From an optimization exercise on the open Yosys and OpenROAD flow, aimed at small area; shortcuts taken in it are not production practice.
Where RTL was checked, it was by simulation tests only, not by an equivalence proof against the original.
The series may have gaps, and a smaller design here may also do less where the tests do not look.
Only the layout flow was run in runs 8 and 9; the RTL was not checked for function there.
The clock cells of runs 7 to 12 come from the design's own scripts or RTL, not from TritonCTS.
The clock port is modelled as an ideal driver, which makes a skipped or thinned clock tree look cheaper than it is; a real chip needs a root buffer or a tree.

**flow/design.v**
```verilog
module SAM (str, mode, clk, reset, msg, frame);
	input str;
	input mode;
	input clk;
	input reset;
	output reg [31:0] msg;
	output reg frame;
	reg [3:0] n;
	reg [31:0] d;
	reg [31:0] capsN;
	reg [2:0] counter0;		 
	reg [15:0] counter1;		 
	reg [15:0] counter2;
	reg [15:0] countZeros;
	reg [15:0] countOnes;
	reg [5:0] bitPeriod;
	reg prevBit;
	reg [15:0] msgSize;
	reg configured;
	reg stop_count;
	reg [15:0] cz, co;
	reg [5:0] bp;
	reg pb;
	reg boundary;
	always @(*) begin
		cz = countZeros;
		co = countOnes;
		bp = bitPeriod;
		pb = prevBit;
		if (!stop_count) begin
			if (str) co = countOnes + 16'd1;
			else begin
				cz = countZeros + 16'd1;
				pb = 1'b1;
			end
			bp = bitPeriod + 6'd1;
		end
		boundary = pb & str;
	end
	always @(posedge clk, negedge reset) begin
		if (!reset) begin
			msg <= 32'b0;
			frame <= 1'b0;
			n <= 4'b0;
			d <= 32'b0;
			capsN <= 32'b0;
			counter0 <= 3'b100;
			counter1 <= 16'b0;
			counter2 <= 16'b0;
			countZeros <= 16'b0;
			countOnes <= 16'b0;
			bitPeriod <= 6'b0;
			prevBit <= 1'b0;
			msgSize <= 16'b0;
			configured <= 1'b0;
			stop_count <= 1'b0;
		end
		else if (mode) begin
			if (counter0 != 3'b000) begin
				n[counter0-1] <= str;
				counter0 <= counter0 - 3'b001;
				if (counter0 == 3'b001) begin
					counter1 <= 16'd1 << {n[3:1], str};	 
					counter2 <= 16'd1 << {n[3:1], str};
				end
			end
			else if (counter1 != 16'b0) begin
				if (counter1 <= 16'd32) d[counter1-1] <= str;
				counter1 <= counter1 - 16'd1;
			end
			else if (counter2 != 16'b0) begin
				if (counter2 <= 16'd32) capsN[counter2-1] <= str;
				counter2 <= counter2 - 16'd1;
			end
			configured <= 1'b1;
		end
		else if (configured) begin
			countZeros <= cz;
			countOnes <= co;
			bitPeriod <= bp;
			prevBit <= pb;
			if (bp > 6'b111100) begin
				frame <= 1'b0;
				stop_count <= 1'b1;
			end
			else if (boundary & (bp < 6'd10)) begin
				frame <= 1'b0;
			end
			else if (boundary) begin
				frame <= 1'b1;
				if (msgSize != 16'b0) begin
					if (cz < co) msg <= (~d) | capsN;	 
					else msg <= d | capsN;			 
				end
				prevBit <= 1'b0;
				countZeros <= 16'b0;
				countOnes <= 16'b0;
				bitPeriod <= 6'b0;
				msgSize <= msgSize + 16'd1;
				stop_count <= 1'b0;
			end
		end
	end
endmodule
```
**flow/run.sh**
```bash
#!/bin/bash
# synth_recipe.tcl (not shown) runs the flow's synth.tcl, then flattens the netlist and writes it again
# the make line also repeats each setting of config.mk as NAME=value (left out here)
make -C /OpenROAD-flow-scripts/flow DESIGN_CONFIG=/design/flow/config.mk WORK_HOME=/design/flow/orfs CLKGATE_MAP_FILE= SYNTH_SCRIPT=/design/flow/synth_recipe.tcl finish
```
**flow/config.mk**
```make
export PLATFORM = sky130hd
export DESIGN_NAME = SAM
export DESIGN_NICKNAME = SAM
export VERILOG_FILES = /design/flow/design.v
export SDC_FILE = /design/flow/constraint.sdc
export NUM_CORES = 4
export LEC_CHECK = 0
export CAP_MARGIN = 20
export CORE_MARGIN = 2
export CORE_UTILIZATION = 40
export SLEW_MARGIN = 20
```
**flow/constraint.sdc**
```tcl
create_clock -name core_clock -period 10.0 [get_ports {clk}]
set_input_delay 2.0000 -clock core_clock [delete_from_list [all_inputs] [get_ports {clk}]]
set_output_delay 2.0000 -clock core_clock [all_outputs]
set_load 0.01 [all_outputs]
```
Figure 1. Cell area per tile (run 1).
The die is cut into 17 by 17 equal tiles; black is low, pale yellow is high, 0 to 100% covered.
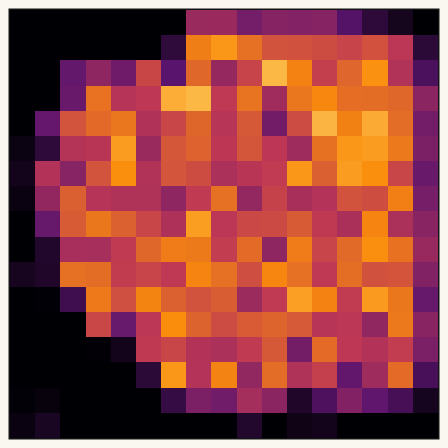
mean over tiles = 41%
fullest tile = 85%
nearly empty tiles = 18%
tiles over 75% full = 6.9%
emptiest ninth of the die = bottom left
CORE AREA: 28700 um2
final core occ: 44.95%
starting density of the core: 40.71%

Figure 2. Clock distribution (run 1).
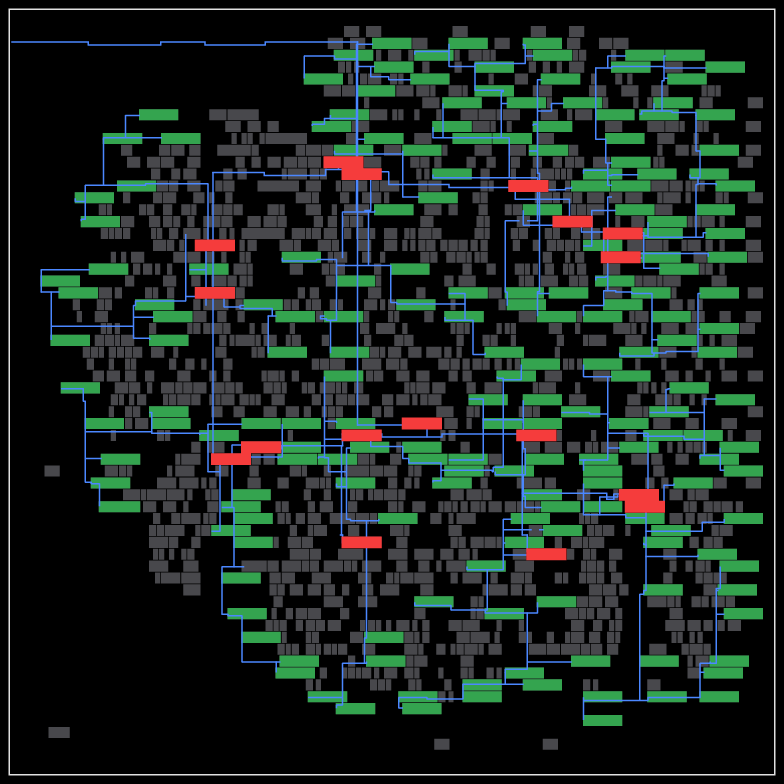
red -> clock drivers  # count 17
green -> flip-flops  # count 192
blue -> clock wires  # length 2590 um
flops lie = spread over the die
routed clock nets = 18

Figure 3. Routed metal, one color a layer (run 1).
Scale bar: 50 um.
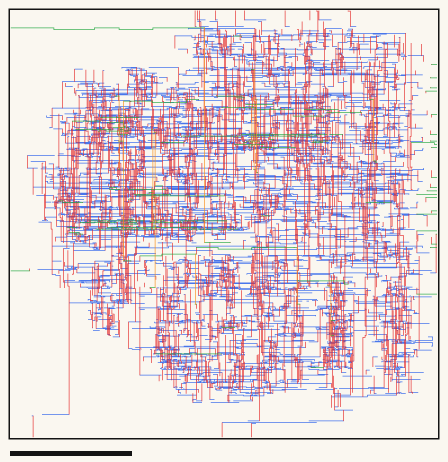
orange -> metal 4  # wire length 457 um
blue -> metal 1  # wire length 13700 um
green -> metal 3  # wire length 960 um
red -> metal 2  # wire length 12500 um
Routed wire per std cell: 16.44 um
total track usage: 18.70%
final WL: 27.67 mm
DR vias: 9358

==> results.sh, run 1 <==
export IMPL_cts_made_buffers=17
export IMPL_slew_violations=0
export IMPL_clk_path_buf_depth=2
export IMPL_slowest_delay_ns=0.58
export IMPL_ys_seq_elements=192
export IMPL_hold_viol_final=0
export IMPL_die_w_um=174.9
export IMPL_seq_area_um2=4806
export IMPL_hpwl_mm=18.57
export IMPL_crit_path_start_kind="input pin"
export IMPL_clk_latency_ns=0.45
export IMPL_period_needed_ns=5.747
export IMPL_max_slew_margin_rel_pct=33.61
export IMPL_antenna_found_initial=0
export IMPL_arrival_ns=6.08
export IMPL_layout_common_cells="191 x dfrtp_1, 153 x nor2_1, 125 x nand2_1, 95 x o21ai_0, 74 x xnor2_1"
export IMPL_area_delta_synth_final_pct=10.40
export IMPL_vias_per_cell=5.560
export IMPL_dieArea_um2=30600
export IMPL_synth_edff_count=0
export IMPL_cts_resized=0
export IMPL_dp_slack_ns=3.803
export IMPL_period_share_pct=57.47
export IMPL_cts_tree="done"
export IMPL_final_common_cell="dfrtp_1"
export IMPL_crit_path_max_fanout=77
export IMPL_ys_seq_area_share_pct=41.12
export IMPL_ant_nets=0
export IMPL_place_congestion=0.8683
export IMPL_async_reset_ff_share_pct=100.0
export IMPL_synth_main_ff_cell="dfrtp_1"
export IMPL_status="complete, no violations"
export IMPL_dr_pass1_iters=5
export IMPL_drtIter0Drc=728
export IMPL_ctsHtreeMaxLevel=4
export IMPL_synth_nets=1340
export IMPL_timing_fmax_ghz=0.1740
export IMPL_nFillCells=2828
export IMPL_final_area_um2=12900
export IMPL_drv_cap=0
export IMPL_syn_inst=1299
export IMPL_crit_chain="buf_2 > buf_4 > nor2_1 > and4_1 > and4_1 > and3_1 > and3_1 > xor2_1 > ha_1 > a21o_1 > a21o_1 > a21oi_1 > o21ai_0 > a21oi_4 > buf_4 > xnor2_1 > a21oi_1"
export IMPL_fin_tns_setup_ns=0
export IMPL_io_pins=37
export IMPL_clkSinkCount=192
export IMPL_first_global_vias=9073
export IMPL_final_setup_worst_slack_ns=4.253
export IMPL_critPathRequiredTime_ns=10.33
export IMPL_ctsHoldBuffers=0
export IMPL_synthesis_area_um2=11690
export IMPL_path_clk_slew_ns=0.08
export IMPL_tightest_slew_ns=0.9820
export IMPL_crit_type="input pin to register"
export IMPL_grt_ovfl_total=0
export IMPL_finalSetupViolCount=0
export IMPL_end_kind="register"
export IMPL_num_nets_final=1327
export IMPL_grt_max_degree=117
export IMPL_drc_errors=0
export IMPL_die_y_um=174.9
export IMPL_rows=62
export IMPL_dpl_instance_area_um2=12300
export IMPL_cp_slowest_cell="buf_4"
export IMPL_multi_input_area_um2=6447
export IMPL_synth_area_per_cell_um2=8.996
export IMPL_antenna_diode_count=0
export IMPL_drive_gt1_share_pct=8.083
export IMPL_io_buffers=36
export IMPL_rsz0062_at_grt="no"
export IMPL_post_cts_buffers=0
export IMPL_grt_pass1_wl_mm=46.78
export IMPL_ys_types=72
export IMPL_fin_skew_ns=0.02040
export IMPL_hold_path_class="register to register"
export IMPL_yosysWarnings=1
export IMPL_clock_root_buffer="clkbuf_16"
## run 1: cell families (layout without fill, tap and decap cells)
| logic type | count (synthesis) | after routing | synth area share, % |
|---|---|---|---|
| adder cells (fa/ha/maj) | 37 | 37 | 3.961 |
| AO/OA/AOI/OAI | 257 | 257 | 13.79 |
| AND/OR/NAND/NOR | 520 | 520 | 21.92 |
| XOR/XNOR | 113 | 113 | 8.469 |
| buffers and inverters | 110 | 110 | 4.036 |
| multiplexers | 70 | 70 | 6.702 |
| flip-flops | 192 | 192 | 41.12 |
## run 1: synth_stat cells (3+ instances only)
master,count,area (um2)
a2111oi_0,3,26.28
a21o_1,4,30.03
a21oi_1,63,315.3
a22o_1,10,87.58
a31oi_1,14,87.58
and2_1,3,18.77
and3_1,19,118.9
and4_1,7,61.31
buf_1,3,11.26
buf_2,5,25.02
buf_6,4,45.04
clkbuf_1,64,240.2
clkbuf_4,5,37.54
dfrtp_1,191,4780
ha_1,37,462.9
inv_1,28,105.1
mux2_1,30,337.8
mux2_2,36,405.4
mux2i_1,4,40.04
nand2_1,125,469.2
nand2b_1,13,81.33
nand3_1,43,215.2
nand3b_1,3,22.52
nand4_1,42,262.8
nor2_1,153,574.3
nor2b_1,12,75.07
nor3_1,30,150.1
nor3b_1,6,45.04
nor4_1,27,168.9
nor4b_1,5,43.79
o21a_1,6,45.04
o21ai_0,96,480.5
o221ai_1,4,35.03
o22ai_1,6,37.54
o2bb2ai_1,3,26.28
o31ai_1,19,142.6
o32ai_1,4,35.03
o41ai_1,3,26.28
or2_2,5,31.28
or3_1,13,81.33
or4_1,3,22.52
xnor2_1,74,648.1
xor2_1,39,341.6
## run 1: state kept, by name, indices dropped and copies added (netlist names), 6 cells and up
name	cells
capsN	32
d	32
msg	32
countOnes	16
countZeros	16
counter1	16
counter2	16
msgSize	16
bitPeriod	6
## run 1: layer usage
layer  GRT usage [%]  share of wire, %  up-vias
met5               0                 0        -
met4           5.035               1.7        0
met3           3.220               3.5       31
met2           29.43                45      181
met1           26.62                50     4561
li1                -                 -     4585
## run 1: metrics by stage
stage	instances	util, %	hold WS (ns)
3_3_place_gp	1650	42.84	0.4596
2_1_floorplan	1299	-	0.4429
5_1_grt	1683	44.95	0.4879
6_report	1683	44.95	0.4722
4_1_cts	1682	44.93	0.4755
3_5_place_dp	1650	42.84	0.4638
## run 1: critical path, delay by kind of cell
kind            cells  cell delay [ns]
simple gates        5             1.31
buf+inv             3             1.16
compound gates      6             0.86
xor+xnor            2             0.36
fa+ha+maj           1             0.31
## run 1: layout make-up
| type | count | share of cell area [%] |
|---|---|---|
| inverter | 28 | 0.8147 |
| sequential | 192 | 37.25 |
| tap | 384 | 3.724 |
| clock inverter | 14 | 1.329 |
| clock buffer | 18 | 3.327 |
| timing repair buffer | 50 | 3.579 |
| multi-input combinational | 997 | 49.98 |
## run 1: path summary, 6_finish.rpt
kind	slack, ns	from	to	depth (start not counted)
max	4.25	str	msg[2]	17
min	0.47	msgSize[15]	msgSize[15]	1
max reg2reg	5.21	counter1[0]	d[25]	14
min reg2reg	0.47	msgSize[15]	msgSize[15]	1
max in group asynchronous	6.71	reset	d[25]	2
min in group asynchronous	1.72	reset	n[1]	1
Figure 4. Close-up of the layout (run 1).
Scale bar: 10 um. Region (72, 72) to (102, 102) um. Cells in gray, sequential cells in the stronger gray; small squares are vias.
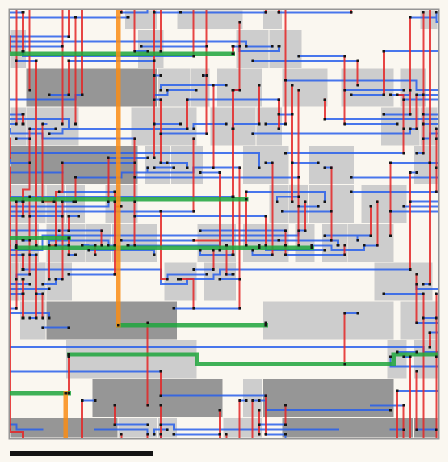

--- run 2 (diff from run 1) ---
==> flow/design.v (replaced) <==
module SAM (str, mode, clk, reset, msg, frame);
	input str;
	input mode;
	input clk;
	input reset;
	output [31:0] msg;
	output reg frame;
	reg [2:0] s;
	reg [5:0] p;		 
	reg [5:0] z;		 
	reg [31:0] Ac;		 
	reg [31:0] Bc;		 
	wire [2:0] n = z[2:0];
	wire st_n = (s == 3'b000);
	wire st_d = (s == 3'b001);
	wire st_c = (s == 3'b010);
	wire cfg = mode & ~s[2];
	wire clr = mode & st_n;
	wire shift = mode & (st_d | st_c);
	wire dec = ~mode & s[2];
	wire [5:0] win = {n >= 3'd5, n >= 3'd4, n >= 3'd3, n >= 3'd2, n >= 3'd1, 1'b1};
	wire [5:0] sh = {6{shift}} & win;
	wire [5:0] keep = ~sh & ~{6{clr}};
	reg tap;
	always @(*) begin
		case (n)
			3'd0: tap = Ac[0];
			3'd1: tap = Ac[1];
			3'd2: tap = Ac[3];
			3'd3: tap = Ac[7];
			3'd4: tap = Ac[15];
			default: tap = Ac[31];
		endcase
	end
	wire ac_in = ~str & (st_d | tap);
	wire bc_in = ~str & ~tap;
	wire [31:0] ac_sh = {Ac[30:0], ac_in};
	wire [31:0] bc_sh = {Bc[30:0], bc_in};
	function [31:0] grp;
		input [5:0] g;
		grp = {{16{g[5]}}, {8{g[4]}}, {4{g[3]}}, {2{g[2]}}, g[1], g[0]};
	endfunction
	wire [31:0] sh32 = grp(sh);
	wire [31:0] keep32 = grp(keep);
	always @(posedge clk) begin
		Ac <= (ac_sh | ~sh32) & (Ac | ~keep32);
		Bc <= (bc_sh & sh32) | (Bc & keep32);
	end
	wire P = s[2] & s[1] & s[0];
	wire Q = s[2] & s[1] & ~s[0];
	assign msg = ~((~{32{Q}} | Ac) & (~{32{P}} | Bc));
	wire [4:0] need = st_n ? 5'b00011 : {n >= 3'd5, n >= 3'd4, n >= 3'd3, n >= 3'd2, n >= 3'd1};
	wire last = &(p[4:0] | ~need);
	wire stop = &p[5:2];
	wire bnd = str & (z != 6'd0);
	wire shortp = (p <= 6'd8);
	wire accept = dec & ~stop & bnd & ~shortp;
	wire ob = ({z, 1'b0} <= {1'b0, p});
	always @(posedge clk) begin
		if (cfg) begin
			if (st_n) z <= {z[4:0], str};
			else if (st_c & last) z <= 6'd0;
		end
		else if (dec & ~stop & ~str) z <= z + 6'd1;
		else if (accept) z <= 6'd0;
	end
	always @(posedge clk, negedge reset) begin
		if (!reset) begin
			s <= 3'b000;
			p <= 6'd0;
			frame <= 1'b0;
		end
		else if (cfg) begin
			if (last) begin
				p <= 6'd0;
				if (st_n) s <= 3'b001;
				else if (st_d) s <= 3'b010;
				else if (st_c) s <= 3'b100;
			end
			else p <= p + 6'd1;
		end
		else if (dec) begin
			if (stop) frame <= 1'b0;
			else if (accept) begin
				frame <= 1'b1;
				p <= 6'd0;
				s[1] <= s[1] | s[0];
				s[0] <= (s[1] | s[0]) ? ob : 1'b1;
			end
			else begin
				if (bnd) frame <= 1'b0;
				p <= p + 6'd1;
			end
		end
	end
endmodule
Figure 5. Close-up of the layout (run 2).
Scale bar: 10 um. Region (36, 36) to (66, 66) um. Cells in gray, sequential cells in the stronger gray; small squares are vias.
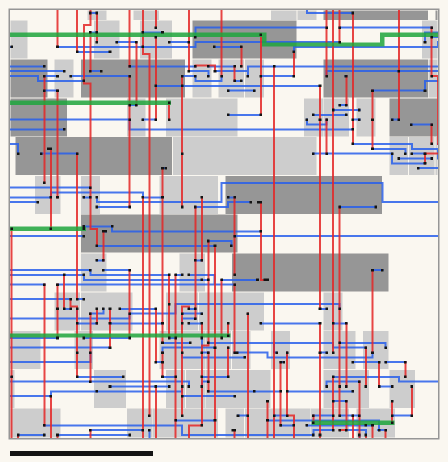
red -> metal 2
green -> metal 3
blue -> metal 1
sequential cells in the window = 8
netlist names of flops here include = `z` (4), `Ac` (3)
most frequent = nand2_1 (11)
cells with their middle in the window = 53

Figure 6. Clock distribution (run 2).
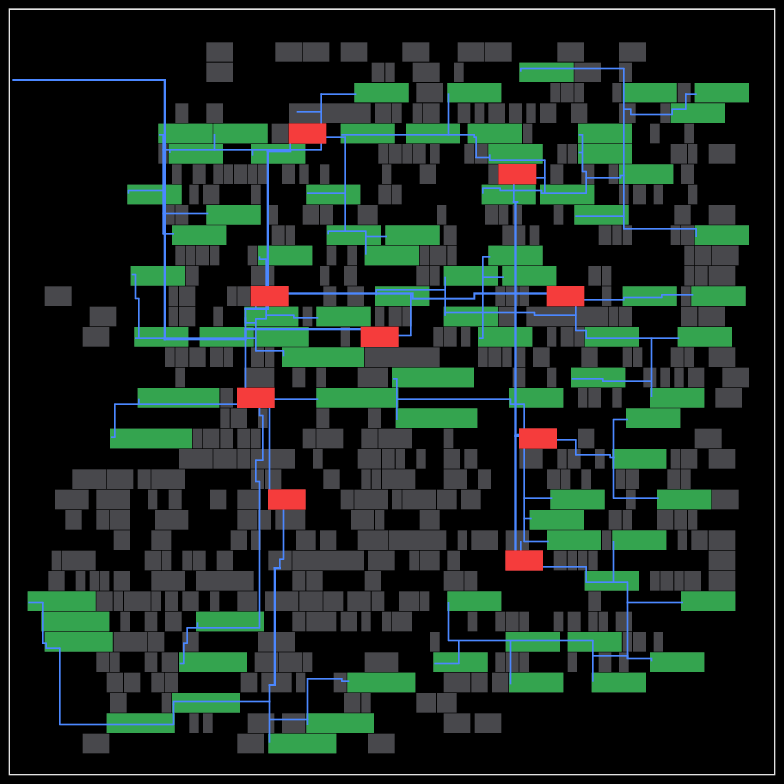
blue -> clock wires  # length 1000 um
red -> clock drivers  # count 9
green -> flip-flops  # count 80
routed clock nets = 10
flops lie = spread over the die

==> results.sh, run 2 <==
export IMPL_max_slew_margin_rel_pct=43.74
export IMPL_vias_per_cell=5.355
export IMPL_period_share_pct=45.79
export IMPL_antenna_found_initial=0
export IMPL_final_common_cell="nand2_1"
export IMPL_dp_cells=616
export IMPL_synth_nets=492
export IMPL_antenna_diode_count=0
export IMPL_ys_seq_area_share_pct=44.39
export IMPL_largestRegisters="Ac (32), Bc (32)"
export IMPL_crit_path_start_kind="register"
export IMPL_synth_main_ff_cell="dfxtp_1"
export IMPL_hold_viol_final=0
export IMPL_rows=35
export IMPL_grt_max_degree=34
export IMPL_clkSinkCount=80
export IMPL_post_cts_buffers=0
export IMPL_synth_area_per_cell_um2=8.135
export IMPL_syn_inst=474
export IMPL_slew_violations=0
export IMPL_timing_fmax_ghz=0.2184
export IMPL_ctsHtreeMaxLevel=3
export IMPL_cts_made_buffers=9
export IMPL_synth_edff_count=6
export IMPL_crit_path_max_fanout=24
export IMPL_clk_latency_ns=0.36
export IMPL_ant_nets=0
export IMPL_end_kind="primary output"
export IMPL_yosysWarnings=1
export IMPL_die_w_um=102.2
export IMPL_dr_pass1_iters=4
export IMPL_fin_tns_setup_ns=0
export IMPL_arrival_ns=2.58
export IMPL_period_needed_ns=4.579
export IMPL_totalWireLength_mm=8.989
export IMPL_clock_root_buffer="clkbuf_8"
export IMPL_hold_path_class="register to register"
export IMPL_crit_type="register to primary output"
export IMPL_status="complete, no violations"
export IMPL_io_buffers=36
export IMPL_yosysTopAreaCell="dfxtp_1"
export IMPL_finalSetupViolCount=0
run 2: cell types whose count changed in the layout (fill, tap and decap cells not counted), sizes merged, moves of 32 or more:
cell and change:
xor2 -38, o21ai -38, dfxtp +64, mux2 -65
nor2 -103, a21oi -50, dfrtp -181, nand4 -35
xnor2 -73, o22ai +32
run 2: through the flow:
| step | hold WS (ns) | cell area, um2 |
|---|---|---|
| 3_5_place_dp | 0.4513 | 4297 |
| 4_1_cts | 0.4563 | 4532 |
| 5_1_grt | 0.4835 | 4543 |
| 2_1_floorplan | 0.4314 | 3856 |
| 6_report | 0.4557 | 4543 |
| 3_3_place_gp | 0.4447 | 4269 |
run 2: path summary, 6_finish.rpt:
check	to	slack, ns	from	cells past startpoint
worst max-delay path	msg[16]	5.42	s[1]	4
worst min-delay path	Bc[11]	0.46	Bc[10]	2
worst max register to register	z[3]	7.36	z[0]	7
worst min register to register	Bc[11]	0.46	Bc[10]	2
max in group asynchronous	s[0]	7.74	reset	1
min in group asynchronous	p[0]	1.95	reset	1
run 2: cell type report:
class | count | share of cell area (%)
Multi-Input combinational cell | 353 | 43.07
Sequential cell | 80 | 37.68
Timing Repair Buffer | 42 | 9.446
Tap cell | 129 | 3.553
Clock buffer | 9 | 2.727
Clock inverter | 7 | 2.451
Inverter | 13 | 1.074
run 2: critical path: stages, from the launching register on:
cell	delay (ns)
dfrtp_1	0.62
nand3_1	0.42
buf_4	0.37
o22ai_1	0.24
clkdlybuf4s50_1	0.58
run 2: per-layer routing:
| layer | global-route usage (%) | vias up | wire length (um) |
|---|---|---|---|
| met5 | 0 | - | 0 |
| met1 | 27.46 | 1587 | 4629 |
| met2 | 28.04 | 62 | 3989 |
| met4 | 6.359 | 0 | 119 |
| li1 | - | 1730 | - |
| met3 | 2.804 | 11 | 251 |
run 2: cell families (layout without fill, tap and decap cells):
| logic type | Yosys count | after routing | synth area share (%) |
|---|---|---|---|
| compound gates | 137 | 137 | 21.84 |
| xor+xnor | 2 | 2 | 0.4543 |
| fa+ha+maj | 14 | 14 | 4.543 |
| buf+inv | 41 | 71 | 4.997 |
| flops | 80 | 80 | 44.39 |
| mux | 1 | 1 | 0.2920 |
| simple gates | 199 | 199 | 23.49 |
Figure 7. Cell area per tile (run 2).
The die is cut into 10 by 10 equal tiles; black is low, pale yellow is high, 0 to 100% covered.
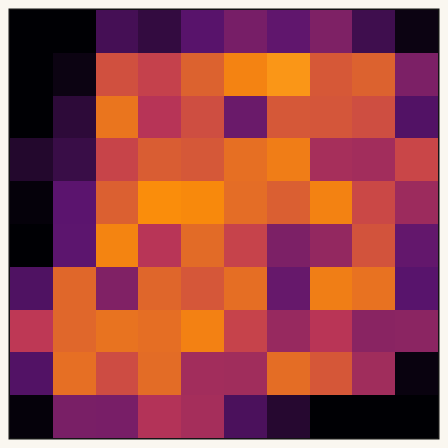

--- run 3 (diff from run 2) ---
==> flow/flow/run.sh (new file) <==
#!/bin/bash
# Standard ORFS layout with three changes:
#  - synthesis uses an area-oriented ABC script (flow/abc_area.script)
#    in place of ORFS's own; registers are left as the standard synthesis makes them
#  - ports are buffered with buf_1
#  - CTS uses no dummy loads and a list of small clock buffers
set -euo pipefail
W=$(pwd)
rm -rf "$W/scripts_abc"
cp -r "$FLOW_HOME/scripts" "$W/scripts_abc"
cp "$W/flow/abc_area.script" "$W/scripts_abc/abc_area.script"
SCRIPTS_DIR="$W/scripts_abc" bash standard.sh synth > "$W/synth.log" 2>&1
export BUFFER_PORTS_ARGS="-buffer_cell sky130_fd_sc_hd__buf_1"
export CTS_ARGS="-sink_clustering_enable -sink_clustering_size 80 -sink_clustering_max_diameter 300 -repair_clock_nets -dont_use_dummy_load -buf_list {sky130_fd_sc_hd__clkbuf_16} -root_buf sky130_fd_sc_hd__clkbuf_16"
bash standard.sh > "$W/layout.log" 2>&1
==> flow/flow/abc_area.script (new file) <==
strash
dc2
&get -n
&dch -f
&nf -R 1000
&put
==> flow/standard.sh (new file) <==
#!/bin/bash
# synth_recipe.tcl (not shown) runs the flow's synth.tcl, then flattens the netlist and writes it again
# the make line also repeats each setting of config.mk as NAME=value (left out here)
make -C /OpenROAD-flow-scripts/flow DESIGN_CONFIG=/design/flow/config.mk WORK_HOME=/design/flow/orfs CLKGATE_MAP_FILE= SYNTH_SCRIPT=/design/flow/synth_recipe.tcl "${@:-finish}"
--- a/flow/config.mk
+++ b/flow/config.mk
@@ -6,6 +6,7 @@
 export NUM_CORES = 4
 export LEC_CHECK = 0
+export ABC_AREA = 1
 export CAP_MARGIN = 20
 export CORE_MARGIN = 2
-export CORE_UTILIZATION = 40
+export CORE_UTILIZATION = 55
 export SLEW_MARGIN = 20
removed: flow/run.sh
Figure 8. Cell area per tile (run 3).
The die is cut into 8 by 8 equal tiles; black is low, pale yellow is high, 0 to 100% covered.
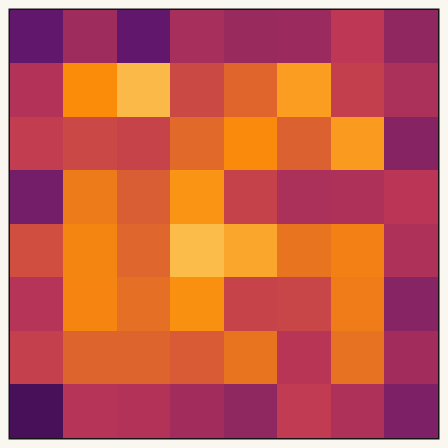
tiles over 75% full = 11%
fullest tile = 85%
mean over tiles = 55%
densest ninth of the die = middle

==> results.sh, run 3 <==
export IMPL_status="complete, no violations"
export IMPL_dieArea_um2=6742
export IMPL_clk_path_buf_depth=2
export IMPL_crit_path_max_fanout=17
export IMPL_post_cts_buffers=0
export IMPL_ctsHtreeMaxLevel=3
export IMPL_crit_family="simple AND/OR/NAND/NOR gates"
export IMPL_final_setup_worst_slack_ns=5.920
export IMPL_io_buffers=36
export IMPL_period_share_pct=40.80
export IMPL_antenna_found_initial=0
export IMPL_grtUsageTotal_pct=23.46
export IMPL_max_slew_margin_rel_pct=29.23
export IMPL_rsz0062_at_grt="no"
export IMPL_clock_root_buffer="clkbuf_16"
export IMPL_final_common_cell="dfxtp_1"
export IMPL_dr_pass1_iters=4
export IMPL_clk_latency_ns=0.33
export IMPL_io_pins=37
export IMPL_vias=2803
export IMPL_clkSinkCount=80
export IMPL_synth_nets=348
export IMPL_die_y_um=82.11
export IMPL_path_buf_inv=1
export IMPL_initial_core_util_pct=56.68
export IMPL_arrival_ns=4.35
export IMPL_period_needed_ns=4.080
export IMPL_grt_max_degree=33
export IMPL_first_global_vias=2484
export IMPL_vias_per_cell=6.215
export IMPL_yosysTopAreaCellShare_pct=38.18
export IMPL_fin_skew_ns=0.01393
export IMPL_drive_gt1_share_pct=3.191
export IMPL_totalWireLength_mm=7.448
export IMPL_cts_resized=0
export IMPL_drtIter0Drc=142
export IMPL_yosysTopAreaCell="dfxtp_1"
export IMPL_ys_seq_elements=80
export IMPL_drc_errors=0
export IMPL_cp_slowest_cell="nor2_1"
export IMPL_finalSetupViolCount=0
export IMPL_drv_cap=0
export IMPL_async_reset_ff_share_pct=12.50
export IMPL_final_area_um2=3820
export IMPL_cts_made_buffers=9
export IMPL_synth_edff_count=6
export IMPL_synth_main_ff_cell="dfxtp_1"
export IMPL_synth_most_common_cell="dfxtp_1"
export IMPL_path_clk_slew_ns=0.05
export IMPL_layout_common_cells="64 x dfxtp_1, 36 x buf_1, 32 x o22ai_1, 31 x a22o_1, 30 x o22a_1"
export IMPL_area_delta_synth_final_pct=13.83
export IMPL_ant_nets=0
export IMPL_synth_area_per_cell_um2=10.17
export IMPL_grt_pass1_wl_mm=12.01
export IMPL_wl_per_cell_um=16.51
export IMPL_dp_slack_ns=5.448
export IMPL_largestRegisters="Ac (32), Bc (32)"
export IMPL_ctsHoldBuffers=0
export IMPL_die_w_um=82.11
export IMPL_netlist_top_cells_area="dfxtp_1 38%, a22o_1 8.1%, o22a_1 7.8%"
export IMPL_end_kind="register"
export IMPL_cts_tree="done"
export IMPL_ys_types=35
export IMPL_slew_violations=0
export IMPL_place_congestion=0.8551
export IMPL_synthesis_area_um2=3356
export IMPL_critPathRequiredTime_ns=10.27
export IMPL_ys_seq_area_share_pct=51.01
export IMPL_hold_path_class="register to register"
export IMPL_syn_inst=330
export IMPL_crit_type="input pin to register"
export IMPL_yosysWarnings=1
export IMPL_antenna_diode_count=0
export IMPL_timing_fmax_ghz=0.2451
export IMPL_cp_common_cell="nand2_1"
Figure 9. Close-up of the layout (run 3).
Scale bar: 10 um. Region (26, 26) to (56, 56) um. Cells in gray, sequential cells in the stronger gray; small squares are vias.
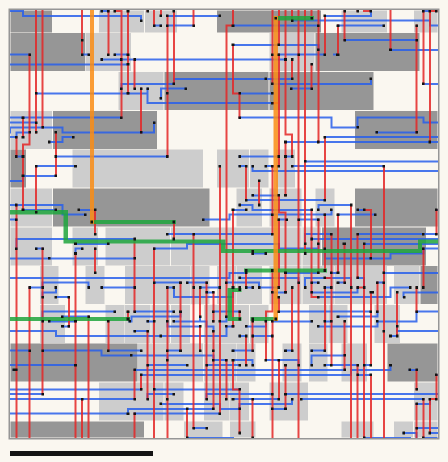
blue -> metal 1
green -> metal 3
red -> metal 2
orange -> metal 4
most frequent = dfxtp_1 (9), nor2_1 (9), a22o_1 (6)
netlist names of flops here include = `Bc` (6), `Ac` (3), `z` (2)
sequential cells in the window = 11
cells with their middle in the window = 63

[run 3: final timing paths]
path | start | endpoint | slack [ns] | cells past startpoint
setup / recovery | mode | Ac[16] | 5.92 | 6
hold / removal | Bc[31] | Bc[31] | 0.48 | 1
setup reg to reg | s[0] | Ac[16] | 6.84 | 7
hold reg to reg | Bc[31] | Bc[31] | 0.48 | 1
max in group asynchronous | reset | s[0] | 7.99 | 1
min in group asynchronous | reset | p[2] | 1.64 | 1
[run 3: worst reg2reg max path: stages (launching register included)]
cell and delay (ns):
dfrtp_1 0.42, nand2b_1 0.20, o21ai_0 0.27, nand2_1 0.24, nor2_1 0.61, nand2_1 0.54, nand2_1 0.60, o22a_1 0.23
[run 3: through the flow]
stage / utilization [%] / hold WS (ns) / std cells
4_1_cts: 64.48 / 0.4815 / 451
6_report: 64.52 / 0.4808 / 451
3_3_place_gp: 60.67 / 0.4590 / 442
2_1_floorplan: - / 0.4428 / 330
5_1_grt: 64.52 / 0.4951 / 451
3_5_place_dp: 60.67 / 0.4604 / 442
[run 3: area by class of cell]
class / count / area, um2 / share of cell area, %
flip-flops and latches: 80 / 1712 / 44.81
multi-input cells: 236 / 1594 / 41.73
clock buffers: 9 / 225.2 / 5.896
repair buffers: 37 / 142.6 / 3.734
well taps: 75 / 93.84 / 2.457
inverters: 14 / 52.55 / 1.376
[run 3: cells by family (layout without fill, tap and decap cells)]
logic type	count (synthesis)	count (layout)	share of synthesized area, %
compound gates	128	128	28.11
simple gates	84	84	11.26
flops	80	80	51.01
fa+ha+maj	14	14	5.220
buf+inv	14	60	1.566
xor+xnor	7	7	1.827
mux	3	3	1.007
[run 3: layer usage]
layer	vias up	track usage (%)	part of all wire [%]
met2	56	35.69	45
met1	1365	32.75	50
met5	-	0	0
li1	1371	-	-
met4	0	10.17	1.6
met3	11	4.348	3.2
--- run 4 (diff from run 3) ---
--- a/flow/flow/run.sh
+++ b/flow/flow/run.sh
@@ -12,4 +12,4 @@
 SCRIPTS_DIR="$W/scripts_abc" bash standard.sh synth > "$W/synth.log" 2>&1
 export BUFFER_PORTS_ARGS="-buffer_cell sky130_fd_sc_hd__buf_1"
-export CTS_ARGS="-sink_clustering_enable -sink_clustering_size 80 -sink_clustering_max_diameter 300 -repair_clock_nets -dont_use_dummy_load -buf_list {sky130_fd_sc_hd__clkbuf_16} -root_buf sky130_fd_sc_hd__clkbuf_16"
+export CTS_ARGS="-repair_clock_nets -dont_use_dummy_load -buf_list {sky130_fd_sc_hd__clkbuf_8 sky130_fd_sc_hd__clkbuf_16} -root_buf sky130_fd_sc_hd__clkbuf_16"
 bash standard.sh > "$W/layout.log" 2>&1
Figure 10. Clock distribution (run 4).
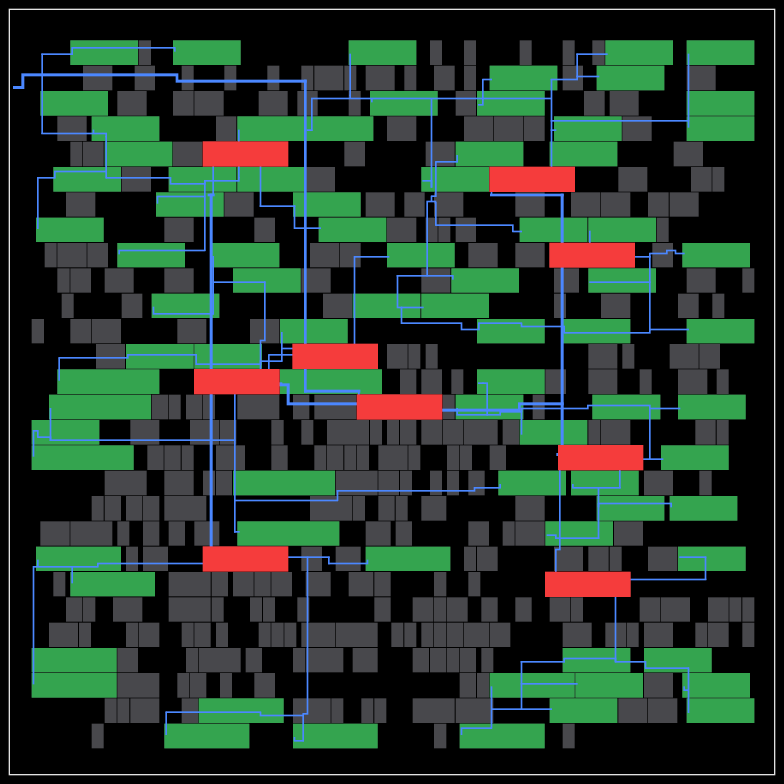
green -> flip-flops  # count 80
blue -> clock wires  # length 925 um
red -> clock drivers  # count 9
routed clock nets = 10
flops lie = spread over the die

==> results.sh, run 4 <==
export IMPL_timing_fmax_ghz=0.2451
export IMPL_finalSetupViolCount=0
export IMPL_synth_most_common_cell="dfxtp_1"
export IMPL_ant_nets=0
export IMPL_antenna_diode_count=0
export IMPL_clkSinkCount=80
export IMPL_ctsHoldBuffers=0
export IMPL_tightest_slew_ns=1.058
export IMPL_rows=28
export IMPL_synth_nets=348
export IMPL_rsz0062_at_grt="no"
export IMPL_clk_path_buf_depth=2
export IMPL_dp_cells=442
export IMPL_grtUsageTotal_pct=23.46
export IMPL_clock_root_buffer="clkbuf_16"
export IMPL_synth_area_per_cell_um2=10.17
export IMPL_status="complete, no violations"
export IMPL_whs_ns=0.4808
export IMPL_synthesis_area_um2=3356
export IMPL_vias_per_cell=6.215
export IMPL_io_pins=37
export IMPL_max_slew_margin_rel_pct=29.23
export IMPL_area_delta_synth_final_pct=13.83
export IMPL_drive_gt1_share_pct=3.191
export IMPL_cp_common_cell="nand2_1"
export IMPL_place_congestion=0.8551
export IMPL_period_share_pct=40.80
export IMPL_layout_common_cells="64 x dfxtp_1, 36 x buf_1, 32 x o22ai_1, 31 x a22o_1, 30 x o22a_1"
export IMPL_crit_chain="buf_1 > nand2_1 > nor2_1 > nand2_1 > nand2_1 > o22a_1"
export IMPL_fin_tns_setup_ns=0
export IMPL_period_needed_ns=4.080
export IMPL_initial_core_util_pct=56.68
export IMPL_hold_viol_final=0
export IMPL_dpl_instance_area_um2=3592
export IMPL_cts_made_buffers=9
export IMPL_ys_top_cells_by_count="64 x dfxtp_1, 32 x o22ai_1, 31 x a22o_1, 30 x o22a_1"
export IMPL_yosysWarnings=1
export IMPL_netlist_top_cells_area="dfxtp_1 38%, a22o_1 8.1%, o22a_1 7.8%"
export IMPL_drv_cap=0
export IMPL_crit_path_max_fanout=17
export IMPL_grt_pass1_wl_mm=12.01
export IMPL_antenna_found_initial=0
export IMPL_clk_latency_ns=0.33
export IMPL_post_route_util_pct=64.52
export IMPL_arrival_ns=4.35
export IMPL_dr_pass1_iters=4
export IMPL_path_clk_slew_ns=0.05
export IMPL_die_w_um=82.11
export IMPL_dieArea_um2=6742
export IMPL_end_kind="register"
export IMPL_num_nets_final=396
export IMPL_cts_tree="done"
export IMPL_drc_errors=0
export IMPL_critPathRequiredTime_ns=10.27
export IMPL_yosysTopAreaCell="dfxtp_1"
export IMPL_totalWireLength_mm=7.448
export IMPL_hpwl_mm=5.089
export IMPL_ys_seq_elements=80
export IMPL_slew_violations=0
export IMPL_core_area_um2=5921
export IMPL_ys_types=35
export IMPL_ys_seq_area_share_pct=51.01
export IMPL_die_y_um=82.11
export IMPL_crit_type="input pin to register"
export IMPL_slowest_delay_ns=0.61
export IMPL_cp_slowest_cell="nor2_1"
export IMPL_largestRegisters="Ac (32), Bc (32)"
export IMPL_stdcell_count=451
export IMPL_hold_path_class="register to register"
export IMPL_drtIter0Drc=142
export IMPL_dp_slack_ns=5.448
export IMPL_synth_main_ff_cell="dfxtp_1"
export IMPL_crit_path_start_kind="input pin"
export IMPL_cts_resized=0
export IMPL_synth_edff_count=6
export IMPL_final_setup_worst_slack_ns=5.920
export IMPL_io_buffers=36
export IMPL_syn_inst=330
export IMPL_fin_skew_ns=0.01393
export IMPL_final_area_um2=3820
export IMPL_yosysTopAreaCellShare_pct=38.18
export IMPL_grt_max_degree=33
export IMPL_ctsHtreeMaxLevel=3
export IMPL_grt_ovfl_total=0
export IMPL_post_cts_buffers=0
export IMPL_first_global_vias=2484
Figure 11. Routed metal, one color a layer (run 4).
Scale bar: 20 um.
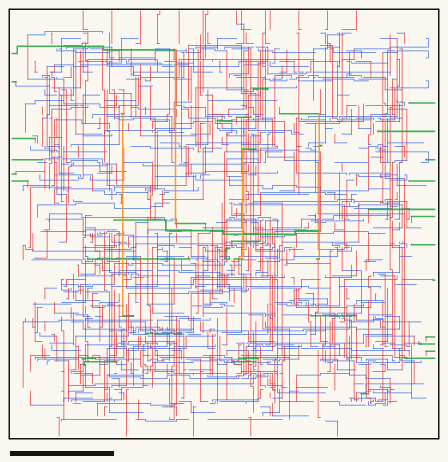
orange -> metal 4  # wire length 121 um
green -> metal 3  # wire length 238 um
blue -> metal 1  # wire length 3750 um
red -> metal 2  # wire length 3340 um
DR vias: 2803
Routed wire per std cell: 16.51 um

==> run 4: cell counts after synthesis <==
No cell type changed its count.
==> run 4: kinds of logic after synthesis <==
kind of cell	count (synthesis)	share of synthesized area, %
flops	80	51.01
fa+ha+maj	14	5.220
compound gates	128	28.11
mux	3	1.007
xor+xnor	7	1.827
simple gates	84	11.26
buf+inv	14	1.566
==> run 4: metal layers <==
| layer | track usage, % | part of all wire (%) | up-vias |
|---|---|---|---|
| met5 | 0 | 0 | - |
| met4 | 10.17 | 1.6 | 0 |
| met3 | 4.348 | 3.2 | 11 |
| met2 | 35.69 | 45 | 56 |
| met1 | 32.75 | 50 | 1365 |
| li1 | - | - | 1371 |
==> run 4: critical path, delay by kind of cell <==
family	cells	cell delay [ns]
AND/OR/NAND/NOR	4	1.95
AO/OA/AOI/OAI	1	0.23
buffers and inverters	1	0.17
==> run 4: area by class of cell <==
type / instances / area [um2]
fillers: 509 / 2101
well taps: 75 / 93.84
multi-input cells: 236 / 1594
flip-flops and latches: 80 / 1712
inverters: 14 / 52.55
clock buffers: 9 / 225.2
repair buffers: 37 / 142.6
==> run 4: path summary, 6_finish.rpt <==
path	to	startpoint	slack, ns	cells past startpoint
max in group asynchronous	s[0]	reset	7.99	1
worst max register to register	Ac[16]	s[0]	6.84	7
min in group asynchronous	p[2]	reset	1.64	1
worst max-delay path	Ac[16]	mode	5.92	6
worst min-delay path	Bc[31]	Bc[31]	0.48	1
worst min register to register	Bc[31]	Bc[31]	0.48	1
--- run 5 (diff from run 4) ---
--- a/flow/flow/run.sh
+++ b/flow/flow/run.sh
@@ -12,4 +12,4 @@
 SCRIPTS_DIR="$W/scripts_abc" bash standard.sh synth > "$W/synth.log" 2>&1
 export BUFFER_PORTS_ARGS="-buffer_cell sky130_fd_sc_hd__buf_1"
-export CTS_ARGS="-repair_clock_nets -dont_use_dummy_load -buf_list {sky130_fd_sc_hd__clkbuf_8 sky130_fd_sc_hd__clkbuf_16} -root_buf sky130_fd_sc_hd__clkbuf_16"
+export CTS_ARGS="-sink_clustering_enable -repair_clock_nets -dont_use_dummy_load -buf_list {sky130_fd_sc_hd__clkbuf_8 sky130_fd_sc_hd__clkbuf_16}"
 bash standard.sh > "$W/layout.log" 2>&1
Figure 12. Clock distribution (run 5).
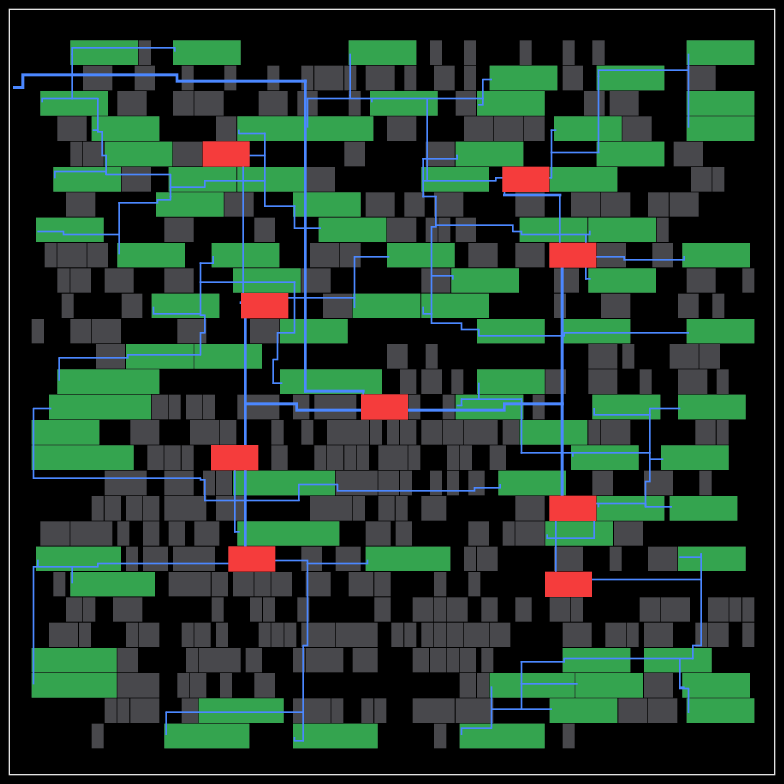
red -> clock drivers  # count 9
blue -> clock wires  # length 895 um
green -> flip-flops  # count 80
flops lie = spread over the die
routed clock nets = 10

==> results.sh, run 5 <==
export IMPL_rsz0062_at_grt="no"
export IMPL_cp_common_cell="nand2_1"
export IMPL_synth_nets=348
export IMPL_wl_per_cell_um=16.25
export IMPL_slowest_delay_ns=0.60
export IMPL_synth_most_common_cell="dfxtp_1"
export IMPL_io_buffers=36
export IMPL_synth_edff_count=6
export IMPL_max_slew_margin_rel_pct=30.30
export IMPL_cp_slowest_cell="nor2_1"
export IMPL_die_y_um=82.11
export IMPL_ys_seq_elements=80
export IMPL_yosys_area_share_xor_xnor_pct=1.827
export IMPL_post_cts_buffers=0
export IMPL_arrival_ns=4.35
export IMPL_clk_path_buf_depth=2
export IMPL_clkSinkCount=80
export IMPL_dr_pass1_iters=4
export IMPL_clock_root_buffer="clkbuf_8"
export IMPL_final_common_cell="dfxtp_1"
export IMPL_ys_types=35
export IMPL_async_reset_ff_share_pct=12.50
export IMPL_rows=28
export IMPL_critPathRequiredTime_ns=10.28
export IMPL_finalSetupViolCount=0
export IMPL_place_congestion=0.8551
export IMPL_synth_main_ff_cell="dfxtp_1"
export IMPL_crit_path_start_kind="input pin"
export IMPL_synth_simple_gate_area_share_pct=11.26
export IMPL_grt_pass1_wl_mm=11.87
export IMPL_synthesis_area_um2=3356
export IMPL_ys_top_cells_by_count="64 x dfxtp_1, 32 x o22ai_1, 31 x a22o_1, 30 x o22a_1"
export IMPL_grt_ovfl_total=0
export IMPL_die_w_um=82.11
export IMPL_vias=2772
export IMPL_hpwl_mm=5.089
export IMPL_period_share_pct=40.66
export IMPL_yosys_area_share_adder_pct=5.220
export IMPL_io_pins=37
export IMPL_status="complete, no violations"
export IMPL_end_kind="register"
export IMPL_tightest_slew_ns=1.042
export IMPL_ctsHoldBuffers=0
export IMPL_vias_per_cell=6.146
export IMPL_drive_gt1_share_pct=3.191
export IMPL_ys_seq_area_share_pct=51.01
export IMPL_crit_family="simple AND/OR/NAND/NOR gates"
export IMPL_hold_viol_final=0
export IMPL_totalWireLength_mm=7.330
export IMPL_fin_tns_setup_ns=0
export IMPL_dieArea_um2=6742
export IMPL_cts_resized=0
export IMPL_yosysTopAreaCell="dfxtp_1"
export IMPL_path_clk_slew_ns=0.07
export IMPL_layout_common_cells="64 x dfxtp_1, 36 x buf_1, 32 x o22ai_1, 31 x a22o_1, 30 x o22a_1"
export IMPL_synth_top_family_by_area="compound AO/OA/AOI/OAI gates"
export IMPL_yosysTopAreaCellShare_pct=38.18
export IMPL_syn_inst=330
export IMPL_num_nets_final=396
export IMPL_antenna_diode_count=0
export IMPL_ant_nets=0
export IMPL_first_global_vias=2458
export IMPL_whs_ns=0.4856
export IMPL_path_buf_inv=1
export IMPL_synth_compound_area_share_pct=28.11
export IMPL_area_delta_synth_final_pct=10.81
export IMPL_synth_area_per_cell_um2=10.17
export IMPL_clk_latency_ns=0.34
export IMPL_synthMuxAreaShare_pct=1.007
export IMPL_crit_path_max_fanout=17
export IMPL_cts_tree="done"
export IMPL_final_area_um2=3719
export IMPL_netlist_top_cells_area="dfxtp_1 38%, a22o_1 8.1%, o22a_1 7.8%"
export IMPL_drtIter0Drc=148
export IMPL_largestRegisters="Ac (32), Bc (32)"
Figure 13. Cell area per tile (run 5).
The die is cut into 8 by 8 equal tiles; black is low, pale yellow is high, 0 to 100% covered.
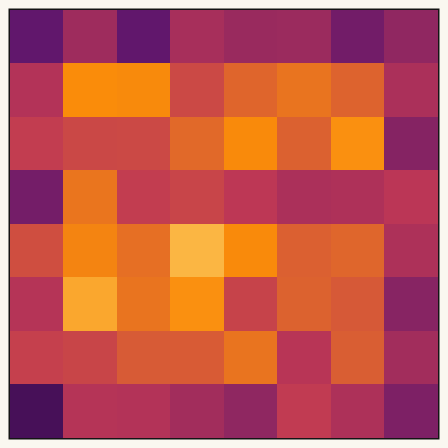
mean over tiles = 54%
fullest tile = 84%
densest ninth of the die = middle
tiles over 75% full = 6.2%
CORE AREA: 5921 um2
starting density of the core: 56.68%

## run 5: changes by cell type in the layout (fill, tap and decap cells not counted)
cell       delta
clkbuf_8      +9
clkbuf_16     -9
## run 5: final timing paths
kind	from	end	slack [ns]	cells after the start
min in group asynchronous	reset	p[2]	1.63	1
setup / recovery	mode	Ac[16]	5.93	6
setup reg to reg	s[0]	Ac[16]	6.83	7
hold / removal	Bc[31]	Bc[31]	0.49	1
max in group asynchronous	reset	s[2]	8.01	1
hold reg to reg	Bc[31]	Bc[31]	0.49	1
## run 5: per-layer routing
layer | GRT usage, % | part of all wire, %
met2 | 34.72 | 43
met3 | 3.696 | 2.9
met1 | 33.08 | 52
met5 | 0 | 0
met4 | 10.17 | 1.5
## run 5: worst register-to-register path, cell delays in order, from the launching register on
cell,delay (ns)
dfrtp_1,0.43
nand2b_1,0.20
o21ai_0,0.28
nand2_1,0.24
nor2_1,0.60
nand2_1,0.55
nand2_1,0.60
o22a_1,0.23
## run 5: cells by family after synthesis
| family | count (synthesis) |
|---|---|
| fa+ha+maj | 14 |
| simple gates | 84 |
| xor+xnor | 7 |
| mux | 3 |
| buf+inv | 14 |
| flops | 80 |
| compound gates | 128 |
## run 5: area by class of cell
cell class,count,area [um2]
Clock buffer,9,123.9
Fill cell,531,2202
Inverter,14,52.55
Multi-Input combinational cell,236,1594
Sequential cell,80,1712
Tap cell,75,93.84
Timing Repair Buffer,37,142.6
## run 5: per-stage QoR
step	setup slack (ns)	utilization (%)
2_1_floorplan	6.276	-
3_3_place_gp	5.503	60.67
3_5_place_dp	5.448	60.67
4_1_cts	5.727	62.76
5_1_grt	5.757	62.81
6_report	5.934	62.81
Figure 14. Routed metal, one color a layer (run 5).
Scale bar: 20 um.
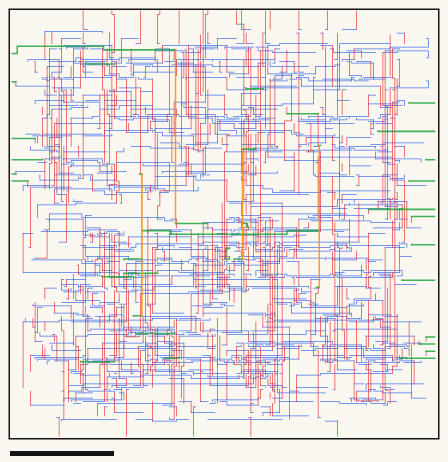

--- run 6 (diff from run 5) ---
--- a/flow/design.v
+++ b/flow/design.v
@@ -50,5 +50,5 @@
 	wire Q = s[2] & s[1] & ~s[0];
 	assign msg = ~((~{32{Q}} | Ac) & (~{32{P}} | Bc));
-	wire [4:0] need = st_n ? 5'b00011 : {n >= 3'd5, n >= 3'd4, n >= 3'd3, n >= 3'd2, n >= 3'd1};
+	wire [4:0] need = st_n ? 5'b00011 : win[5:1];
 	wire last = &(p[4:0] | ~need);
 	wire stop = &p[5:2];
@@ -57,11 +57,12 @@
 	wire accept = dec & ~stop & bnd & ~shortp;
 	wire ob = ({z, 1'b0} <= {1'b0, p});
+	wire p_clr = (cfg & last) | accept;
+	wire p_inc = cfg | (dec & ~stop);
+	wire z_clr = (cfg & st_c & last) | accept;
+	wire z_inc = dec & ~stop & ~str;
 	always @(posedge clk) begin
-		if (cfg) begin
-			if (st_n) z <= {z[4:0], str};
-			else if (st_c & last) z <= 6'd0;
-		end
-		else if (dec & ~stop & ~str) z <= z + 6'd1;
-		else if (accept) z <= 6'd0;
+		if (z_clr) z <= 6'd0;
+		else if (clr) z[2:0] <= {z[1:0], str};
+		else if (z_inc) z <= z + 6'd1;
 	end
 	always @(posedge clk, negedge reset) begin
@@ -71,25 +72,17 @@
 			frame <= 1'b0;
 		end
-		else if (cfg) begin
-			if (last) begin
-				p <= 6'd0;
+		else begin
+			if (p_clr) p <= 6'd0;
+			else if (p_inc) p <= p + 6'd1;
+			if (cfg & last) begin
 				if (st_n) s <= 3'b001;
 				else if (st_d) s <= 3'b010;
 				else if (st_c) s <= 3'b100;
 			end
-			else p <= p + 6'd1;
-		end
-		else if (dec) begin
-			if (stop) frame <= 1'b0;
-			else if (accept) begin
-				frame <= 1'b1;
-				p <= 6'd0;
+			if (accept) begin
 				s[1] <= s[1] | s[0];
 				s[0] <= (s[1] | s[0]) ? ob : 1'b1;
 			end
-			else begin
-				if (bnd) frame <= 1'b0;
-				p <= p + 6'd1;
-			end
+			if (dec & (stop | bnd)) frame <= accept;
 		end
 	end
==> flow/flow/run.sh (replaced) <==
#!/bin/bash
# Standard ORFS layout with three changes:
#  - synthesis uses an area-oriented ABC script (flow/abc_area.script)
#    in place of ORFS's own, and leaves adders to ABC (no half-adder cells);
#    registers are left as the standard synthesis makes them
#  - ports are buffered with buf_1
#  - CTS uses no dummy loads and a list of small clock buffers
set -euo pipefail
W=$(pwd)
rm -rf "$W/scripts_abc"
cp -r "$FLOW_HOME/scripts" "$W/scripts_abc"
cp "$W/flow/abc_area.script" "$W/scripts_abc/abc_area.script"
ADDER_MAP_FILE= SCRIPTS_DIR="$W/scripts_abc" bash standard.sh synth > "$W/synth.log" 2>&1
export BUFFER_PORTS_ARGS="-buffer_cell sky130_fd_sc_hd__buf_1"
export CTS_ARGS="-sink_clustering_enable -repair_clock_nets -dont_use_dummy_load -buf_list {sky130_fd_sc_hd__clkbuf_8 sky130_fd_sc_hd__clkbuf_16}"
bash standard.sh > "$W/layout.log" 2>&1
Figure 15. Routed metal, one color a layer (run 6).
Scale bar: 20 um.
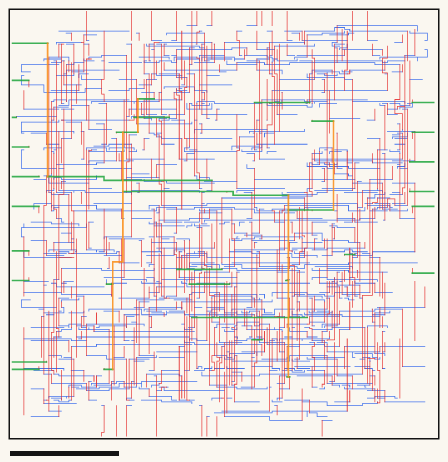
red -> metal 2  # wire length 2990 um
blue -> metal 1  # wire length 3350 um
orange -> metal 4  # wire length 126 um
green -> metal 3  # wire length 205 um

==> results.sh, run 6 <==
export IMPL_arrival_ns=4.38
export IMPL_drive_gt1_share_pct=3.448
export IMPL_post_cts_buffers=0
export IMPL_place_congestion=0.8813
export IMPL_hold_path_class="register to register"
export IMPL_clk_latency_ns=0.35
export IMPL_synth_main_ff_cell="dfxtp_1"
export IMPL_grt_ovfl_total=0
export IMPL_cts_tree="done"
export IMPL_layout_common_cells="70 x dfxtp_1, 36 x buf_1, 34 x o22ai_1, 31 x o22a_1, 30 x a22o_1"
export IMPL_grtUsageTotal_pct=23.07
export IMPL_ys_types=36
export IMPL_vias=2568
export IMPL_synth_most_common_cell="dfxtp_1"
export IMPL_yosysTopAreaCellShare_pct=45.88
export IMPL_status="complete, no violations"
export IMPL_dieArea_um2=6165
export IMPL_totalWireLength_mm=6.669
export IMPL_synthesis_area_um2=3054
export IMPL_clock_root_buffer="clkbuf_8"
export IMPL_fin_tns_setup_ns=0
export IMPL_timing_fmax_ghz=0.2407
export IMPL_async_reset_ff_share_pct=12.50
export IMPL_rows=27
export IMPL_syn_inst=300
export IMPL_nFillCells=495
export IMPL_finalSetupViolCount=0
export IMPL_period_share_pct=41.54
export IMPL_crit_path_max_fanout=17
export IMPL_final_common_cell="dfxtp_1"
export IMPL_antenna_diode_count=0
export IMPL_first_global_vias=2391
export IMPL_ctsHtreeMaxLevel=3
export IMPL_ys_top_cells_by_count="70 x dfxtp_1, 34 x o22ai_1, 31 x o22a_1, 30 x a22o_1, 23 x nor2_1"
export IMPL_clk_path_buf_depth=2
export IMPL_synth_edff_count=0
export IMPL_yosysWarnings=1
export IMPL_clkSinkCount=80
export IMPL_slew_violations=0
export IMPL_synth_area_per_cell_um2=10.18
export IMPL_hpwl_mm=4.495
export IMPL_dr_pass1_iters=4
export IMPL_vias_per_cell=6.114
export IMPL_cts_resized=0
export IMPL_ctsHoldBuffers=0
export IMPL_hold_viol_final=0
export IMPL_grt_pass1_wl_mm=11.19
export IMPL_end_kind="register"
export IMPL_antenna_found_initial=0
export IMPL_area_delta_synth_final_pct=12.17
export IMPL_netlist_top_cells_area="dfxtp_1 46%, o22a_1 8.9%, a22o_1 8.6%"
export IMPL_crit_path_start_kind="input pin"
export IMPL_ant_nets=0
export IMPL_drtIter0Drc=117
export IMPL_crit_type="input pin to register"
export IMPL_ys_seq_elements=80
export IMPL_rsz0062_at_grt="no"
export IMPL_die_y_um=78.52
export IMPL_tightest_slew_ns=1.029
export IMPL_critPathRequiredTime_ns=10.23
export IMPL_num_nets_final=354
export IMPL_fin_skew_ns=0.02333
Figure 16. Close-up of the layout (run 6).
Scale bar: 10 um. Region (24, 24) to (54, 54) um. Cells in gray, sequential cells in the stronger gray; small squares are vias.
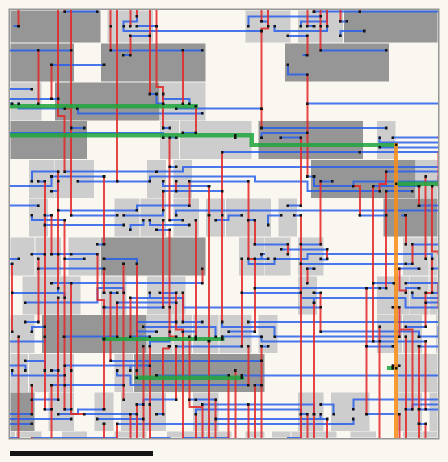
red -> metal 2
green -> metal 3
orange -> metal 4
blue -> metal 1
cells with their middle in the window = 65
most frequent = dfxtp_1 (12), o21ai_0 (8)
sequential cells in the window = 13
netlist names of flops here include = `Bc` (5), `Ac` (4), `z` (3)

run 6: kinds of logic after synthesis:
| group | after synthesis | synth area share (%) |
|---|---|---|
| xor+xnor | 2 | 0.5736 |
| simple gates | 73 | 11.18 |
| buf+inv | 6 | 0.7374 |
| mux | 1 | 0.3687 |
| fa+ha+maj | 1 | 0.3277 |
| flops | 80 | 54.08 |
| compound gates | 137 | 32.73 |
run 6: critical path: stages:
cell	delay, ns
buf_1	0.20
o21a_1	0.28
nand2_1	0.26
nor2_1	0.86
nor2_1	0.48
a22o_1	0.30
run 6: layout make-up:
type / instances / area (um2) / area share [%]
clock buffer: 9 / 123.9 / 3.616
inverter: 6 / 22.52 / 0.6574
multi-input combinational: 214 / 1380 / 40.28
sequential: 80 / 1652 / 48.21
tap: 72 / 90.09 / 2.630
timing repair buffer: 39 / 157.7 / 4.602
run 6: stage by stage:
stage / hold WS, ns / worst slack [ns] / area (um2) / util [%] / instances
floorplan: 0.4428 / 6.152 / 3054 / - / 300
global placement: 0.4568 / 5.626 / 3302 / 60.71 / 411
detailed placement: 0.4673 / 5.520 / 3302 / 60.71 / 411
CTS: 0.4798 / 5.874 / 3426 / 62.99 / 420
global route: 0.5117 / 5.579 / 3426 / 62.99 / 420
finish: 0.4739 / 5.846 / 3426 / 62.99 / 420
run 6: routing by layer:
layer  vias to the layer above  part of all wire [%]  track usage (%)
met5                         -                     0                0
met4                         0                   1.9            11.75
met3                        14                   3.1            4.253
met2                        42                    45            34.87
met1                      1221                    50            31.55
li1                       1291                     -                -
run 6: path summary, 6_finish.rpt:
kind	startpoint	endpoint	slack (ns)	depth (start not counted)
min in group asynchronous	reset	s[1]	1.64	1
setup / recovery	mode	Bc[18]	5.85	6
max in group asynchronous	reset	p[4]	7.98	1
hold reg to reg	frame	frame	0.47	2
hold / removal	frame	frame	0.47	2
setup reg to reg	s[2]	Bc[18]	6.85	6
Figure 17. Cell area per tile (run 6).
The die is cut into 8 by 8 equal tiles; black is low, pale yellow is high, 0 to 100% covered.
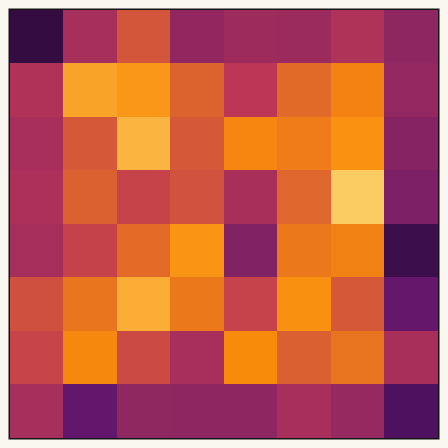

--- run 7 (diff from run 6) ---
==> flow/flow/run.sh (replaced) <==
#!/bin/bash
# Standard ORFS layout with these changes:
#  - synthesis uses an area-oriented ABC script (flow/abc_area.script)
#    in place of ORFS's own, and leaves adders to ABC (no half-adder cells);
#    registers are left as the standard synthesis makes them
#  - ports are buffered with buf_1
#  - the clock tree is MANUAL_CTS_N clock buffers placed at the centres of
#    their groups of registers (flow/manual_cts.tcl) in place of TritonCTS
set -euo pipefail
W=$(pwd)
S="$W/scripts_own"
rm -rf "$S"
cp -r "$FLOW_HOME/scripts" "$S"
cp "$W/flow/abc_area.script" "$S/abc_area.script"
cp "$W/flow/manual_cts.tcl" "$S/manual_cts.tcl"
grep -q '^log_cmd clock_tree_synthesis {\*}\$cts_args$' "$S/cts.tcl"
sed -i 's|^log_cmd clock_tree_synthesis {\*}\$cts_args$|source $::env(SCRIPTS_DIR)/manual_cts.tcl\nmanual_cts $::env(MANUAL_CTS_BUF) $::env(MANUAL_CTS_N)\nset_propagated_clock [all_clocks]|' "$S/cts.tcl"
export SCRIPTS_DIR="$S"
export MANUAL_CTS_BUF=sky130_fd_sc_hd__clkbuf_8
export MANUAL_CTS_N=4
ADDER_MAP_FILE= bash standard.sh synth > "$W/synth.log" 2>&1
export BUFFER_PORTS_ARGS="-buffer_cell sky130_fd_sc_hd__buf_1"
bash standard.sh > "$W/layout.log" 2>&1
==> flow/flow/manual_cts.tcl (new file) <==
# Manual clock buffering: split the clock sinks into NBUF groups by position
# and drive each group from its own clock buffer placed at the group's centre.
proc manual_cts { bufcell nbuf } {
  set block [ord::get_db_block]
  set db [ord::get_db]
  set master [$db findMaster $bufcell]
  set bterm [$block findBTerm clk]
  set clknet [$bterm getNet]
  set sinks {}
  foreach it [$clknet getITerms] {
    set inst [$it getInst]
    set bb [$inst getBBox]
    set x [expr {([$bb xMin] + [$bb xMax]) / 2}]
    set y [expr {([$bb yMin] + [$bb yMax]) / 2}]
    lappend sinks [list $it $x $y]
  }
  set n [llength $sinks]
  # split: by x into nbuf groups (nbuf 1, 2 or 4: 4 = 2 by x then 2 by y)
  set groups [list $sinks]
  if { $nbuf >= 2 } {
    set s [lsort -integer -index 1 $sinks]
    set h [expr {$n / 2}]
    set groups [list [lrange $s 0 [expr {$h - 1}]] [lrange $s $h end]]
  }
  if { $nbuf >= 4 } {
    set g2 {}
    foreach g $groups {
      set s [lsort -integer -index 2 $g]
      set h [expr {[llength $s] / 2}]
      lappend g2 [lrange $s 0 [expr {$h - 1}]] [lrange $s $h end]
    }
    set groups $g2
  }
  set i 0
  foreach g $groups {
    set sx 0
    set sy 0
    foreach e $g {
      set sx [expr {$sx + [lindex $e 1]}]
      set sy [expr {$sy + [lindex $e 2]}]
    }
    set cx [expr {$sx / [llength $g]}]
    set cy [expr {$sy / [llength $g]}]
    set net [odb::dbNet_create $block "clknet_leaf_$i"]
    $net setSigType CLOCK
    set inst [odb::dbInst_create $block $master "clkbuf_leaf_$i"]
    foreach e $g {
      set it [lindex $e 0]
      $it disconnect
      $it connect $net
    }
    [$inst findITerm A] connect $clknet
    [$inst findITerm X] connect $net
    $inst setLocation $cx $cy
    $inst setPlacementStatus PLACED
    puts "manual_cts: $bufcell clkbuf_leaf_$i drives [llength $g] sinks at $cx $cy"
    incr i
  }
}
--- a/flow/config.mk
+++ b/flow/config.mk
@@ -9,4 +9,4 @@
 export CAP_MARGIN = 20
 export CORE_MARGIN = 2
-export CORE_UTILIZATION = 55
+export CORE_UTILIZATION = 70
 export SLEW_MARGIN = 20
Figure 18. Cell area per tile (run 7).
The die is cut into 7 by 7 equal tiles; black is low, pale yellow is high, 0 to 100% covered.
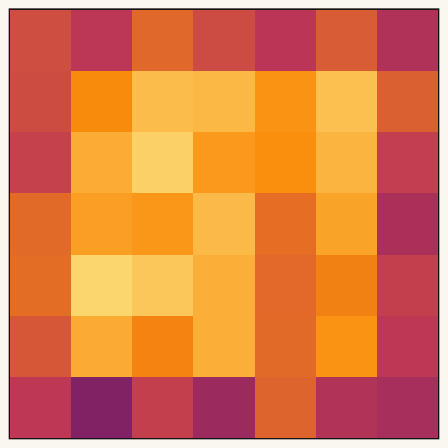
tiles over 75% full = 39%
mean over tiles = 67%
fullest tile = 91%

Figure 19. Close-up of the layout (run 7).
Scale bar: 10 um. Region (20, 20) to (50, 50) um. Cells in gray, sequential cells in the stronger gray; small squares are vias.
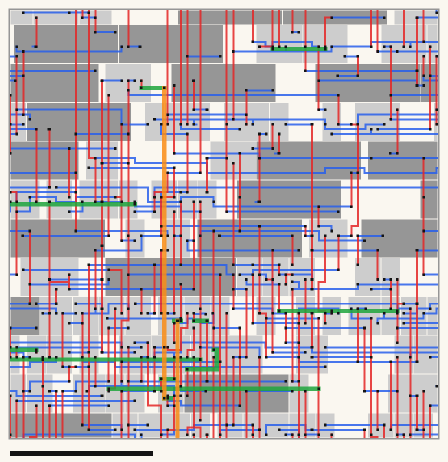
green -> metal 3
orange -> metal 4
blue -> metal 1
red -> metal 2
sequential cells in the window = 16
cells with their middle in the window = 84
most frequent = dfxtp_1 (15), nor2_1 (11), nand2_1 (10)
netlist names of flops here include = `Bc` (7), `Ac` (5), `z` (3)

==> results.sh, run 7 <==
export IMPL_dp_cells=389
export IMPL_max_slew_margin_rel_pct=33.40
export IMPL_period_share_pct=42.60
export IMPL_final_setup_worst_slack_ns=5.740
export IMPL_ys_seq_area_share_pct=54.08
export IMPL_wl_per_cell_um=16.21
export IMPL_path_clk_slew_ns=0.12
export IMPL_synth_most_common_cell="dfxtp_1"
export IMPL_synth_nets=304
export IMPL_crit_path_start_kind="input pin"
export IMPL_ys_top_cells_by_count="70 x dfxtp_1, 34 x o22ai_1, 31 x o22a_1, 30 x a22o_1, 23 x nor2_1"
export IMPL_syn_inst=300
export IMPL_io_buffers=36
export IMPL_rsz0062_at_grt="no"
export IMPL_netlist_top_cells_area="dfxtp_1 46%, o22a_1 8.9%, a22o_1 8.6%"
export IMPL_crit_path_max_fanout=17
export IMPL_first_global_vias=2316
export IMPL_hold_viol_final=0
export IMPL_core_area_um2=4264
export IMPL_dp_slack_ns=5.568
export IMPL_vias_per_cell=6.453
export IMPL_stdcell_count=393
export IMPL_clk_latency_ns=0.17
export IMPL_hold_path_class="register to register"
export IMPL_hpwl_mm=4.441
export IMPL_synth_main_ff_cell="dfxtp_1"
export IMPL_final_common_cell="dfxtp_1"
export IMPL_synth_simple_gate_area_share_pct=11.18
export IMPL_fin_tns_setup_ns=0
export IMPL_rows=24
export IMPL_yosysWarnings=1
export IMPL_totalWireLength_mm=6.371
export IMPL_timing_fmax_ghz=0.2348
export IMPL_antenna_diode_count=0
export IMPL_status="complete, no violations"
-- run 7: cell types whose count changed in the layout (fill, tap and decap cells not counted) --
cell,delta
clkbuf_8,-5
buf_4,-2
nand3_1,-2
nand3_2,+2
-- run 7: through the flow --
stage / util [%] / hold WS [ns]
floorplan: - / 0.4428
global placement: 76.50 / 0.4559
detailed placement: 76.73 / 0.4627
CTS: 78.02 / 0.4904
global route: 78.02 / 0.5273
finish: 78.02 / 0.4879
-- run 7: worst max-delay path, cell delays in order --
cell and delay, ns:
buf_1 0.18, o21a_1 0.28, nand2_1 0.26, nor2_1 0.83, nor2_1 0.48, a22o_1 0.30
-- run 7: final timing paths --
check,from,to,slack [ns],cells after the start
max in group asynchronous,reset,s[0],7.86,1
worst min-delay path,frame,frame,0.49,2
worst min register to register,frame,frame,0.49,2
worst max-delay path,mode,Bc[23],5.74,6
min in group asynchronous,reset,frame,1.77,1
worst max register to register,s[2],Bc[23],6.86,6
-- run 7: layout make-up --
cell class | instances | area, um2
buffer | 4 | 55.05
fill | 316 | 937.1
inverter | 6 | 22.52
multi-input combinational | 214 | 1390
sequential | 80 | 1652
tap | 52 | 65.06
timing repair buffer | 37 | 142.6
-- run 7: logic make-up (layout without fill, tap and decap cells) --
group / after synthesis / in the layout
AOI/OAI and AO/OA: 137 / 137
buffers and inverters: 6 / 47
xor gates and xnor gates: 2 / 2
and+or+nand+nor: 73 / 73
DFF: 80 / 80
muxes: 1 / 1
adders and majority gates: 1 / 1
-- run 7: layer usage --
| layer | vias to the layer above | routed length, um | track usage (%) |
|---|---|---|---|
| met5 | - | 0 | 0 |
| met4 | 0 | 97 | 4.274 |
| met3 | 9 | 198 | 1.154 |
| met2 | 52 | 2956 | 43.28 |
| met1 | 1200 | 3118 | 37.89 |
| li1 | 1275 | - | - |
Figure 20. Routed metal, one color a layer (run 7).
Scale bar: 20 um.
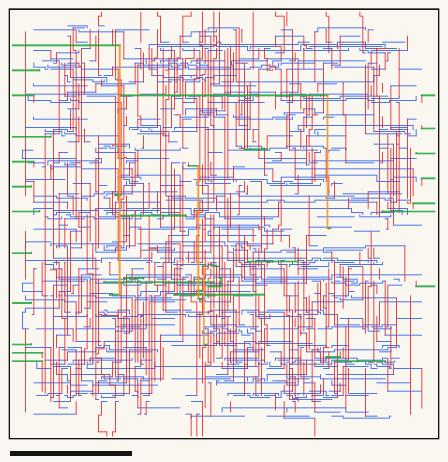

--- run 8 (diff from run 7) ---
--- a/flow/design.v
+++ b/flow/design.v
@@ -19,36 +19,28 @@
 	wire shift = mode & (st_d | st_c);
 	wire dec = ~mode & s[2];
-	wire [5:0] win = {n >= 3'd5, n >= 3'd4, n >= 3'd3, n >= 3'd2, n >= 3'd1, 1'b1};
-	wire [5:0] sh = {6{shift}} & win;
-	wire [5:0] keep = ~sh & ~{6{clr}};
-	reg tap;
-	always @(*) begin
-		case (n)
-			3'd0: tap = Ac[0];
-			3'd1: tap = Ac[1];
-			3'd2: tap = Ac[3];
-			3'd3: tap = Ac[7];
-			3'd4: tap = Ac[15];
-			default: tap = Ac[31];
-		endcase
-	end
+	wire [5:0] ng;
+	assign ng[0] = (n == 3'd0);
+	assign ng[1] = (n == 3'd1);
+	assign ng[2] = (n == 3'd2);
+	assign ng[3] = (n == 3'd3);
+	assign ng[4] = (n == 3'd4);
+	assign ng[5] = ~(ng[0] | ng[1] | ng[2] | ng[3] | ng[4]);
+	wire tap = (ng[0] & Ac[0]) | (ng[1] & Ac[1]) | (ng[2] & Ac[3]) |
+		(ng[3] & Ac[7]) | (ng[4] & Ac[15]) | (ng[5] & Ac[31]);
 	wire ac_in = ~str & (st_d | tap);
-	wire bc_in = ~str & ~tap;
-	wire [31:0] ac_sh = {Ac[30:0], ac_in};
+	wire bc_in = ~str & st_c & ~tap;
+	wire [31:0] ac_sh = {Ac[30:16], Ac[15] | (st_c & ng[4]), Ac[14:8],
+		Ac[7] | (st_c & ng[3]), Ac[6:4], Ac[3] | (st_c & ng[2]), Ac[2],
+		Ac[1] | (st_c & ng[1]), Ac[0] | (st_c & ng[0]), ac_in};
 	wire [31:0] bc_sh = {Bc[30:0], bc_in};
-	function [31:0] grp;
-		input [5:0] g;
-		grp = {{16{g[5]}}, {8{g[4]}}, {4{g[3]}}, {2{g[2]}}, g[1], g[0]};
-	endfunction
-	wire [31:0] sh32 = grp(sh);
-	wire [31:0] keep32 = grp(keep);
+	wire keep = ~shift & ~clr;
 	always @(posedge clk) begin
-		Ac <= (ac_sh | ~sh32) & (Ac | ~keep32);
-		Bc <= (bc_sh & sh32) | (Bc & keep32);
+		Ac <= (ac_sh | {32{~shift}}) & (Ac | {32{~keep}});
+		Bc <= (bc_sh & {32{shift}}) | (Bc & {32{keep}});
 	end
 	wire P = s[2] & s[1] & s[0];
 	wire Q = s[2] & s[1] & ~s[0];
 	assign msg = ~((~{32{Q}} | Ac) & (~{32{P}} | Bc));
-	wire [4:0] need = st_n ? 5'b00011 : win[5:1];
+	wire [4:0] need = st_n ? 5'b00011 : {ng[5], ng[5] | ng[4], ng[5] | ng[4] | ng[3], ~(ng[0] | ng[1]), ~ng[0]};
 	wire last = &(p[4:0] | ~need);
 	wire stop = &p[5:2];
Figure 21. Routed metal, one color a layer (run 8).
Scale bar: 20 um.
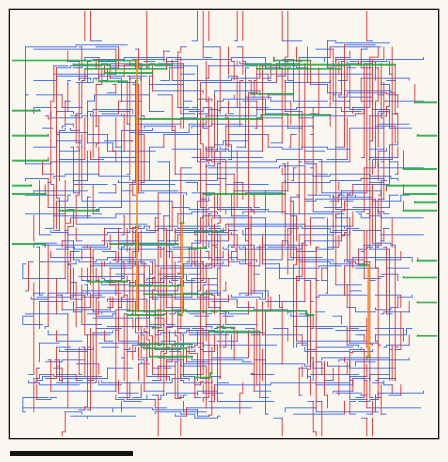
blue -> metal 1  # wire length 3020 um
red -> metal 2  # wire length 2990 um
orange -> metal 4  # wire length 70.7 um
green -> metal 3  # wire length 362 um

Figure 22. Cell area per tile (run 8).
The die is cut into 7 by 7 equal tiles; black is low, pale yellow is high, 0 to 100% covered.
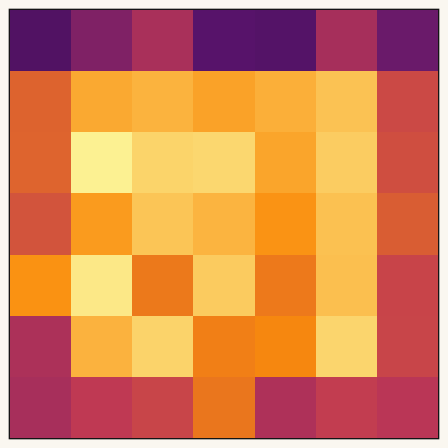
mean over tiles = 67%
fullest tile = 97%
tiles over 75% full = 45%

==> results.sh, run 8 <==
export IMPL_die_y_um=69.78
export IMPL_holdPathStages=2
export IMPL_hpwl_mm=4.239
export IMPL_final_common_cell="dfxtp_1"
export IMPL_final_setup_worst_slack_ns=5.924
export IMPL_status="complete, no violations"
export IMPL_crit_type="register to primary output"
export IMPL_drc_errors=0
export IMPL_seq_area_um2=1652
export IMPL_multi_input_area_um2=1366
export IMPL_yosysTopAreaCell="dfxtp_1"
export IMPL_io_buffers=36
export IMPL_critPathRequiredTime_ns=8.00
export IMPL_synth_most_common_cell="dfxtp_1"
export IMPL_slew_violations=0
export IMPL_post_cts_buffers=0
export IMPL_rsz0062_at_grt="no"
export IMPL_antenna_found_initial=0
export IMPL_crit_path_start_kind="register"
export IMPL_layout_common_cells="70 x dfxtp_1, 36 x buf_1, 33 x o22ai_1, 31 x a22o_1, 27 x o22a_1"
export IMPL_tightest_slew_ns=1.082
export IMPL_end_kind="primary output"
export IMPL_synthesis_area_um2=3029
export IMPL_num_nets_final=337
export IMPL_drtIter0Drc=138
export IMPL_synth_main_ff_cell="dfxtp_1"
export IMPL_totalWireLength_mm=6.443
export IMPL_final_area_um2=3308
export IMPL_grt_pass1_wl_mm=10.70
export IMPL_r2r_cells=6
export IMPL_finalSetupViolCount=0
export IMPL_dpl_instance_area_um2=3249
export IMPL_hold_viol_final=0
export IMPL_path_clk_slew_ns=0.12
export IMPL_drv_cap=0
export IMPL_place_congestion=0.8719
export IMPL_ys_types=35
export IMPL_largestRegisters="Ac (32), Bc (32)"
export IMPL_syn_inst=289
export IMPL_stdcell_count=381
export IMPL_die_w_um=69.78
export IMPL_nFillCells=269
export IMPL_antenna_diode_count=0
export IMPL_core_area_um2=4086
export IMPL_clk_latency_ns=0.17
export IMPL_crit_path_max_fanout=32
export IMPL_hold_path_class="register to register"
export IMPL_grt_ovfl_total=0
export IMPL_arrival_ns=2.08
export IMPL_ant_nets=0
export IMPL_synth_area_per_cell_um2=10.48
export IMPL_ys_seq_area_share_pct=54.52
export IMPL_netlist_top_cells_area="dfxtp_1 46%, a22o_1 9.0%, dfrtp_1 8.3%"
[run 8: cell count changes in the layout (fill, tap and decap cells not counted), sizes merged, moves of 3 or more]
cell   previous run  this run
o32a              0         5
a21oi            12         9
nor2             23        15
o21ai            17         8
o22a             31        27
[run 8: worst max-delay path, stage by stage (launching register included)]
cell      delay [ns]
dfrtp_1         0.49
clkinv_1        0.16
or3_2           0.80
o22ai_1         0.26
buf_1           0.19
[run 8: final timing paths]
| check | to | slack (ns) | startpoint |
|---|---|---|---|
| setup reg to reg | Ac[4] | 6.90 | s[1] |
| setup / recovery | msg[1] | 5.92 | s[1] |
| max in group asynchronous | s[1] | 7.90 | reset |
| min in group asynchronous | p[2] | 1.75 | reset |
| hold reg to reg | Bc[0] | 0.50 | Bc[0] |
| hold / removal | Bc[0] | 0.50 | Bc[0] |
[run 8: per-stage QoR]
step,hold slack [ns],util (%)
after floorplan,0.4428,-
after global placement,0.4565,79.39
after detailed placement,0.4689,79.52
after CTS,0.4983,80.86
after global routing,0.5180,80.96
final,0.4994,80.96
[run 8: layout make-up]
class                   count  area share [%]
repair buffers             38           4.539
inverters                   6          0.6808
flip-flops and latches     80           49.92
plain buffers               4           1.664
multi-input cells         203           41.30
well taps                  50           1.891
[run 8: metal layers]
layer  vias up  share of wire, %  global-route usage (%)
met2        84                46                   40.74
met5         -                 0                       0
met4         0               1.1                   3.846
met1      1235                47                   39.25
met3         7               5.6                   1.308
li1       1236                 -                       -
[run 8: logic make-up (layout without fill, tap and decap cells)]
family | Yosys count | after routing | synth area share, %
xor gates and xnor gates | 3 | 3 | 0.8676
DFF | 80 | 80 | 54.52
AOI/OAI and AO/OA | 124 | 124 | 31.02
adders and majority gates | 3 | 3 | 0.9914
and+or+nand+nor | 73 | 73 | 11.85
buffers and inverters | 6 | 48 | 0.7434
Figure 23. Close-up of the layout (run 8).
Scale bar: 10 um. Region (20, 20) to (50, 50) um. Cells in gray, sequential cells in the stronger gray; small squares are vias.
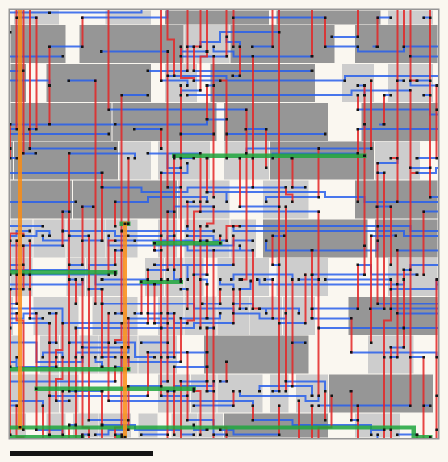

--- run 9 (diff from run 8) ---
--- a/flow/config.mk
+++ b/flow/config.mk
@@ -9,4 +9,4 @@
 export CAP_MARGIN = 20
 export CORE_MARGIN = 2
-export CORE_UTILIZATION = 70
+export CORE_UTILIZATION = 80
 export SLEW_MARGIN = 20
Figure 24. Close-up of the layout (run 9).
Scale bar: 10 um. Region (18, 18) to (48, 48) um. Cells in gray, sequential cells in the stronger gray; small squares are vias.
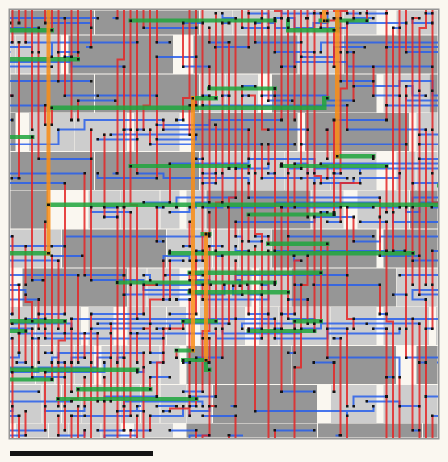
green -> metal 3
blue -> metal 1
orange -> metal 4
red -> metal 2
netlist names of flops here include = `Ac` (17), `Bc` (3)
sequential cells in the window = 21
cells with their middle in the window = 82
most frequent = dfxtp_1 (21), o22a_1 (9), nand2_1 (8)

Figure 25. Cell area per tile (run 9).
The die is cut into 7 by 7 equal tiles; black is low, pale yellow is high, 0 to 100% covered.
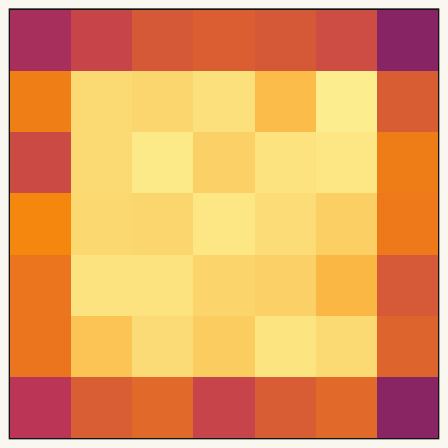
mean over tiles = 76%
tiles over 75% full = 51%
fullest tile = 96%
densest ninth of the die = middle
final core occ: 90.60%
CORE AREA: 3661 um2

==> results.sh, run 9 <==
export IMPL_status="complete, no violations"
export IMPL_grt_ovfl_total=0
export IMPL_num_nets_final=338
export IMPL_dr_pass1_iters=5
export IMPL_drive_gt1_share_pct=2.711
export IMPL_finalSetupViolCount=0
export IMPL_hold_viol_final=0
export IMPL_largestRegisters="Ac (32), Bc (32)"
export IMPL_die_y_um=65.54
export IMPL_synth_nets=293
export IMPL_final_common_cell="dfxtp_1"
export IMPL_grt_max_degree=34
export IMPL_first_global_vias=2500
export IMPL_final_area_um2=3317
export IMPL_final_setup_worst_slack_ns=5.786
export IMPL_dpl_instance_area_um2=3242
export IMPL_rows=22
export IMPL_wl_per_cell_um=19.06
export IMPL_grtUsageTotal_pct=33.83
export IMPL_timing_fmax_ghz=0.2373
export IMPL_synth_edff_count=0
export IMPL_ys_seq_elements=80
export IMPL_clk_latency_ns=0.17
export IMPL_antenna_found_initial=0
export IMPL_crit_path_max_fanout=32
export IMPL_grt_pass1_wl_mm=11.76
export IMPL_async_reset_ff_share_pct=12.50
export IMPL_cts_resized=0
export IMPL_slew_violations=0
export IMPL_ctsHoldBuffers=0
export IMPL_period_share_pct=42.14
export IMPL_fin_skew_ns=0.003016
export IMPL_layout_common_cells="70 x dfxtp_1, 36 x buf_1, 33 x o22ai_1, 31 x a22o_1, 27 x o22a_1"
export IMPL_totalWireLength_mm=7.242
export IMPL_synth_most_common_cell="dfxtp_1"
export IMPL_netlist_top_cells_area="dfxtp_1 46%, a22o_1 9.0%, dfrtp_1 8.3%"
export IMPL_whs_ns=0.4971
export IMPL_tightest_slew_ns=1.107
export IMPL_hpwl_mm=4.859
export IMPL_period_needed_ns=4.214
export IMPL_area_delta_synth_final_pct=9.500
export IMPL_max_slew_margin_rel_pct=26.18
export IMPL_yosysWarnings=1
export IMPL_synth_main_ff_cell="dfxtp_1"
export IMPL_ant_nets=0
export IMPL_path_clk_slew_ns=0.11
export IMPL_vias=2691
export IMPL_fin_tns_setup_ns=0
export IMPL_synth_simple_gate_area_share_pct=11.85
export IMPL_yosys_area_share_adder_pct=0.9913
export IMPL_drv_cap=0
export IMPL_reg2reg_slack_ns=7.15
export IMPL_crit_path_start_kind="register"
export IMPL_rsz0062_at_grt="no"
export IMPL_io_pins=37
export IMPL_synthesis_area_um2=3029
export IMPL_initial_core_util_pct=82.74
export IMPL_end_kind="primary output"
export IMPL_arrival_ns=2.21
export IMPL_ys_seq_area_share_pct=54.52
export IMPL_yosysTopAreaCell="dfxtp_1"
export IMPL_hold_path_class="register to register"
export IMPL_synth_area_per_cell_um2=10.48
export IMPL_die_w_um=65.54
export IMPL_critPathRequiredTime_ns=8.00
export IMPL_dieArea_um2=4295
export IMPL_place_congestion=0.8692
export IMPL_synthMuxAreaShare_pct=0
export IMPL_synth_top_family_by_area="compound AO/OA/AOI/OAI gates"
export IMPL_syn_inst=289
export IMPL_io_buffers=36
export IMPL_drc_errors=0
export IMPL_drtIter0Drc=309
export IMPL_ys_types=35
export IMPL_yosysTopAreaCellShare_pct=46.26
export IMPL_crit_type="register to primary output"
export IMPL_synth_compound_area_share_pct=31.02
export IMPL_ys_top_cells_by_count="70 x dfxtp_1, 33 x o22ai_1, 31 x a22o_1, 27 x o22a_1, 20 x nand2_1"
export IMPL_post_cts_buffers=0
export IMPL_vias_per_cell=7.082
export IMPL_yosys_area_share_xor_xnor_pct=0.8674
export IMPL_dp_slack_ns=5.566
export IMPL_antenna_diode_count=0
-- run 9: metal layers --
metal  up-vias  GRT usage, %  wire [um]
met5         -             0          0
met1      1315         45.25       3111
met2       122         59.31       3592
met3        15         3.425        434
met4         0         8.073        103
li1       1239             -          -
-- run 9: final timing paths --
kind                       startpoint      end  cells after the start
max reg2reg                      s[1]   Ac[21]                      6
min reg2reg                    Bc[31]   Bc[31]                      1
min                            Bc[31]   Bc[31]                      1
max in group asynchronous       reset     s[0]                      1
max                              s[1]  msg[13]                      4
min in group asynchronous       reset     p[1]                      1
-- run 9: cell families (layout without fill, tap and decap cells) --
family / Yosys count / after routing
adder cells (fa/ha/maj): 3 / 3
buffers and inverters: 6 / 49
AO/OA/AOI/OAI: 124 / 124
flip-flops: 80 / 80
AND/OR/NAND/NOR: 73 / 73
XOR/XNOR: 3 / 3
-- run 9: layout make-up --
class                           instances  area (um2)
Buffer                                  4       55.05
Sequential cell                        80        1652
Inverter                                6       22.52
Tap cell                               48       60.06
Multi-Input combinational cell        203        1363
Timing Repair Buffer                   39       165.2
Fill cell                             163       344.1
-- run 9: worst max-delay path: stages, from the launching register on --
cell	delay, ns
dfrtp_1	0.49
clkinv_1	0.14
or3_1	0.84
o22ai_1	0.38
buf_1	0.19
-- run 9: through the flow --
step | instances
floorplan | 289
detailed placement | 375
finish | 380
CTS | 379
global route | 380
global placement | 375
Figure 26. Routed metal, one color a layer (run 9).
Scale bar: 20 um.
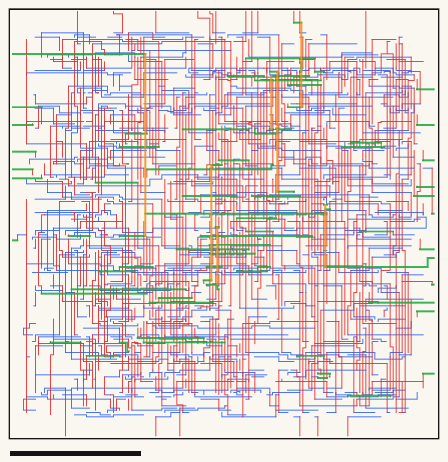

--- run 10 (changed files replaced; the others as in run 9) ---
==> flow/design.v <==
module SAM (str, mode, clk, reset, msg, frame);
	input str;
	input mode;
	input clk;
	input reset;
	output [31:0] msg;
	output reg frame;
	reg [2:0] s;
	reg [5:0] p;
	reg [5:0] z;
	reg [31:0] Ac;
	reg [31:0] Bc;
	wire [2:0] n = z[2:0];
	wire st_n = (s == 3'b000);
	wire st_k = (s == 3'b001);
	wire cfg = mode & ~s[2];
	wire clr = mode & st_n;
	wire shift = mode & st_k;
	wire dec = ~mode & s[2];
	wire [5:0] ng;
	assign ng[0] = (n == 3'd0);
	assign ng[1] = (n == 3'd1);
	assign ng[2] = (n == 3'd2);
	assign ng[3] = (n == 3'd3);
	assign ng[4] = (n == 3'd4);
	assign ng[5] = ~(ng[0] | ng[1] | ng[2] | ng[3] | ng[4]);
	wire tap = (ng[0] & Ac[0]) | (ng[1] & Ac[1]) | (ng[2] & Ac[3]) |
		(ng[3] & Ac[7]) | (ng[4] & Ac[15]) | (ng[5] & Ac[31]);
	wire [31:0] ac_sh = {Ac[30:16], Ac[15] | ng[4], Ac[14:8], Ac[7] | ng[3],
		Ac[6:4], Ac[3] | ng[2], Ac[2], Ac[1] | ng[1], Ac[0] | ng[0],
		~str & tap};
	wire [31:0] bc_sh = {Bc[30:0], ~str & ~tap};
	wire keep = ~shift & ~clr;
	always @(posedge clk) begin
		Ac <= (ac_sh | {32{~shift}}) & (Ac | {32{~keep}});
		Bc <= (bc_sh & {32{shift}}) | (Bc & {32{keep}});
	end
	wire P = s[2] & s[1] & s[0];
	wire Q = s[2] & s[1] & ~s[0];
	assign msg = ~((~{32{Q}} | Ac) & (~{32{P}} | Bc));
	wire [5:0] need = st_n ? 6'b000011 :
		{ng[5], ng[5] | ng[4], ~(ng[0] | ng[1] | ng[2]), ~(ng[0] | ng[1]), ~ng[0], 1'b1};
	wire last = &(p | ~need);
	wire stop = &p[5:2];
	wire bnd = str & (z != 6'd0);
	wire shortp = (p <= 6'd8);
	wire accept = dec & ~stop & bnd & ~shortp;
	wire ob = ({z, 1'b0} <= {1'b0, p});
	wire p_clr = (cfg & last) | accept;
	wire p_inc = cfg | (dec & ~stop);
	wire z_clr = (cfg & st_k & last) | accept;
	wire z_inc = dec & ~stop & ~str;
	always @(posedge clk) begin
		if (z_clr) z <= 6'd0;
		else if (clr) z[2:0] <= {z[1:0], str};
		else if (z_inc) z <= z + 6'd1;
	end
	always @(posedge clk, negedge reset) begin
		if (!reset) begin
			s <= 3'b000;
			p <= 6'd0;
			frame <= 1'b0;
		end
		else begin
			if (p_clr) p <= 6'd0;
			else if (p_inc) p <= p + 6'd1;
			if (cfg & last) s <= st_n ? 3'b001 : 3'b100;
			if (accept) begin
				s[1] <= s[1] | s[0];
				s[0] <= (s[1] | s[0]) ? ob : 1'b1;
			end
			if (dec & (stop | bnd)) frame <= accept;
		end
	end
endmodule
==> flow/flow/run.sh <==
#!/bin/bash
# Standard ORFS layout with these changes:
#  - synthesis uses an area-oriented ABC script (flow/abc_area.script)
#    in place of ORFS's own, and leaves adders to ABC (no half-adder cells);
#    registers are left as the standard synthesis makes them
#  - ports are buffered with buf_1
#  - the clock tree is MANUAL_CTS_N clock buffers placed at the centres of
#    their groups of registers (flow/manual_cts.tcl) in place of TritonCTS
set -euo pipefail
W=$(pwd)
S="$W/scripts_own"
rm -rf "$S"
cp -r "$FLOW_HOME/scripts" "$S"
cp "$W/flow/abc_area.script" "$S/abc_area.script"
cp "$W/flow/manual_cts.tcl" "$S/manual_cts.tcl"
grep -q '^log_cmd clock_tree_synthesis {\*}\$cts_args$' "$S/cts.tcl"
sed -i 's|^log_cmd clock_tree_synthesis {\*}\$cts_args$|source $::env(SCRIPTS_DIR)/manual_cts.tcl\nmanual_cts $::env(MANUAL_CTS_BUF) $::env(MANUAL_CTS_N)\nset_propagated_clock [all_clocks]|' "$S/cts.tcl"
export SCRIPTS_DIR="$S"
export MANUAL_CTS_BUF=sky130_fd_sc_hd__buf_8
export MANUAL_CTS_N=4
ADDER_MAP_FILE= bash standard.sh synth > "$W/synth.log" 2>&1
export BUFFER_PORTS_ARGS="-buffer_cell sky130_fd_sc_hd__buf_1"
bash standard.sh > "$W/layout.log" 2>&1
==> flow/flow/manual_cts.tcl <==
# Manual clock buffering: split the clock sinks into nbuf groups by position
# (repeatedly halving the largest group across its longer side) and drive
# each group from its own clock buffer placed at the group's centre.
proc manual_cts { bufcell nbuf } {
  set block [ord::get_db_block]
  set db [ord::get_db]
  set master [$db findMaster $bufcell]
  set bterm [$block findBTerm clk]
  set clknet [$bterm getNet]
  set sinks {}
  foreach it [$clknet getITerms] {
    set inst [$it getInst]
    set bb [$inst getBBox]
    set x [expr {([$bb xMin] + [$bb xMax]) / 2}]
    set y [expr {([$bb yMin] + [$bb yMax]) / 2}]
    lappend sinks [list $it $x $y]
  }
  set groups [list $sinks]
  while { [llength $groups] < $nbuf } {
    # the largest group
    set bi 0
    set bn -1
    set i 0
    foreach g $groups {
      if { [llength $g] > $bn } {
        set bn [llength $g]
        set bi $i
      }
      incr i
    }
    set g [lindex $groups $bi]
    set xs [lsort -integer [lmap e $g {lindex $e 1}]]
    set ys [lsort -integer [lmap e $g {lindex $e 2}]]
    set dx [expr {[lindex $xs end] - [lindex $xs 0]}]
    set dy [expr {[lindex $ys end] - [lindex $ys 0]}]
    set k [expr {$dx >= $dy ? 1 : 2}]
    set s [lsort -integer -index $k $g]
    set h [expr {[llength $s] / 2}]
    set groups [lreplace $groups $bi $bi [lrange $s 0 [expr {$h - 1}]] [lrange $s $h end]]
  }
  set i 0
  foreach g $groups {
    set sx 0
    set sy 0
    foreach e $g {
      set sx [expr {$sx + [lindex $e 1]}]
      set sy [expr {$sy + [lindex $e 2]}]
    }
    set cx [expr {$sx / [llength $g]}]
    set cy [expr {$sy / [llength $g]}]
    set net [odb::dbNet_create $block "clknet_leaf_$i"]
    $net setSigType CLOCK
    set inst [odb::dbInst_create $block $master "clkbuf_leaf_$i"]
    foreach e $g {
      set it [lindex $e 0]
      $it disconnect
      $it connect $net
    }
    [$inst findITerm A] connect $clknet
    [$inst findITerm X] connect $net
    $inst setLocation $cx $cy
    $inst setPlacementStatus PLACED
    puts "manual_cts: $bufcell clkbuf_leaf_$i drives [llength $g] sinks at $cx $cy"
    incr i
  }
}
==> flow/config.mk <==
export PLATFORM = sky130hd
export DESIGN_NAME = SAM
export DESIGN_NICKNAME = SAM
export VERILOG_FILES = /design/flow/design.v
export SDC_FILE = /design/flow/constraint.sdc
export NUM_CORES = 4
export LEC_CHECK = 0
export ABC_AREA = 1
export CAP_MARGIN = 0
export CORE_MARGIN = 2
export CORE_UTILIZATION = 70
export SLEW_MARGIN = 0
Figure 27. Routed metal, one color a layer (run 10).
Scale bar: 20 um.
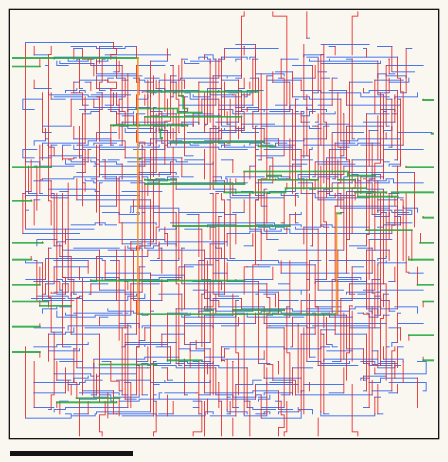
blue -> metal 1  # wire length 2940 um
green -> metal 3  # wire length 394 um
red -> metal 2  # wire length 3050 um
orange -> metal 4  # wire length 57.8 um
total track usage: 26.44%
Routed wire per std cell: 16.99 um
final WL: 6.441 mm
DR vias: 2504

Figure 28. Clock distribution (run 10).
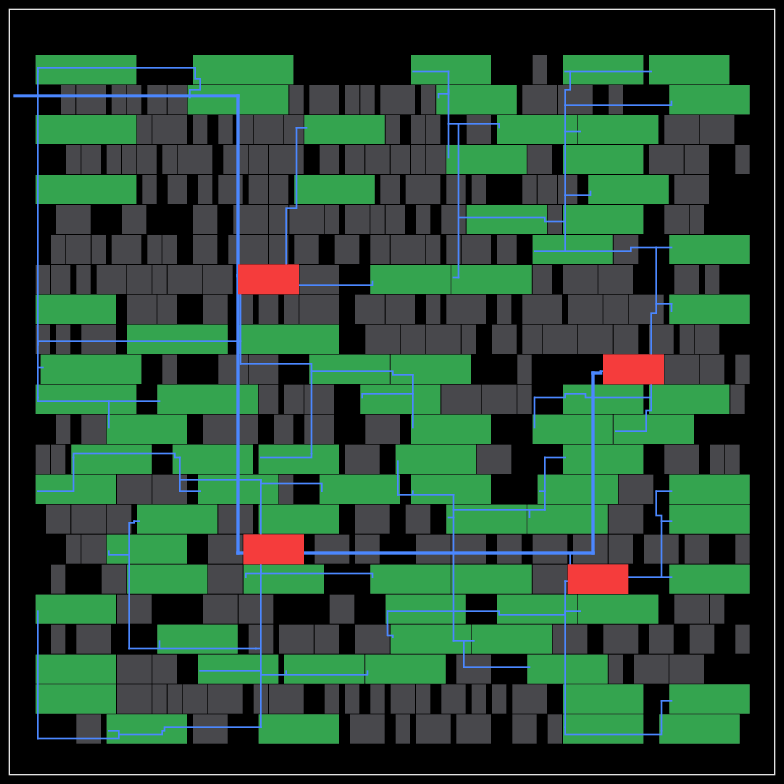
green -> flip-flops  # count 80
red -> clock drivers  # count 4
blue -> clock wires  # length 664 um
routed clock nets = 5
Clock Latency Late Sink: 0.13 ns
Final Skew: 0.006542 ns

==> results.sh, run 10 <==
export IMPL_syn_inst=284
export IMPL_seq_area_um2=1652
export IMPL_stdcell_count=379
export IMPL_drtIter0Drc=156
export IMPL_rows=23
export IMPL_cp_slowest_cell="nand2_1"
export IMPL_die_y_um=69.33
export IMPL_crit_path_max_fanout=34
export IMPL_fin_tns_setup_ns=0
export IMPL_synth_main_ff_cell="dfxtp_1"
export IMPL_netlist_top_cells_area="dfxtp_1 47%, a22o_1 9.1%, dfrtp_1 8.4%"
export IMPL_grt_pass1_wl_mm=11.07
export IMPL_slowest_delay_ns=0.67
export IMPL_hold_viol_final=0
export IMPL_finalSetupViolCount=0
export IMPL_ys_top_cells_by_count="70 x dfxtp_1, 33 x o22ai_1, 31 x a22o_1, 27 x o22a_1"
export IMPL_ctsHoldBuffers=0
export IMPL_num_nets_final=335
export IMPL_drive_gt1_share_pct=3.040
export IMPL_slew_violations=0
export IMPL_die_w_um=69.33
export IMPL_rsz0062_at_grt="no"
export IMPL_period_share_pct=40.73
export IMPL_area_delta_synth_final_pct=9.966
export IMPL_io_pins=37
export IMPL_final_area_um2=3286
export IMPL_async_reset_ff_share_pct=12.50
export IMPL_core_area_um2=4058
export IMPL_timing_fmax_ghz=0.2455
export IMPL_drv_cap=0
export IMPL_synth_nets=288
export IMPL_period_needed_ns=4.073
export IMPL_ys_seq_elements=80
export IMPL_multi_input_area_um2=1316
export IMPL_synth_edff_count=0
export IMPL_final_common_cell="dfxtp_1"
export IMPL_synth_area_per_cell_um2=10.52
export IMPL_grt_max_degree=35
export IMPL_dr_pass1_iters=4
export IMPL_synthesis_area_um2=2988
export IMPL_antenna_diode_count=0
export IMPL_hpwl_mm=4.223
export IMPL_ant_nets=0
export IMPL_synth_most_common_cell="dfxtp_1"
export IMPL_layout_common_cells="70 x dfxtp_1, 36 x buf_1, 33 x o22ai_1, 31 x a22o_1, 27 x o22a_1"
export IMPL_final_setup_worst_slack_ns=5.927
export IMPL_crit_path_start_kind="input pin"
export IMPL_vias_per_cell=6.607
export IMPL_holdPathStages=2
export IMPL_yosysTopAreaCell="dfxtp_1"
export IMPL_place_congestion=0.8670
export IMPL_first_global_vias=2391
export IMPL_nFillCells=278
export IMPL_crit_type="input pin to register"
export IMPL_status="complete, no violations"
export IMPL_largestRegisters="Ac (32), Bc (32)"
export IMPL_critPathRequiredTime_ns=10.02
export IMPL_hold_path_class="register to register"
export IMPL_antenna_found_initial=0
export IMPL_dp_cells=375
export IMPL_path_depth=6
export IMPL_r2r_cells=5
export IMPL_ys_types=34
export IMPL_end_kind="register"
export IMPL_post_cts_buffers=0
export IMPL_drc_errors=0
export IMPL_ys_seq_area_share_pct=55.28
export IMPL_yosysTopAreaCellShare_pct=46.90
export IMPL_max_slew_margin_rel_pct=33.10
export IMPL_cts_resized=0
export IMPL_io_buffers=36
export IMPL_initial_core_util_pct=73.64
export IMPL_arrival_ns=4.10
export IMPL_dpl_instance_area_um2=3226
export IMPL_grt_ovfl_total=0
export IMPL_crit_chain="buf_1 > nor2b_1 > nor2b_2 > buf_4 > nand2_1 > o32a_1"
export IMPL_tightest_slew_ns=1.001
export IMPL_path_clk_slew_ns=0.10
export IMPL_dp_slack_ns=5.784
export IMPL_yosysWarnings=1
export IMPL_crit_family="simple AND/OR/NAND/NOR gates"
export IMPL_path_buf_inv=2
export IMPL_dieArea_um2=4807
==> run 10: cell types whose count changed after synthesis, sizes merged, moves of 2 or more <==
cell / change
nand3b: +2
nor2: +3
nor3: -5
nand2: -2
maj3: -3
and3: -2
a21oi: +4
and2: -2
o32a: -2
nor4: -2
==> run 10: cells by family after synthesis <==
family / synth area share [%]
AO/OA/AOI/OAI: 31.49
XOR/XNOR: 1.173
buffers and inverters: 0.7537
flip-flops: 55.28
multiplexers: 0.3350
AND/OR/NAND/NOR: 10.97
==> run 10: worst paths after layout <==
kind | endpoint | start | slack (ns)
setup / recovery | Ac[4] | mode | 5.93
hold / removal | Bc[0] | Bc[0] | 0.49
setup reg to reg | Ac[4] | s[2] | 7.42
hold reg to reg | Bc[0] | Bc[0] | 0.49
max in group asynchronous | s[0] | reset | 7.84
min in group asynchronous | p[3] | reset | 1.81
==> run 10: layout make-up <==
type / instances / share of cell area, %
flip-flops and latches: 80 / 50.27
well taps: 50 / 1.904
multi-input cells: 198 / 40.06
inverters: 6 / 0.6855
plain buffers: 4 / 1.828
repair buffers: 41 / 5.255
==> run 10: through the flow <==
step	utilization [%]	hold WS [ns]
after floorplan	-	0.4466
after global placement	79.49	0.4585
after detailed placement	79.49	0.4732
after CTS	80.97	0.4983
after global routing	80.97	0.5303
final	80.97	0.4910
==> run 10: worst reg2reg max path, cell delays in order, from the launching register on <==
cell	delay (ns)
dfrtp_1	0.46
nor2b_1	0.24
nor2b_2	0.18
buf_4	0.33
nand2_1	0.67
o32a_1	0.59
==> run 10: per-layer routing <==
metal  GRT usage [%]  vias up  share of wire, %
li1                -     1219                 -
met1           38.95     1195                46
met2           44.12       85                47
met3           1.744        5               6.1
met4           4.139        0              0.88
met5               0        -                 0
--- run 11 (diff from run 10) ---
--- a/flow/config.mk
+++ b/flow/config.mk
@@ -7,6 +7,6 @@
 export LEC_CHECK = 0
 export ABC_AREA = 1
-export CAP_MARGIN = 0
+export CAP_MARGIN = 20
 export CORE_MARGIN = 2
 export CORE_UTILIZATION = 70
-export SLEW_MARGIN = 0
+export SLEW_MARGIN = 20
Figure 29. Close-up of the layout (run 11).
Scale bar: 10 um. Region (20, 20) to (50, 50) um. Cells in gray, sequential cells in the stronger gray; small squares are vias.
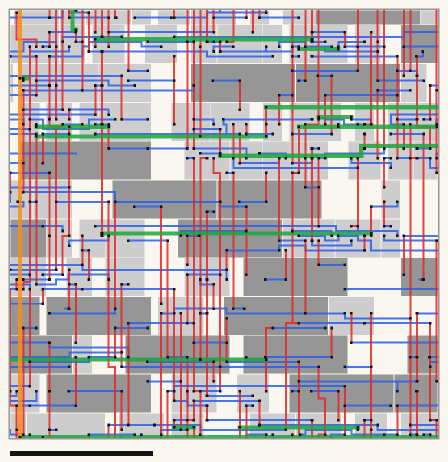
green -> metal 3
orange -> metal 4
red -> metal 2
blue -> metal 1
netlist names of flops here include = `Ac` (9), `Bc` (4)
most frequent = dfxtp_1 (13), o22a_1 (9)
cells with their middle in the window = 70
sequential cells in the window = 14

==> results.sh, run 11 <==
export IMPL_status="complete, no violations"
export IMPL_clk_latency_ns=0.13
export IMPL_async_reset_ff_share_pct=12.50
export IMPL_totalWireLength_mm=6.441
export IMPL_antenna_diode_count=0
export IMPL_finalSetupViolCount=0
export IMPL_area_delta_synth_final_pct=9.966
export IMPL_num_nets_final=335
export IMPL_final_common_cell="dfxtp_1"
export IMPL_crit_chain="buf_1 > nor2b_1 > nor2b_2 > buf_4 > nand2_1 > o32a_1"
export IMPL_slew_violations=0
export IMPL_synth_edff_count=0
export IMPL_grt_pass1_wl_mm=11.07
export IMPL_yosysWarnings=1
export IMPL_drtIter0Drc=156
export IMPL_first_global_vias=2391
export IMPL_timing_fmax_ghz=0.2455
export IMPL_holdPathStages=2
export IMPL_grtUsageTotal_pct=26.44
export IMPL_period_needed_ns=4.073
export IMPL_end_kind="register"
export IMPL_critPathRequiredTime_ns=10.02
export IMPL_ys_seq_elements=80
export IMPL_io_buffers=36
export IMPL_ys_types=34
export IMPL_path_buf_inv=2
export IMPL_place_congestion=0.8670
export IMPL_vias=2504
export IMPL_reg2reg_slack_ns=7.42
export IMPL_largestRegisters="Ac (32), Bc (32)"
export IMPL_wl_per_cell_um=16.99
export IMPL_dr_pass1_iters=4
export IMPL_fin_skew_ns=0.006542
export IMPL_fin_tns_setup_ns=0
export IMPL_crit_path_start_kind="input pin"
export IMPL_ctsHoldBuffers=0
export IMPL_synth_area_per_cell_um2=10.52
export IMPL_grt_ovfl_total=0
export IMPL_crit_family="simple AND/OR/NAND/NOR gates"
export IMPL_max_slew_margin_rel_pct=33.10
export IMPL_final_area_um2=3286
export IMPL_io_pins=37
export IMPL_drc_errors=0
export IMPL_crit_type="input pin to register"
export IMPL_hold_viol_final=0
export IMPL_synth_nets=288
export IMPL_drv_cap=0
export IMPL_slowest_delay_ns=0.67
export IMPL_cts_resized=0
export IMPL_r2r_cells=5
export IMPL_synth_most_common_cell="dfxtp_1"
export IMPL_yosysTopAreaCell="dfxtp_1"
export IMPL_stdcell_count=379
export IMPL_post_cts_buffers=0
export IMPL_synth_main_ff_cell="dfxtp_1"
export IMPL_antenna_found_initial=0
export IMPL_arrival_ns=4.10
export IMPL_cp_slowest_cell="nand2_1"
export IMPL_tightest_slew_ns=1.001
export IMPL_dp_cells=375
export IMPL_dieArea_um2=4807
export IMPL_ys_top_cells_by_count="70 x dfxtp_1, 33 x o22ai_1, 31 x a22o_1, 27 x o22a_1"
export IMPL_yosysTopAreaCellShare_pct=46.90
export IMPL_die_y_um=69.33
export IMPL_path_depth=6
export IMPL_grt_max_degree=35
Figure 30. Cell area per tile (run 11).
The die is cut into 7 by 7 equal tiles; black is low, pale yellow is high, 0 to 100% covered.
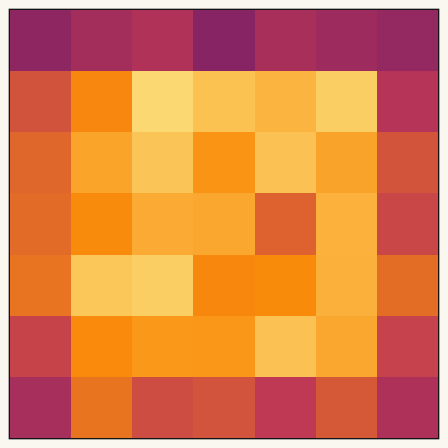
fullest tile = 92%
mean over tiles = 67%
tiles over 75% full = 39%
starting density of the core: 73.64%
final core occ: 80.97%
CORE AREA: 4058 um2

-- run 11: cell counts in the layout (fill, tap and decap cells not counted) --
No cell type changed its count.
-- run 11: worst register-to-register path, cell delays in order (launching register included) --
cell     delay (ns)
dfrtp_1        0.46
nor2b_1        0.24
nor2b_2        0.18
buf_4          0.33
nand2_1        0.67
o32a_1         0.59
-- run 11: cell type report --
| class | instances | share of cell area [%] |
|---|---|---|
| multi-input combinational | 198 | 40.06 |
| sequential | 80 | 50.27 |
| tap | 50 | 1.904 |
| timing repair buffer | 41 | 5.255 |
| buffer | 4 | 1.828 |
| inverter | 6 | 0.6855 |
-- run 11: cell families after synthesis --
| family | Yosys count | synth area share (%) |
|---|---|---|
| AO/OA/AOI/OAI | 126 | 31.49 |
| flip-flops | 80 | 55.28 |
| AND/OR/NAND/NOR | 67 | 10.97 |
| buffers and inverters | 6 | 0.7537 |
| XOR/XNOR | 4 | 1.173 |
| multiplexers | 1 | 0.3350 |
-- run 11: layer usage --
layer | track usage, % | share of wire [%] | vias to the layer above
li1 | - | - | 1219
met1 | 38.95 | 46 | 1195
met2 | 44.12 | 47 | 85
met3 | 1.744 | 6.1 | 5
met4 | 4.139 | 0.88 | 0
met5 | 0 | 0 | -
-- run 11: per-stage QoR --
stage	setup WS, ns	utilization [%]	hold WS [ns]
finish	5.927	80.97	0.4910
detailed placement	5.784	79.49	0.4732
CTS	5.935	80.97	0.4983
global placement	5.882	79.49	0.4585
global route	5.741	80.97	0.5303
floorplan	5.116	-	0.4466
-- run 11: path summary, 6_finish.rpt --
check                      startpoint     to
max                              mode  Ac[4]
min                             Bc[0]  Bc[0]
max reg2reg                      s[2]  Ac[4]
min reg2reg                     Bc[0]  Bc[0]
max in group asynchronous       reset   s[0]
min in group asynchronous       reset   p[3]
--- run 12 (diff from run 11) ---
--- a/flow/design.v
+++ b/flow/design.v
@@ -7,15 +7,21 @@
 	output reg frame;
 	reg [2:0] s;
+	localparam [2:0] SN = 3'd0;
+	localparam [2:0] SK = 3'd1;
+	localparam [2:0] S0 = 3'd2;
+	localparam [2:0] S1 = 3'd3;
+	localparam [2:0] B0 = 3'd6;
+	localparam [2:0] B1 = 3'd7;
 	reg [5:0] p;
-	reg [5:0] z;
+	reg [4:0] z;
 	reg [31:0] Ac;
 	reg [31:0] Bc;
 	wire [2:0] n = z[2:0];
-	wire st_n = (s == 3'b000);
-	wire st_k = (s == 3'b001);
-	wire cfg = mode & ~s[2];
+	wire st_n = (s == SN);
+	wire st_k = (s == SK);
+	wire cfg = mode & (st_n | st_k);
 	wire clr = mode & st_n;
 	wire shift = mode & st_k;
-	wire dec = ~mode & s[2];
+	wire dec = ~mode & ~(st_n | st_k);
 	wire [5:0] ng;
 	assign ng[0] = (n == 3'd0);
@@ -36,6 +42,6 @@
 		Bc <= (bc_sh & {32{shift}}) | (Bc & {32{keep}});
 	end
-	wire P = s[2] & s[1] & s[0];
-	wire Q = s[2] & s[1] & ~s[0];
+	wire P = (s == B1);
+	wire Q = (s == B0);
 	assign msg = ~((~{32{Q}} | Ac) & (~{32{P}} | Bc));
 	wire [5:0] need = st_n ? 6'b000011 :
@@ -43,20 +49,20 @@
 	wire last = &(p | ~need);
 	wire stop = &p[5:2];
-	wire bnd = str & (z != 6'd0);
+	wire bnd = str & (z != 5'd0);
 	wire shortp = (p <= 6'd8);
 	wire accept = dec & ~stop & bnd & ~shortp;
-	wire ob = ({z, 1'b0} <= {1'b0, p});
+	wire ob = ({z, 1'b0} <= p);
 	wire p_clr = (cfg & last) | accept;
 	wire p_inc = cfg | (dec & ~stop);
 	wire z_clr = (cfg & st_k & last) | accept;
-	wire z_inc = dec & ~stop & ~str;
+	wire z_inc = dec & ~stop & ~str & ~&z;
 	always @(posedge clk) begin
-		if (z_clr) z <= 6'd0;
+		if (z_clr) z <= 5'd0;
 		else if (clr) z[2:0] <= {z[1:0], str};
-		else if (z_inc) z <= z + 6'd1;
+		else if (z_inc) z <= z + 5'd1;
 	end
 	always @(posedge clk, negedge reset) begin
 		if (!reset) begin
-			s <= 3'b000;
+			s <= SN;
 			p <= 6'd0;
 			frame <= 1'b0;
@@ -65,8 +71,7 @@
 			if (p_clr) p <= 6'd0;
 			else if (p_inc) p <= p + 6'd1;
-			if (cfg & last) s <= st_n ? 3'b001 : 3'b100;
+			if (cfg & last) s <= st_n ? SK : S0;
 			if (accept) begin
-				s[1] <= s[1] | s[0];
-				s[0] <= (s[1] | s[0]) ? ob : 1'b1;
+				s <= (s == S0) ? S1 : (ob ? B1 : B0);
 			end
 			if (dec & (stop | bnd)) frame <= accept;
Figure 31. Routed metal, one color a layer (run 12).
Scale bar: 20 um.
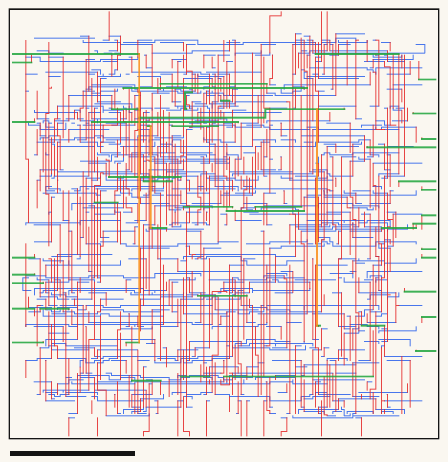
green -> metal 3  # wire length 336 um
red -> metal 2  # wire length 3050 um
orange -> metal 4  # wire length 97.2 um
blue -> metal 1  # wire length 2860 um
DR vias: 2481
total track usage: 26.95%

==> results.sh, run 12 <==
export IMPL_yosysWarnings=1
export IMPL_slew_violations=0
export IMPL_ctsHoldBuffers=0
export IMPL_vias_per_cell=6.651
export IMPL_drv_cap=0
export IMPL_ys_seq_elements=79
export IMPL_io_buffers=36
export IMPL_grt_ovfl_total=0
export IMPL_path_clk_slew_ns=0.10
export IMPL_final_common_cell="dfxtp_1"
export IMPL_synth_edff_count=0
export IMPL_grt_pass1_wl_mm=9.942
export IMPL_area_delta_synth_final_pct=10.45
export IMPL_layout_common_cells="69 x dfxtp_1, 36 x buf_1, 35 x o22ai_1, 31 x a22o_1, 27 x o22a_1"
export IMPL_wl_per_cell_um=17.00
export IMPL_synth_main_ff_cell="dfxtp_1"
export IMPL_yosysTopAreaCellShare_pct=47.28
export IMPL_post_route_util_pct=80.67
export IMPL_timing_fmax_ghz=0.2502
export IMPL_core_area_um2=4000
export IMPL_clk_latency_ns=0.13
export IMPL_rows=23
export IMPL_die_y_um=68.61
export IMPL_post_cts_buffers=0
export IMPL_synth_area_per_cell_um2=10.51
export IMPL_netlist_top_cells_area="dfxtp_1 47%, a22o_1 9.3%, dfrtp_1 8.6%"
export IMPL_syn_inst=278
export IMPL_crit_path_max_fanout=17
export IMPL_die_w_um=68.61
export IMPL_dr_pass1_iters=4
export IMPL_period_needed_ns=3.998
export IMPL_largestRegisters="Ac (32), Bc (32), p (6)"
export IMPL_end_kind="primary output"
export IMPL_place_congestion=0.8665
export IMPL_finalSetupViolCount=0
export IMPL_first_global_vias=2048
export IMPL_ys_types=31
export IMPL_rsz0062_at_grt="no"
export IMPL_antenna_diode_count=0
export IMPL_antenna_found_initial=0
export IMPL_grt_max_degree=38
export IMPL_synth_nets=282
export IMPL_dieArea_um2=4707
export IMPL_yosysTopAreaCell="dfxtp_1"
export IMPL_ys_seq_area_share_pct=55.85
export IMPL_num_nets_final=329
export IMPL_io_pins=37
export IMPL_fin_skew_ns=0.007656
export IMPL_period_share_pct=39.98
export IMPL_initial_core_util_pct=73.04
export IMPL_synthesis_area_um2=2922
export IMPL_totalWireLength_mm=6.341
export IMPL_tightest_slew_ns=0.7236
export IMPL_status="complete, no violations"
export IMPL_arrival_ns=2.00
export IMPL_async_reset_ff_share_pct=12.66
export IMPL_max_slew_margin_rel_pct=51.62
export IMPL_ys_top_cells_by_count="69 x dfxtp_1, 35 x o22ai_1, 31 x a22o_1, 27 x o22a_1, 16 x a21oi_1"
export IMPL_critPathRequiredTime_ns=8.00
export IMPL_nFillCells=272
export IMPL_crit_path_start_kind="register"
export IMPL_drtIter0Drc=195
export IMPL_fin_tns_setup_ns=0
export IMPL_hold_path_class="register to register"
export IMPL_crit_type="register to primary output"
export IMPL_hold_viol_final=0
export IMPL_cts_resized=0
export IMPL_drive_gt1_share_pct=3.096
export IMPL_drc_errors=0
export IMPL_ant_nets=0
export IMPL_hpwl_mm=4.030
export IMPL_synth_most_common_cell="dfxtp_1"
Figure 32. Clock distribution (run 12).
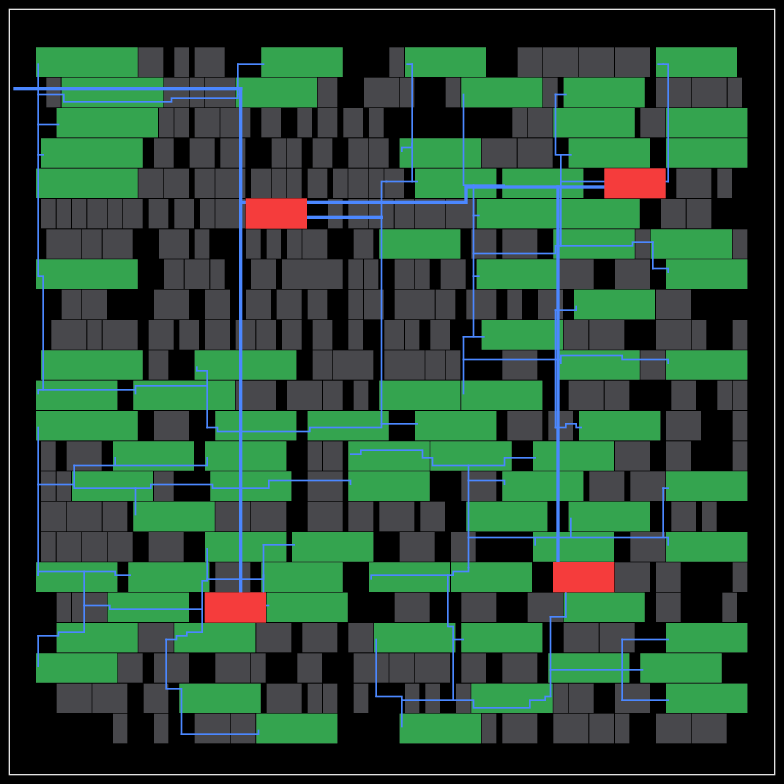
red -> clock drivers  # count 4
green -> flip-flops  # count 79
blue -> clock wires  # length 686 um
flops lie = spread over the die
routed clock nets = 5

-- run 12: changes by cell type after synthesis, moves of 2 or more --
cell | previous run | this run
nand2_1 | 18 | 13
nor3_1 | 5 | 9
a21oi_1 | 13 | 16
nand3b_1 | 3 | 0
nor2_1 | 18 | 15
nor3b_1 | 3 | 0
a32oi_1 | 2 | 0
nand2b_1 | 3 | 1
nand3_1 | 4 | 6
o21a_1 | 0 | 2
o22ai_1 | 33 | 35
or2_0 | 0 | 2
-- run 12: through the flow --
step	hold slack, ns	cells	worst slack [ns]	area [um2]
after floorplan	0.4466	278	5.776	2922
after global placement	0.4646	368	6.057	3149
after detailed placement	0.4615	368	5.988	3149
after CTS	0.4758	372	5.891	3209
after global routing	0.5254	373	5.845	3227
final	0.4748	373	6.002	3227
-- run 12: layer usage --
metal	vias up	GRT usage [%]	routed length (um)
met3	7	1.136	336
met2	74	44.23	3045
met5	-	0	0
li1	1204	-	-
met1	1196	40.17	2862
met4	0	4.750	97
-- run 12: critical path, cell delays in order (launching register included) --
cell and delay [ns]:
dfrtp_1 0.50, nand3_1 0.56, buf_4 0.43, o22ai_1 0.19, buf_1 0.18
-- run 12: logic make-up (layout without fill, tap and decap cells) --
logic type | count (synthesis) | in the layout | synth area share (%)
xor gates and xnor gates | 4 | 4 | 1.199
buffers and inverters | 7 | 52 | 0.8995
AOI/OAI and AO/OA | 131 | 131 | 32.89
DFF | 79 | 79 | 55.85
and+or+nand+nor | 57 | 57 | 9.165
-- run 12: final cells by class --
cell class / count / area [um2] / area share (%)
flip-flops and latches: 79 / 1632 / 50.56
multi-input cells: 192 / 1266 / 39.24
well taps: 50 / 62.56 / 1.939
repair buffers: 41 / 180.2 / 5.584
plain buffers: 4 / 60.06 / 1.861
inverters: 7 / 26.28 / 0.8143
-- run 12: worst paths after layout --
check                      cells past startpoint  startpoint     end  slack [ns]
setup / recovery                               4        s[0]  msg[5]        6.00
min in group asynchronous                      1       reset    s[0]        1.80
hold / removal                                 2       Bc[0]   Bc[0]        0.47
hold reg to reg                                2       Bc[0]   Bc[0]        0.47
max in group asynchronous                      1       reset    p[2]        7.85
setup reg to reg                              10        z[1]    s[0]        7.29

==> re-timing with driven ports <==
Ports are ideal in the flow. The routed layouts listed here were re-timed in OpenROAD.
Step 1: set_driving_cell puts a clkbuf_16 on clk and a buf_2 on each other input, an assumption about the parent block.
Step 2 also shifts input and output timing later by t, the mid clock arrival at the registers, as if the neighbouring blocks saw the same clock.
a / b / c = ideal ports / drivers / drivers and shift; a / b = the first two.
run | t (ns) | slack for setup (ns) | worst setup path after step 2 | pins driven straight from the clock port
run 1 | 0.486 | 4.253 / 4.278 / 3.792 | input to register | 1
run 2 | 0.382 | 5.421 / 5.389 / 5.687 | input to register | 1
run 3 | 0.357 | 5.920 / 5.934 / 5.577 | input to register | 1
run 4 | 0.357 | 5.920 / 5.934 / 5.577 | input to register | 1
run 5 | 0.361 | 5.934 / 5.943 / 5.582 | input to register | 1
run 6 | 0.368 | 5.846 / 5.854 / 5.486 | input to register | 1
run 7 | 0.218 | 5.740 / 5.773 / 5.554 | input to register | 4
run 8 | 0.227 | 5.924 / 5.865 / 5.899 | input to register | 4
run 9 | 0.218 | 5.786 / 5.734 / 5.952 | register to output | 4
run 10 | 0.198 | 5.927 / 5.967 / 5.770 | input to register | 4
run 11 | 0.198 | 5.927 / 5.967 / 5.770 | input to register | 4
run 12 | 0.203 | 6.002 / 5.928 / 6.076 | input to register | 4
After both steps every run listed still meets setup and hold. The setup slack of run 1, which loses most, moves by +0.025 ns with the drivers and by -0.461 ns with both steps.
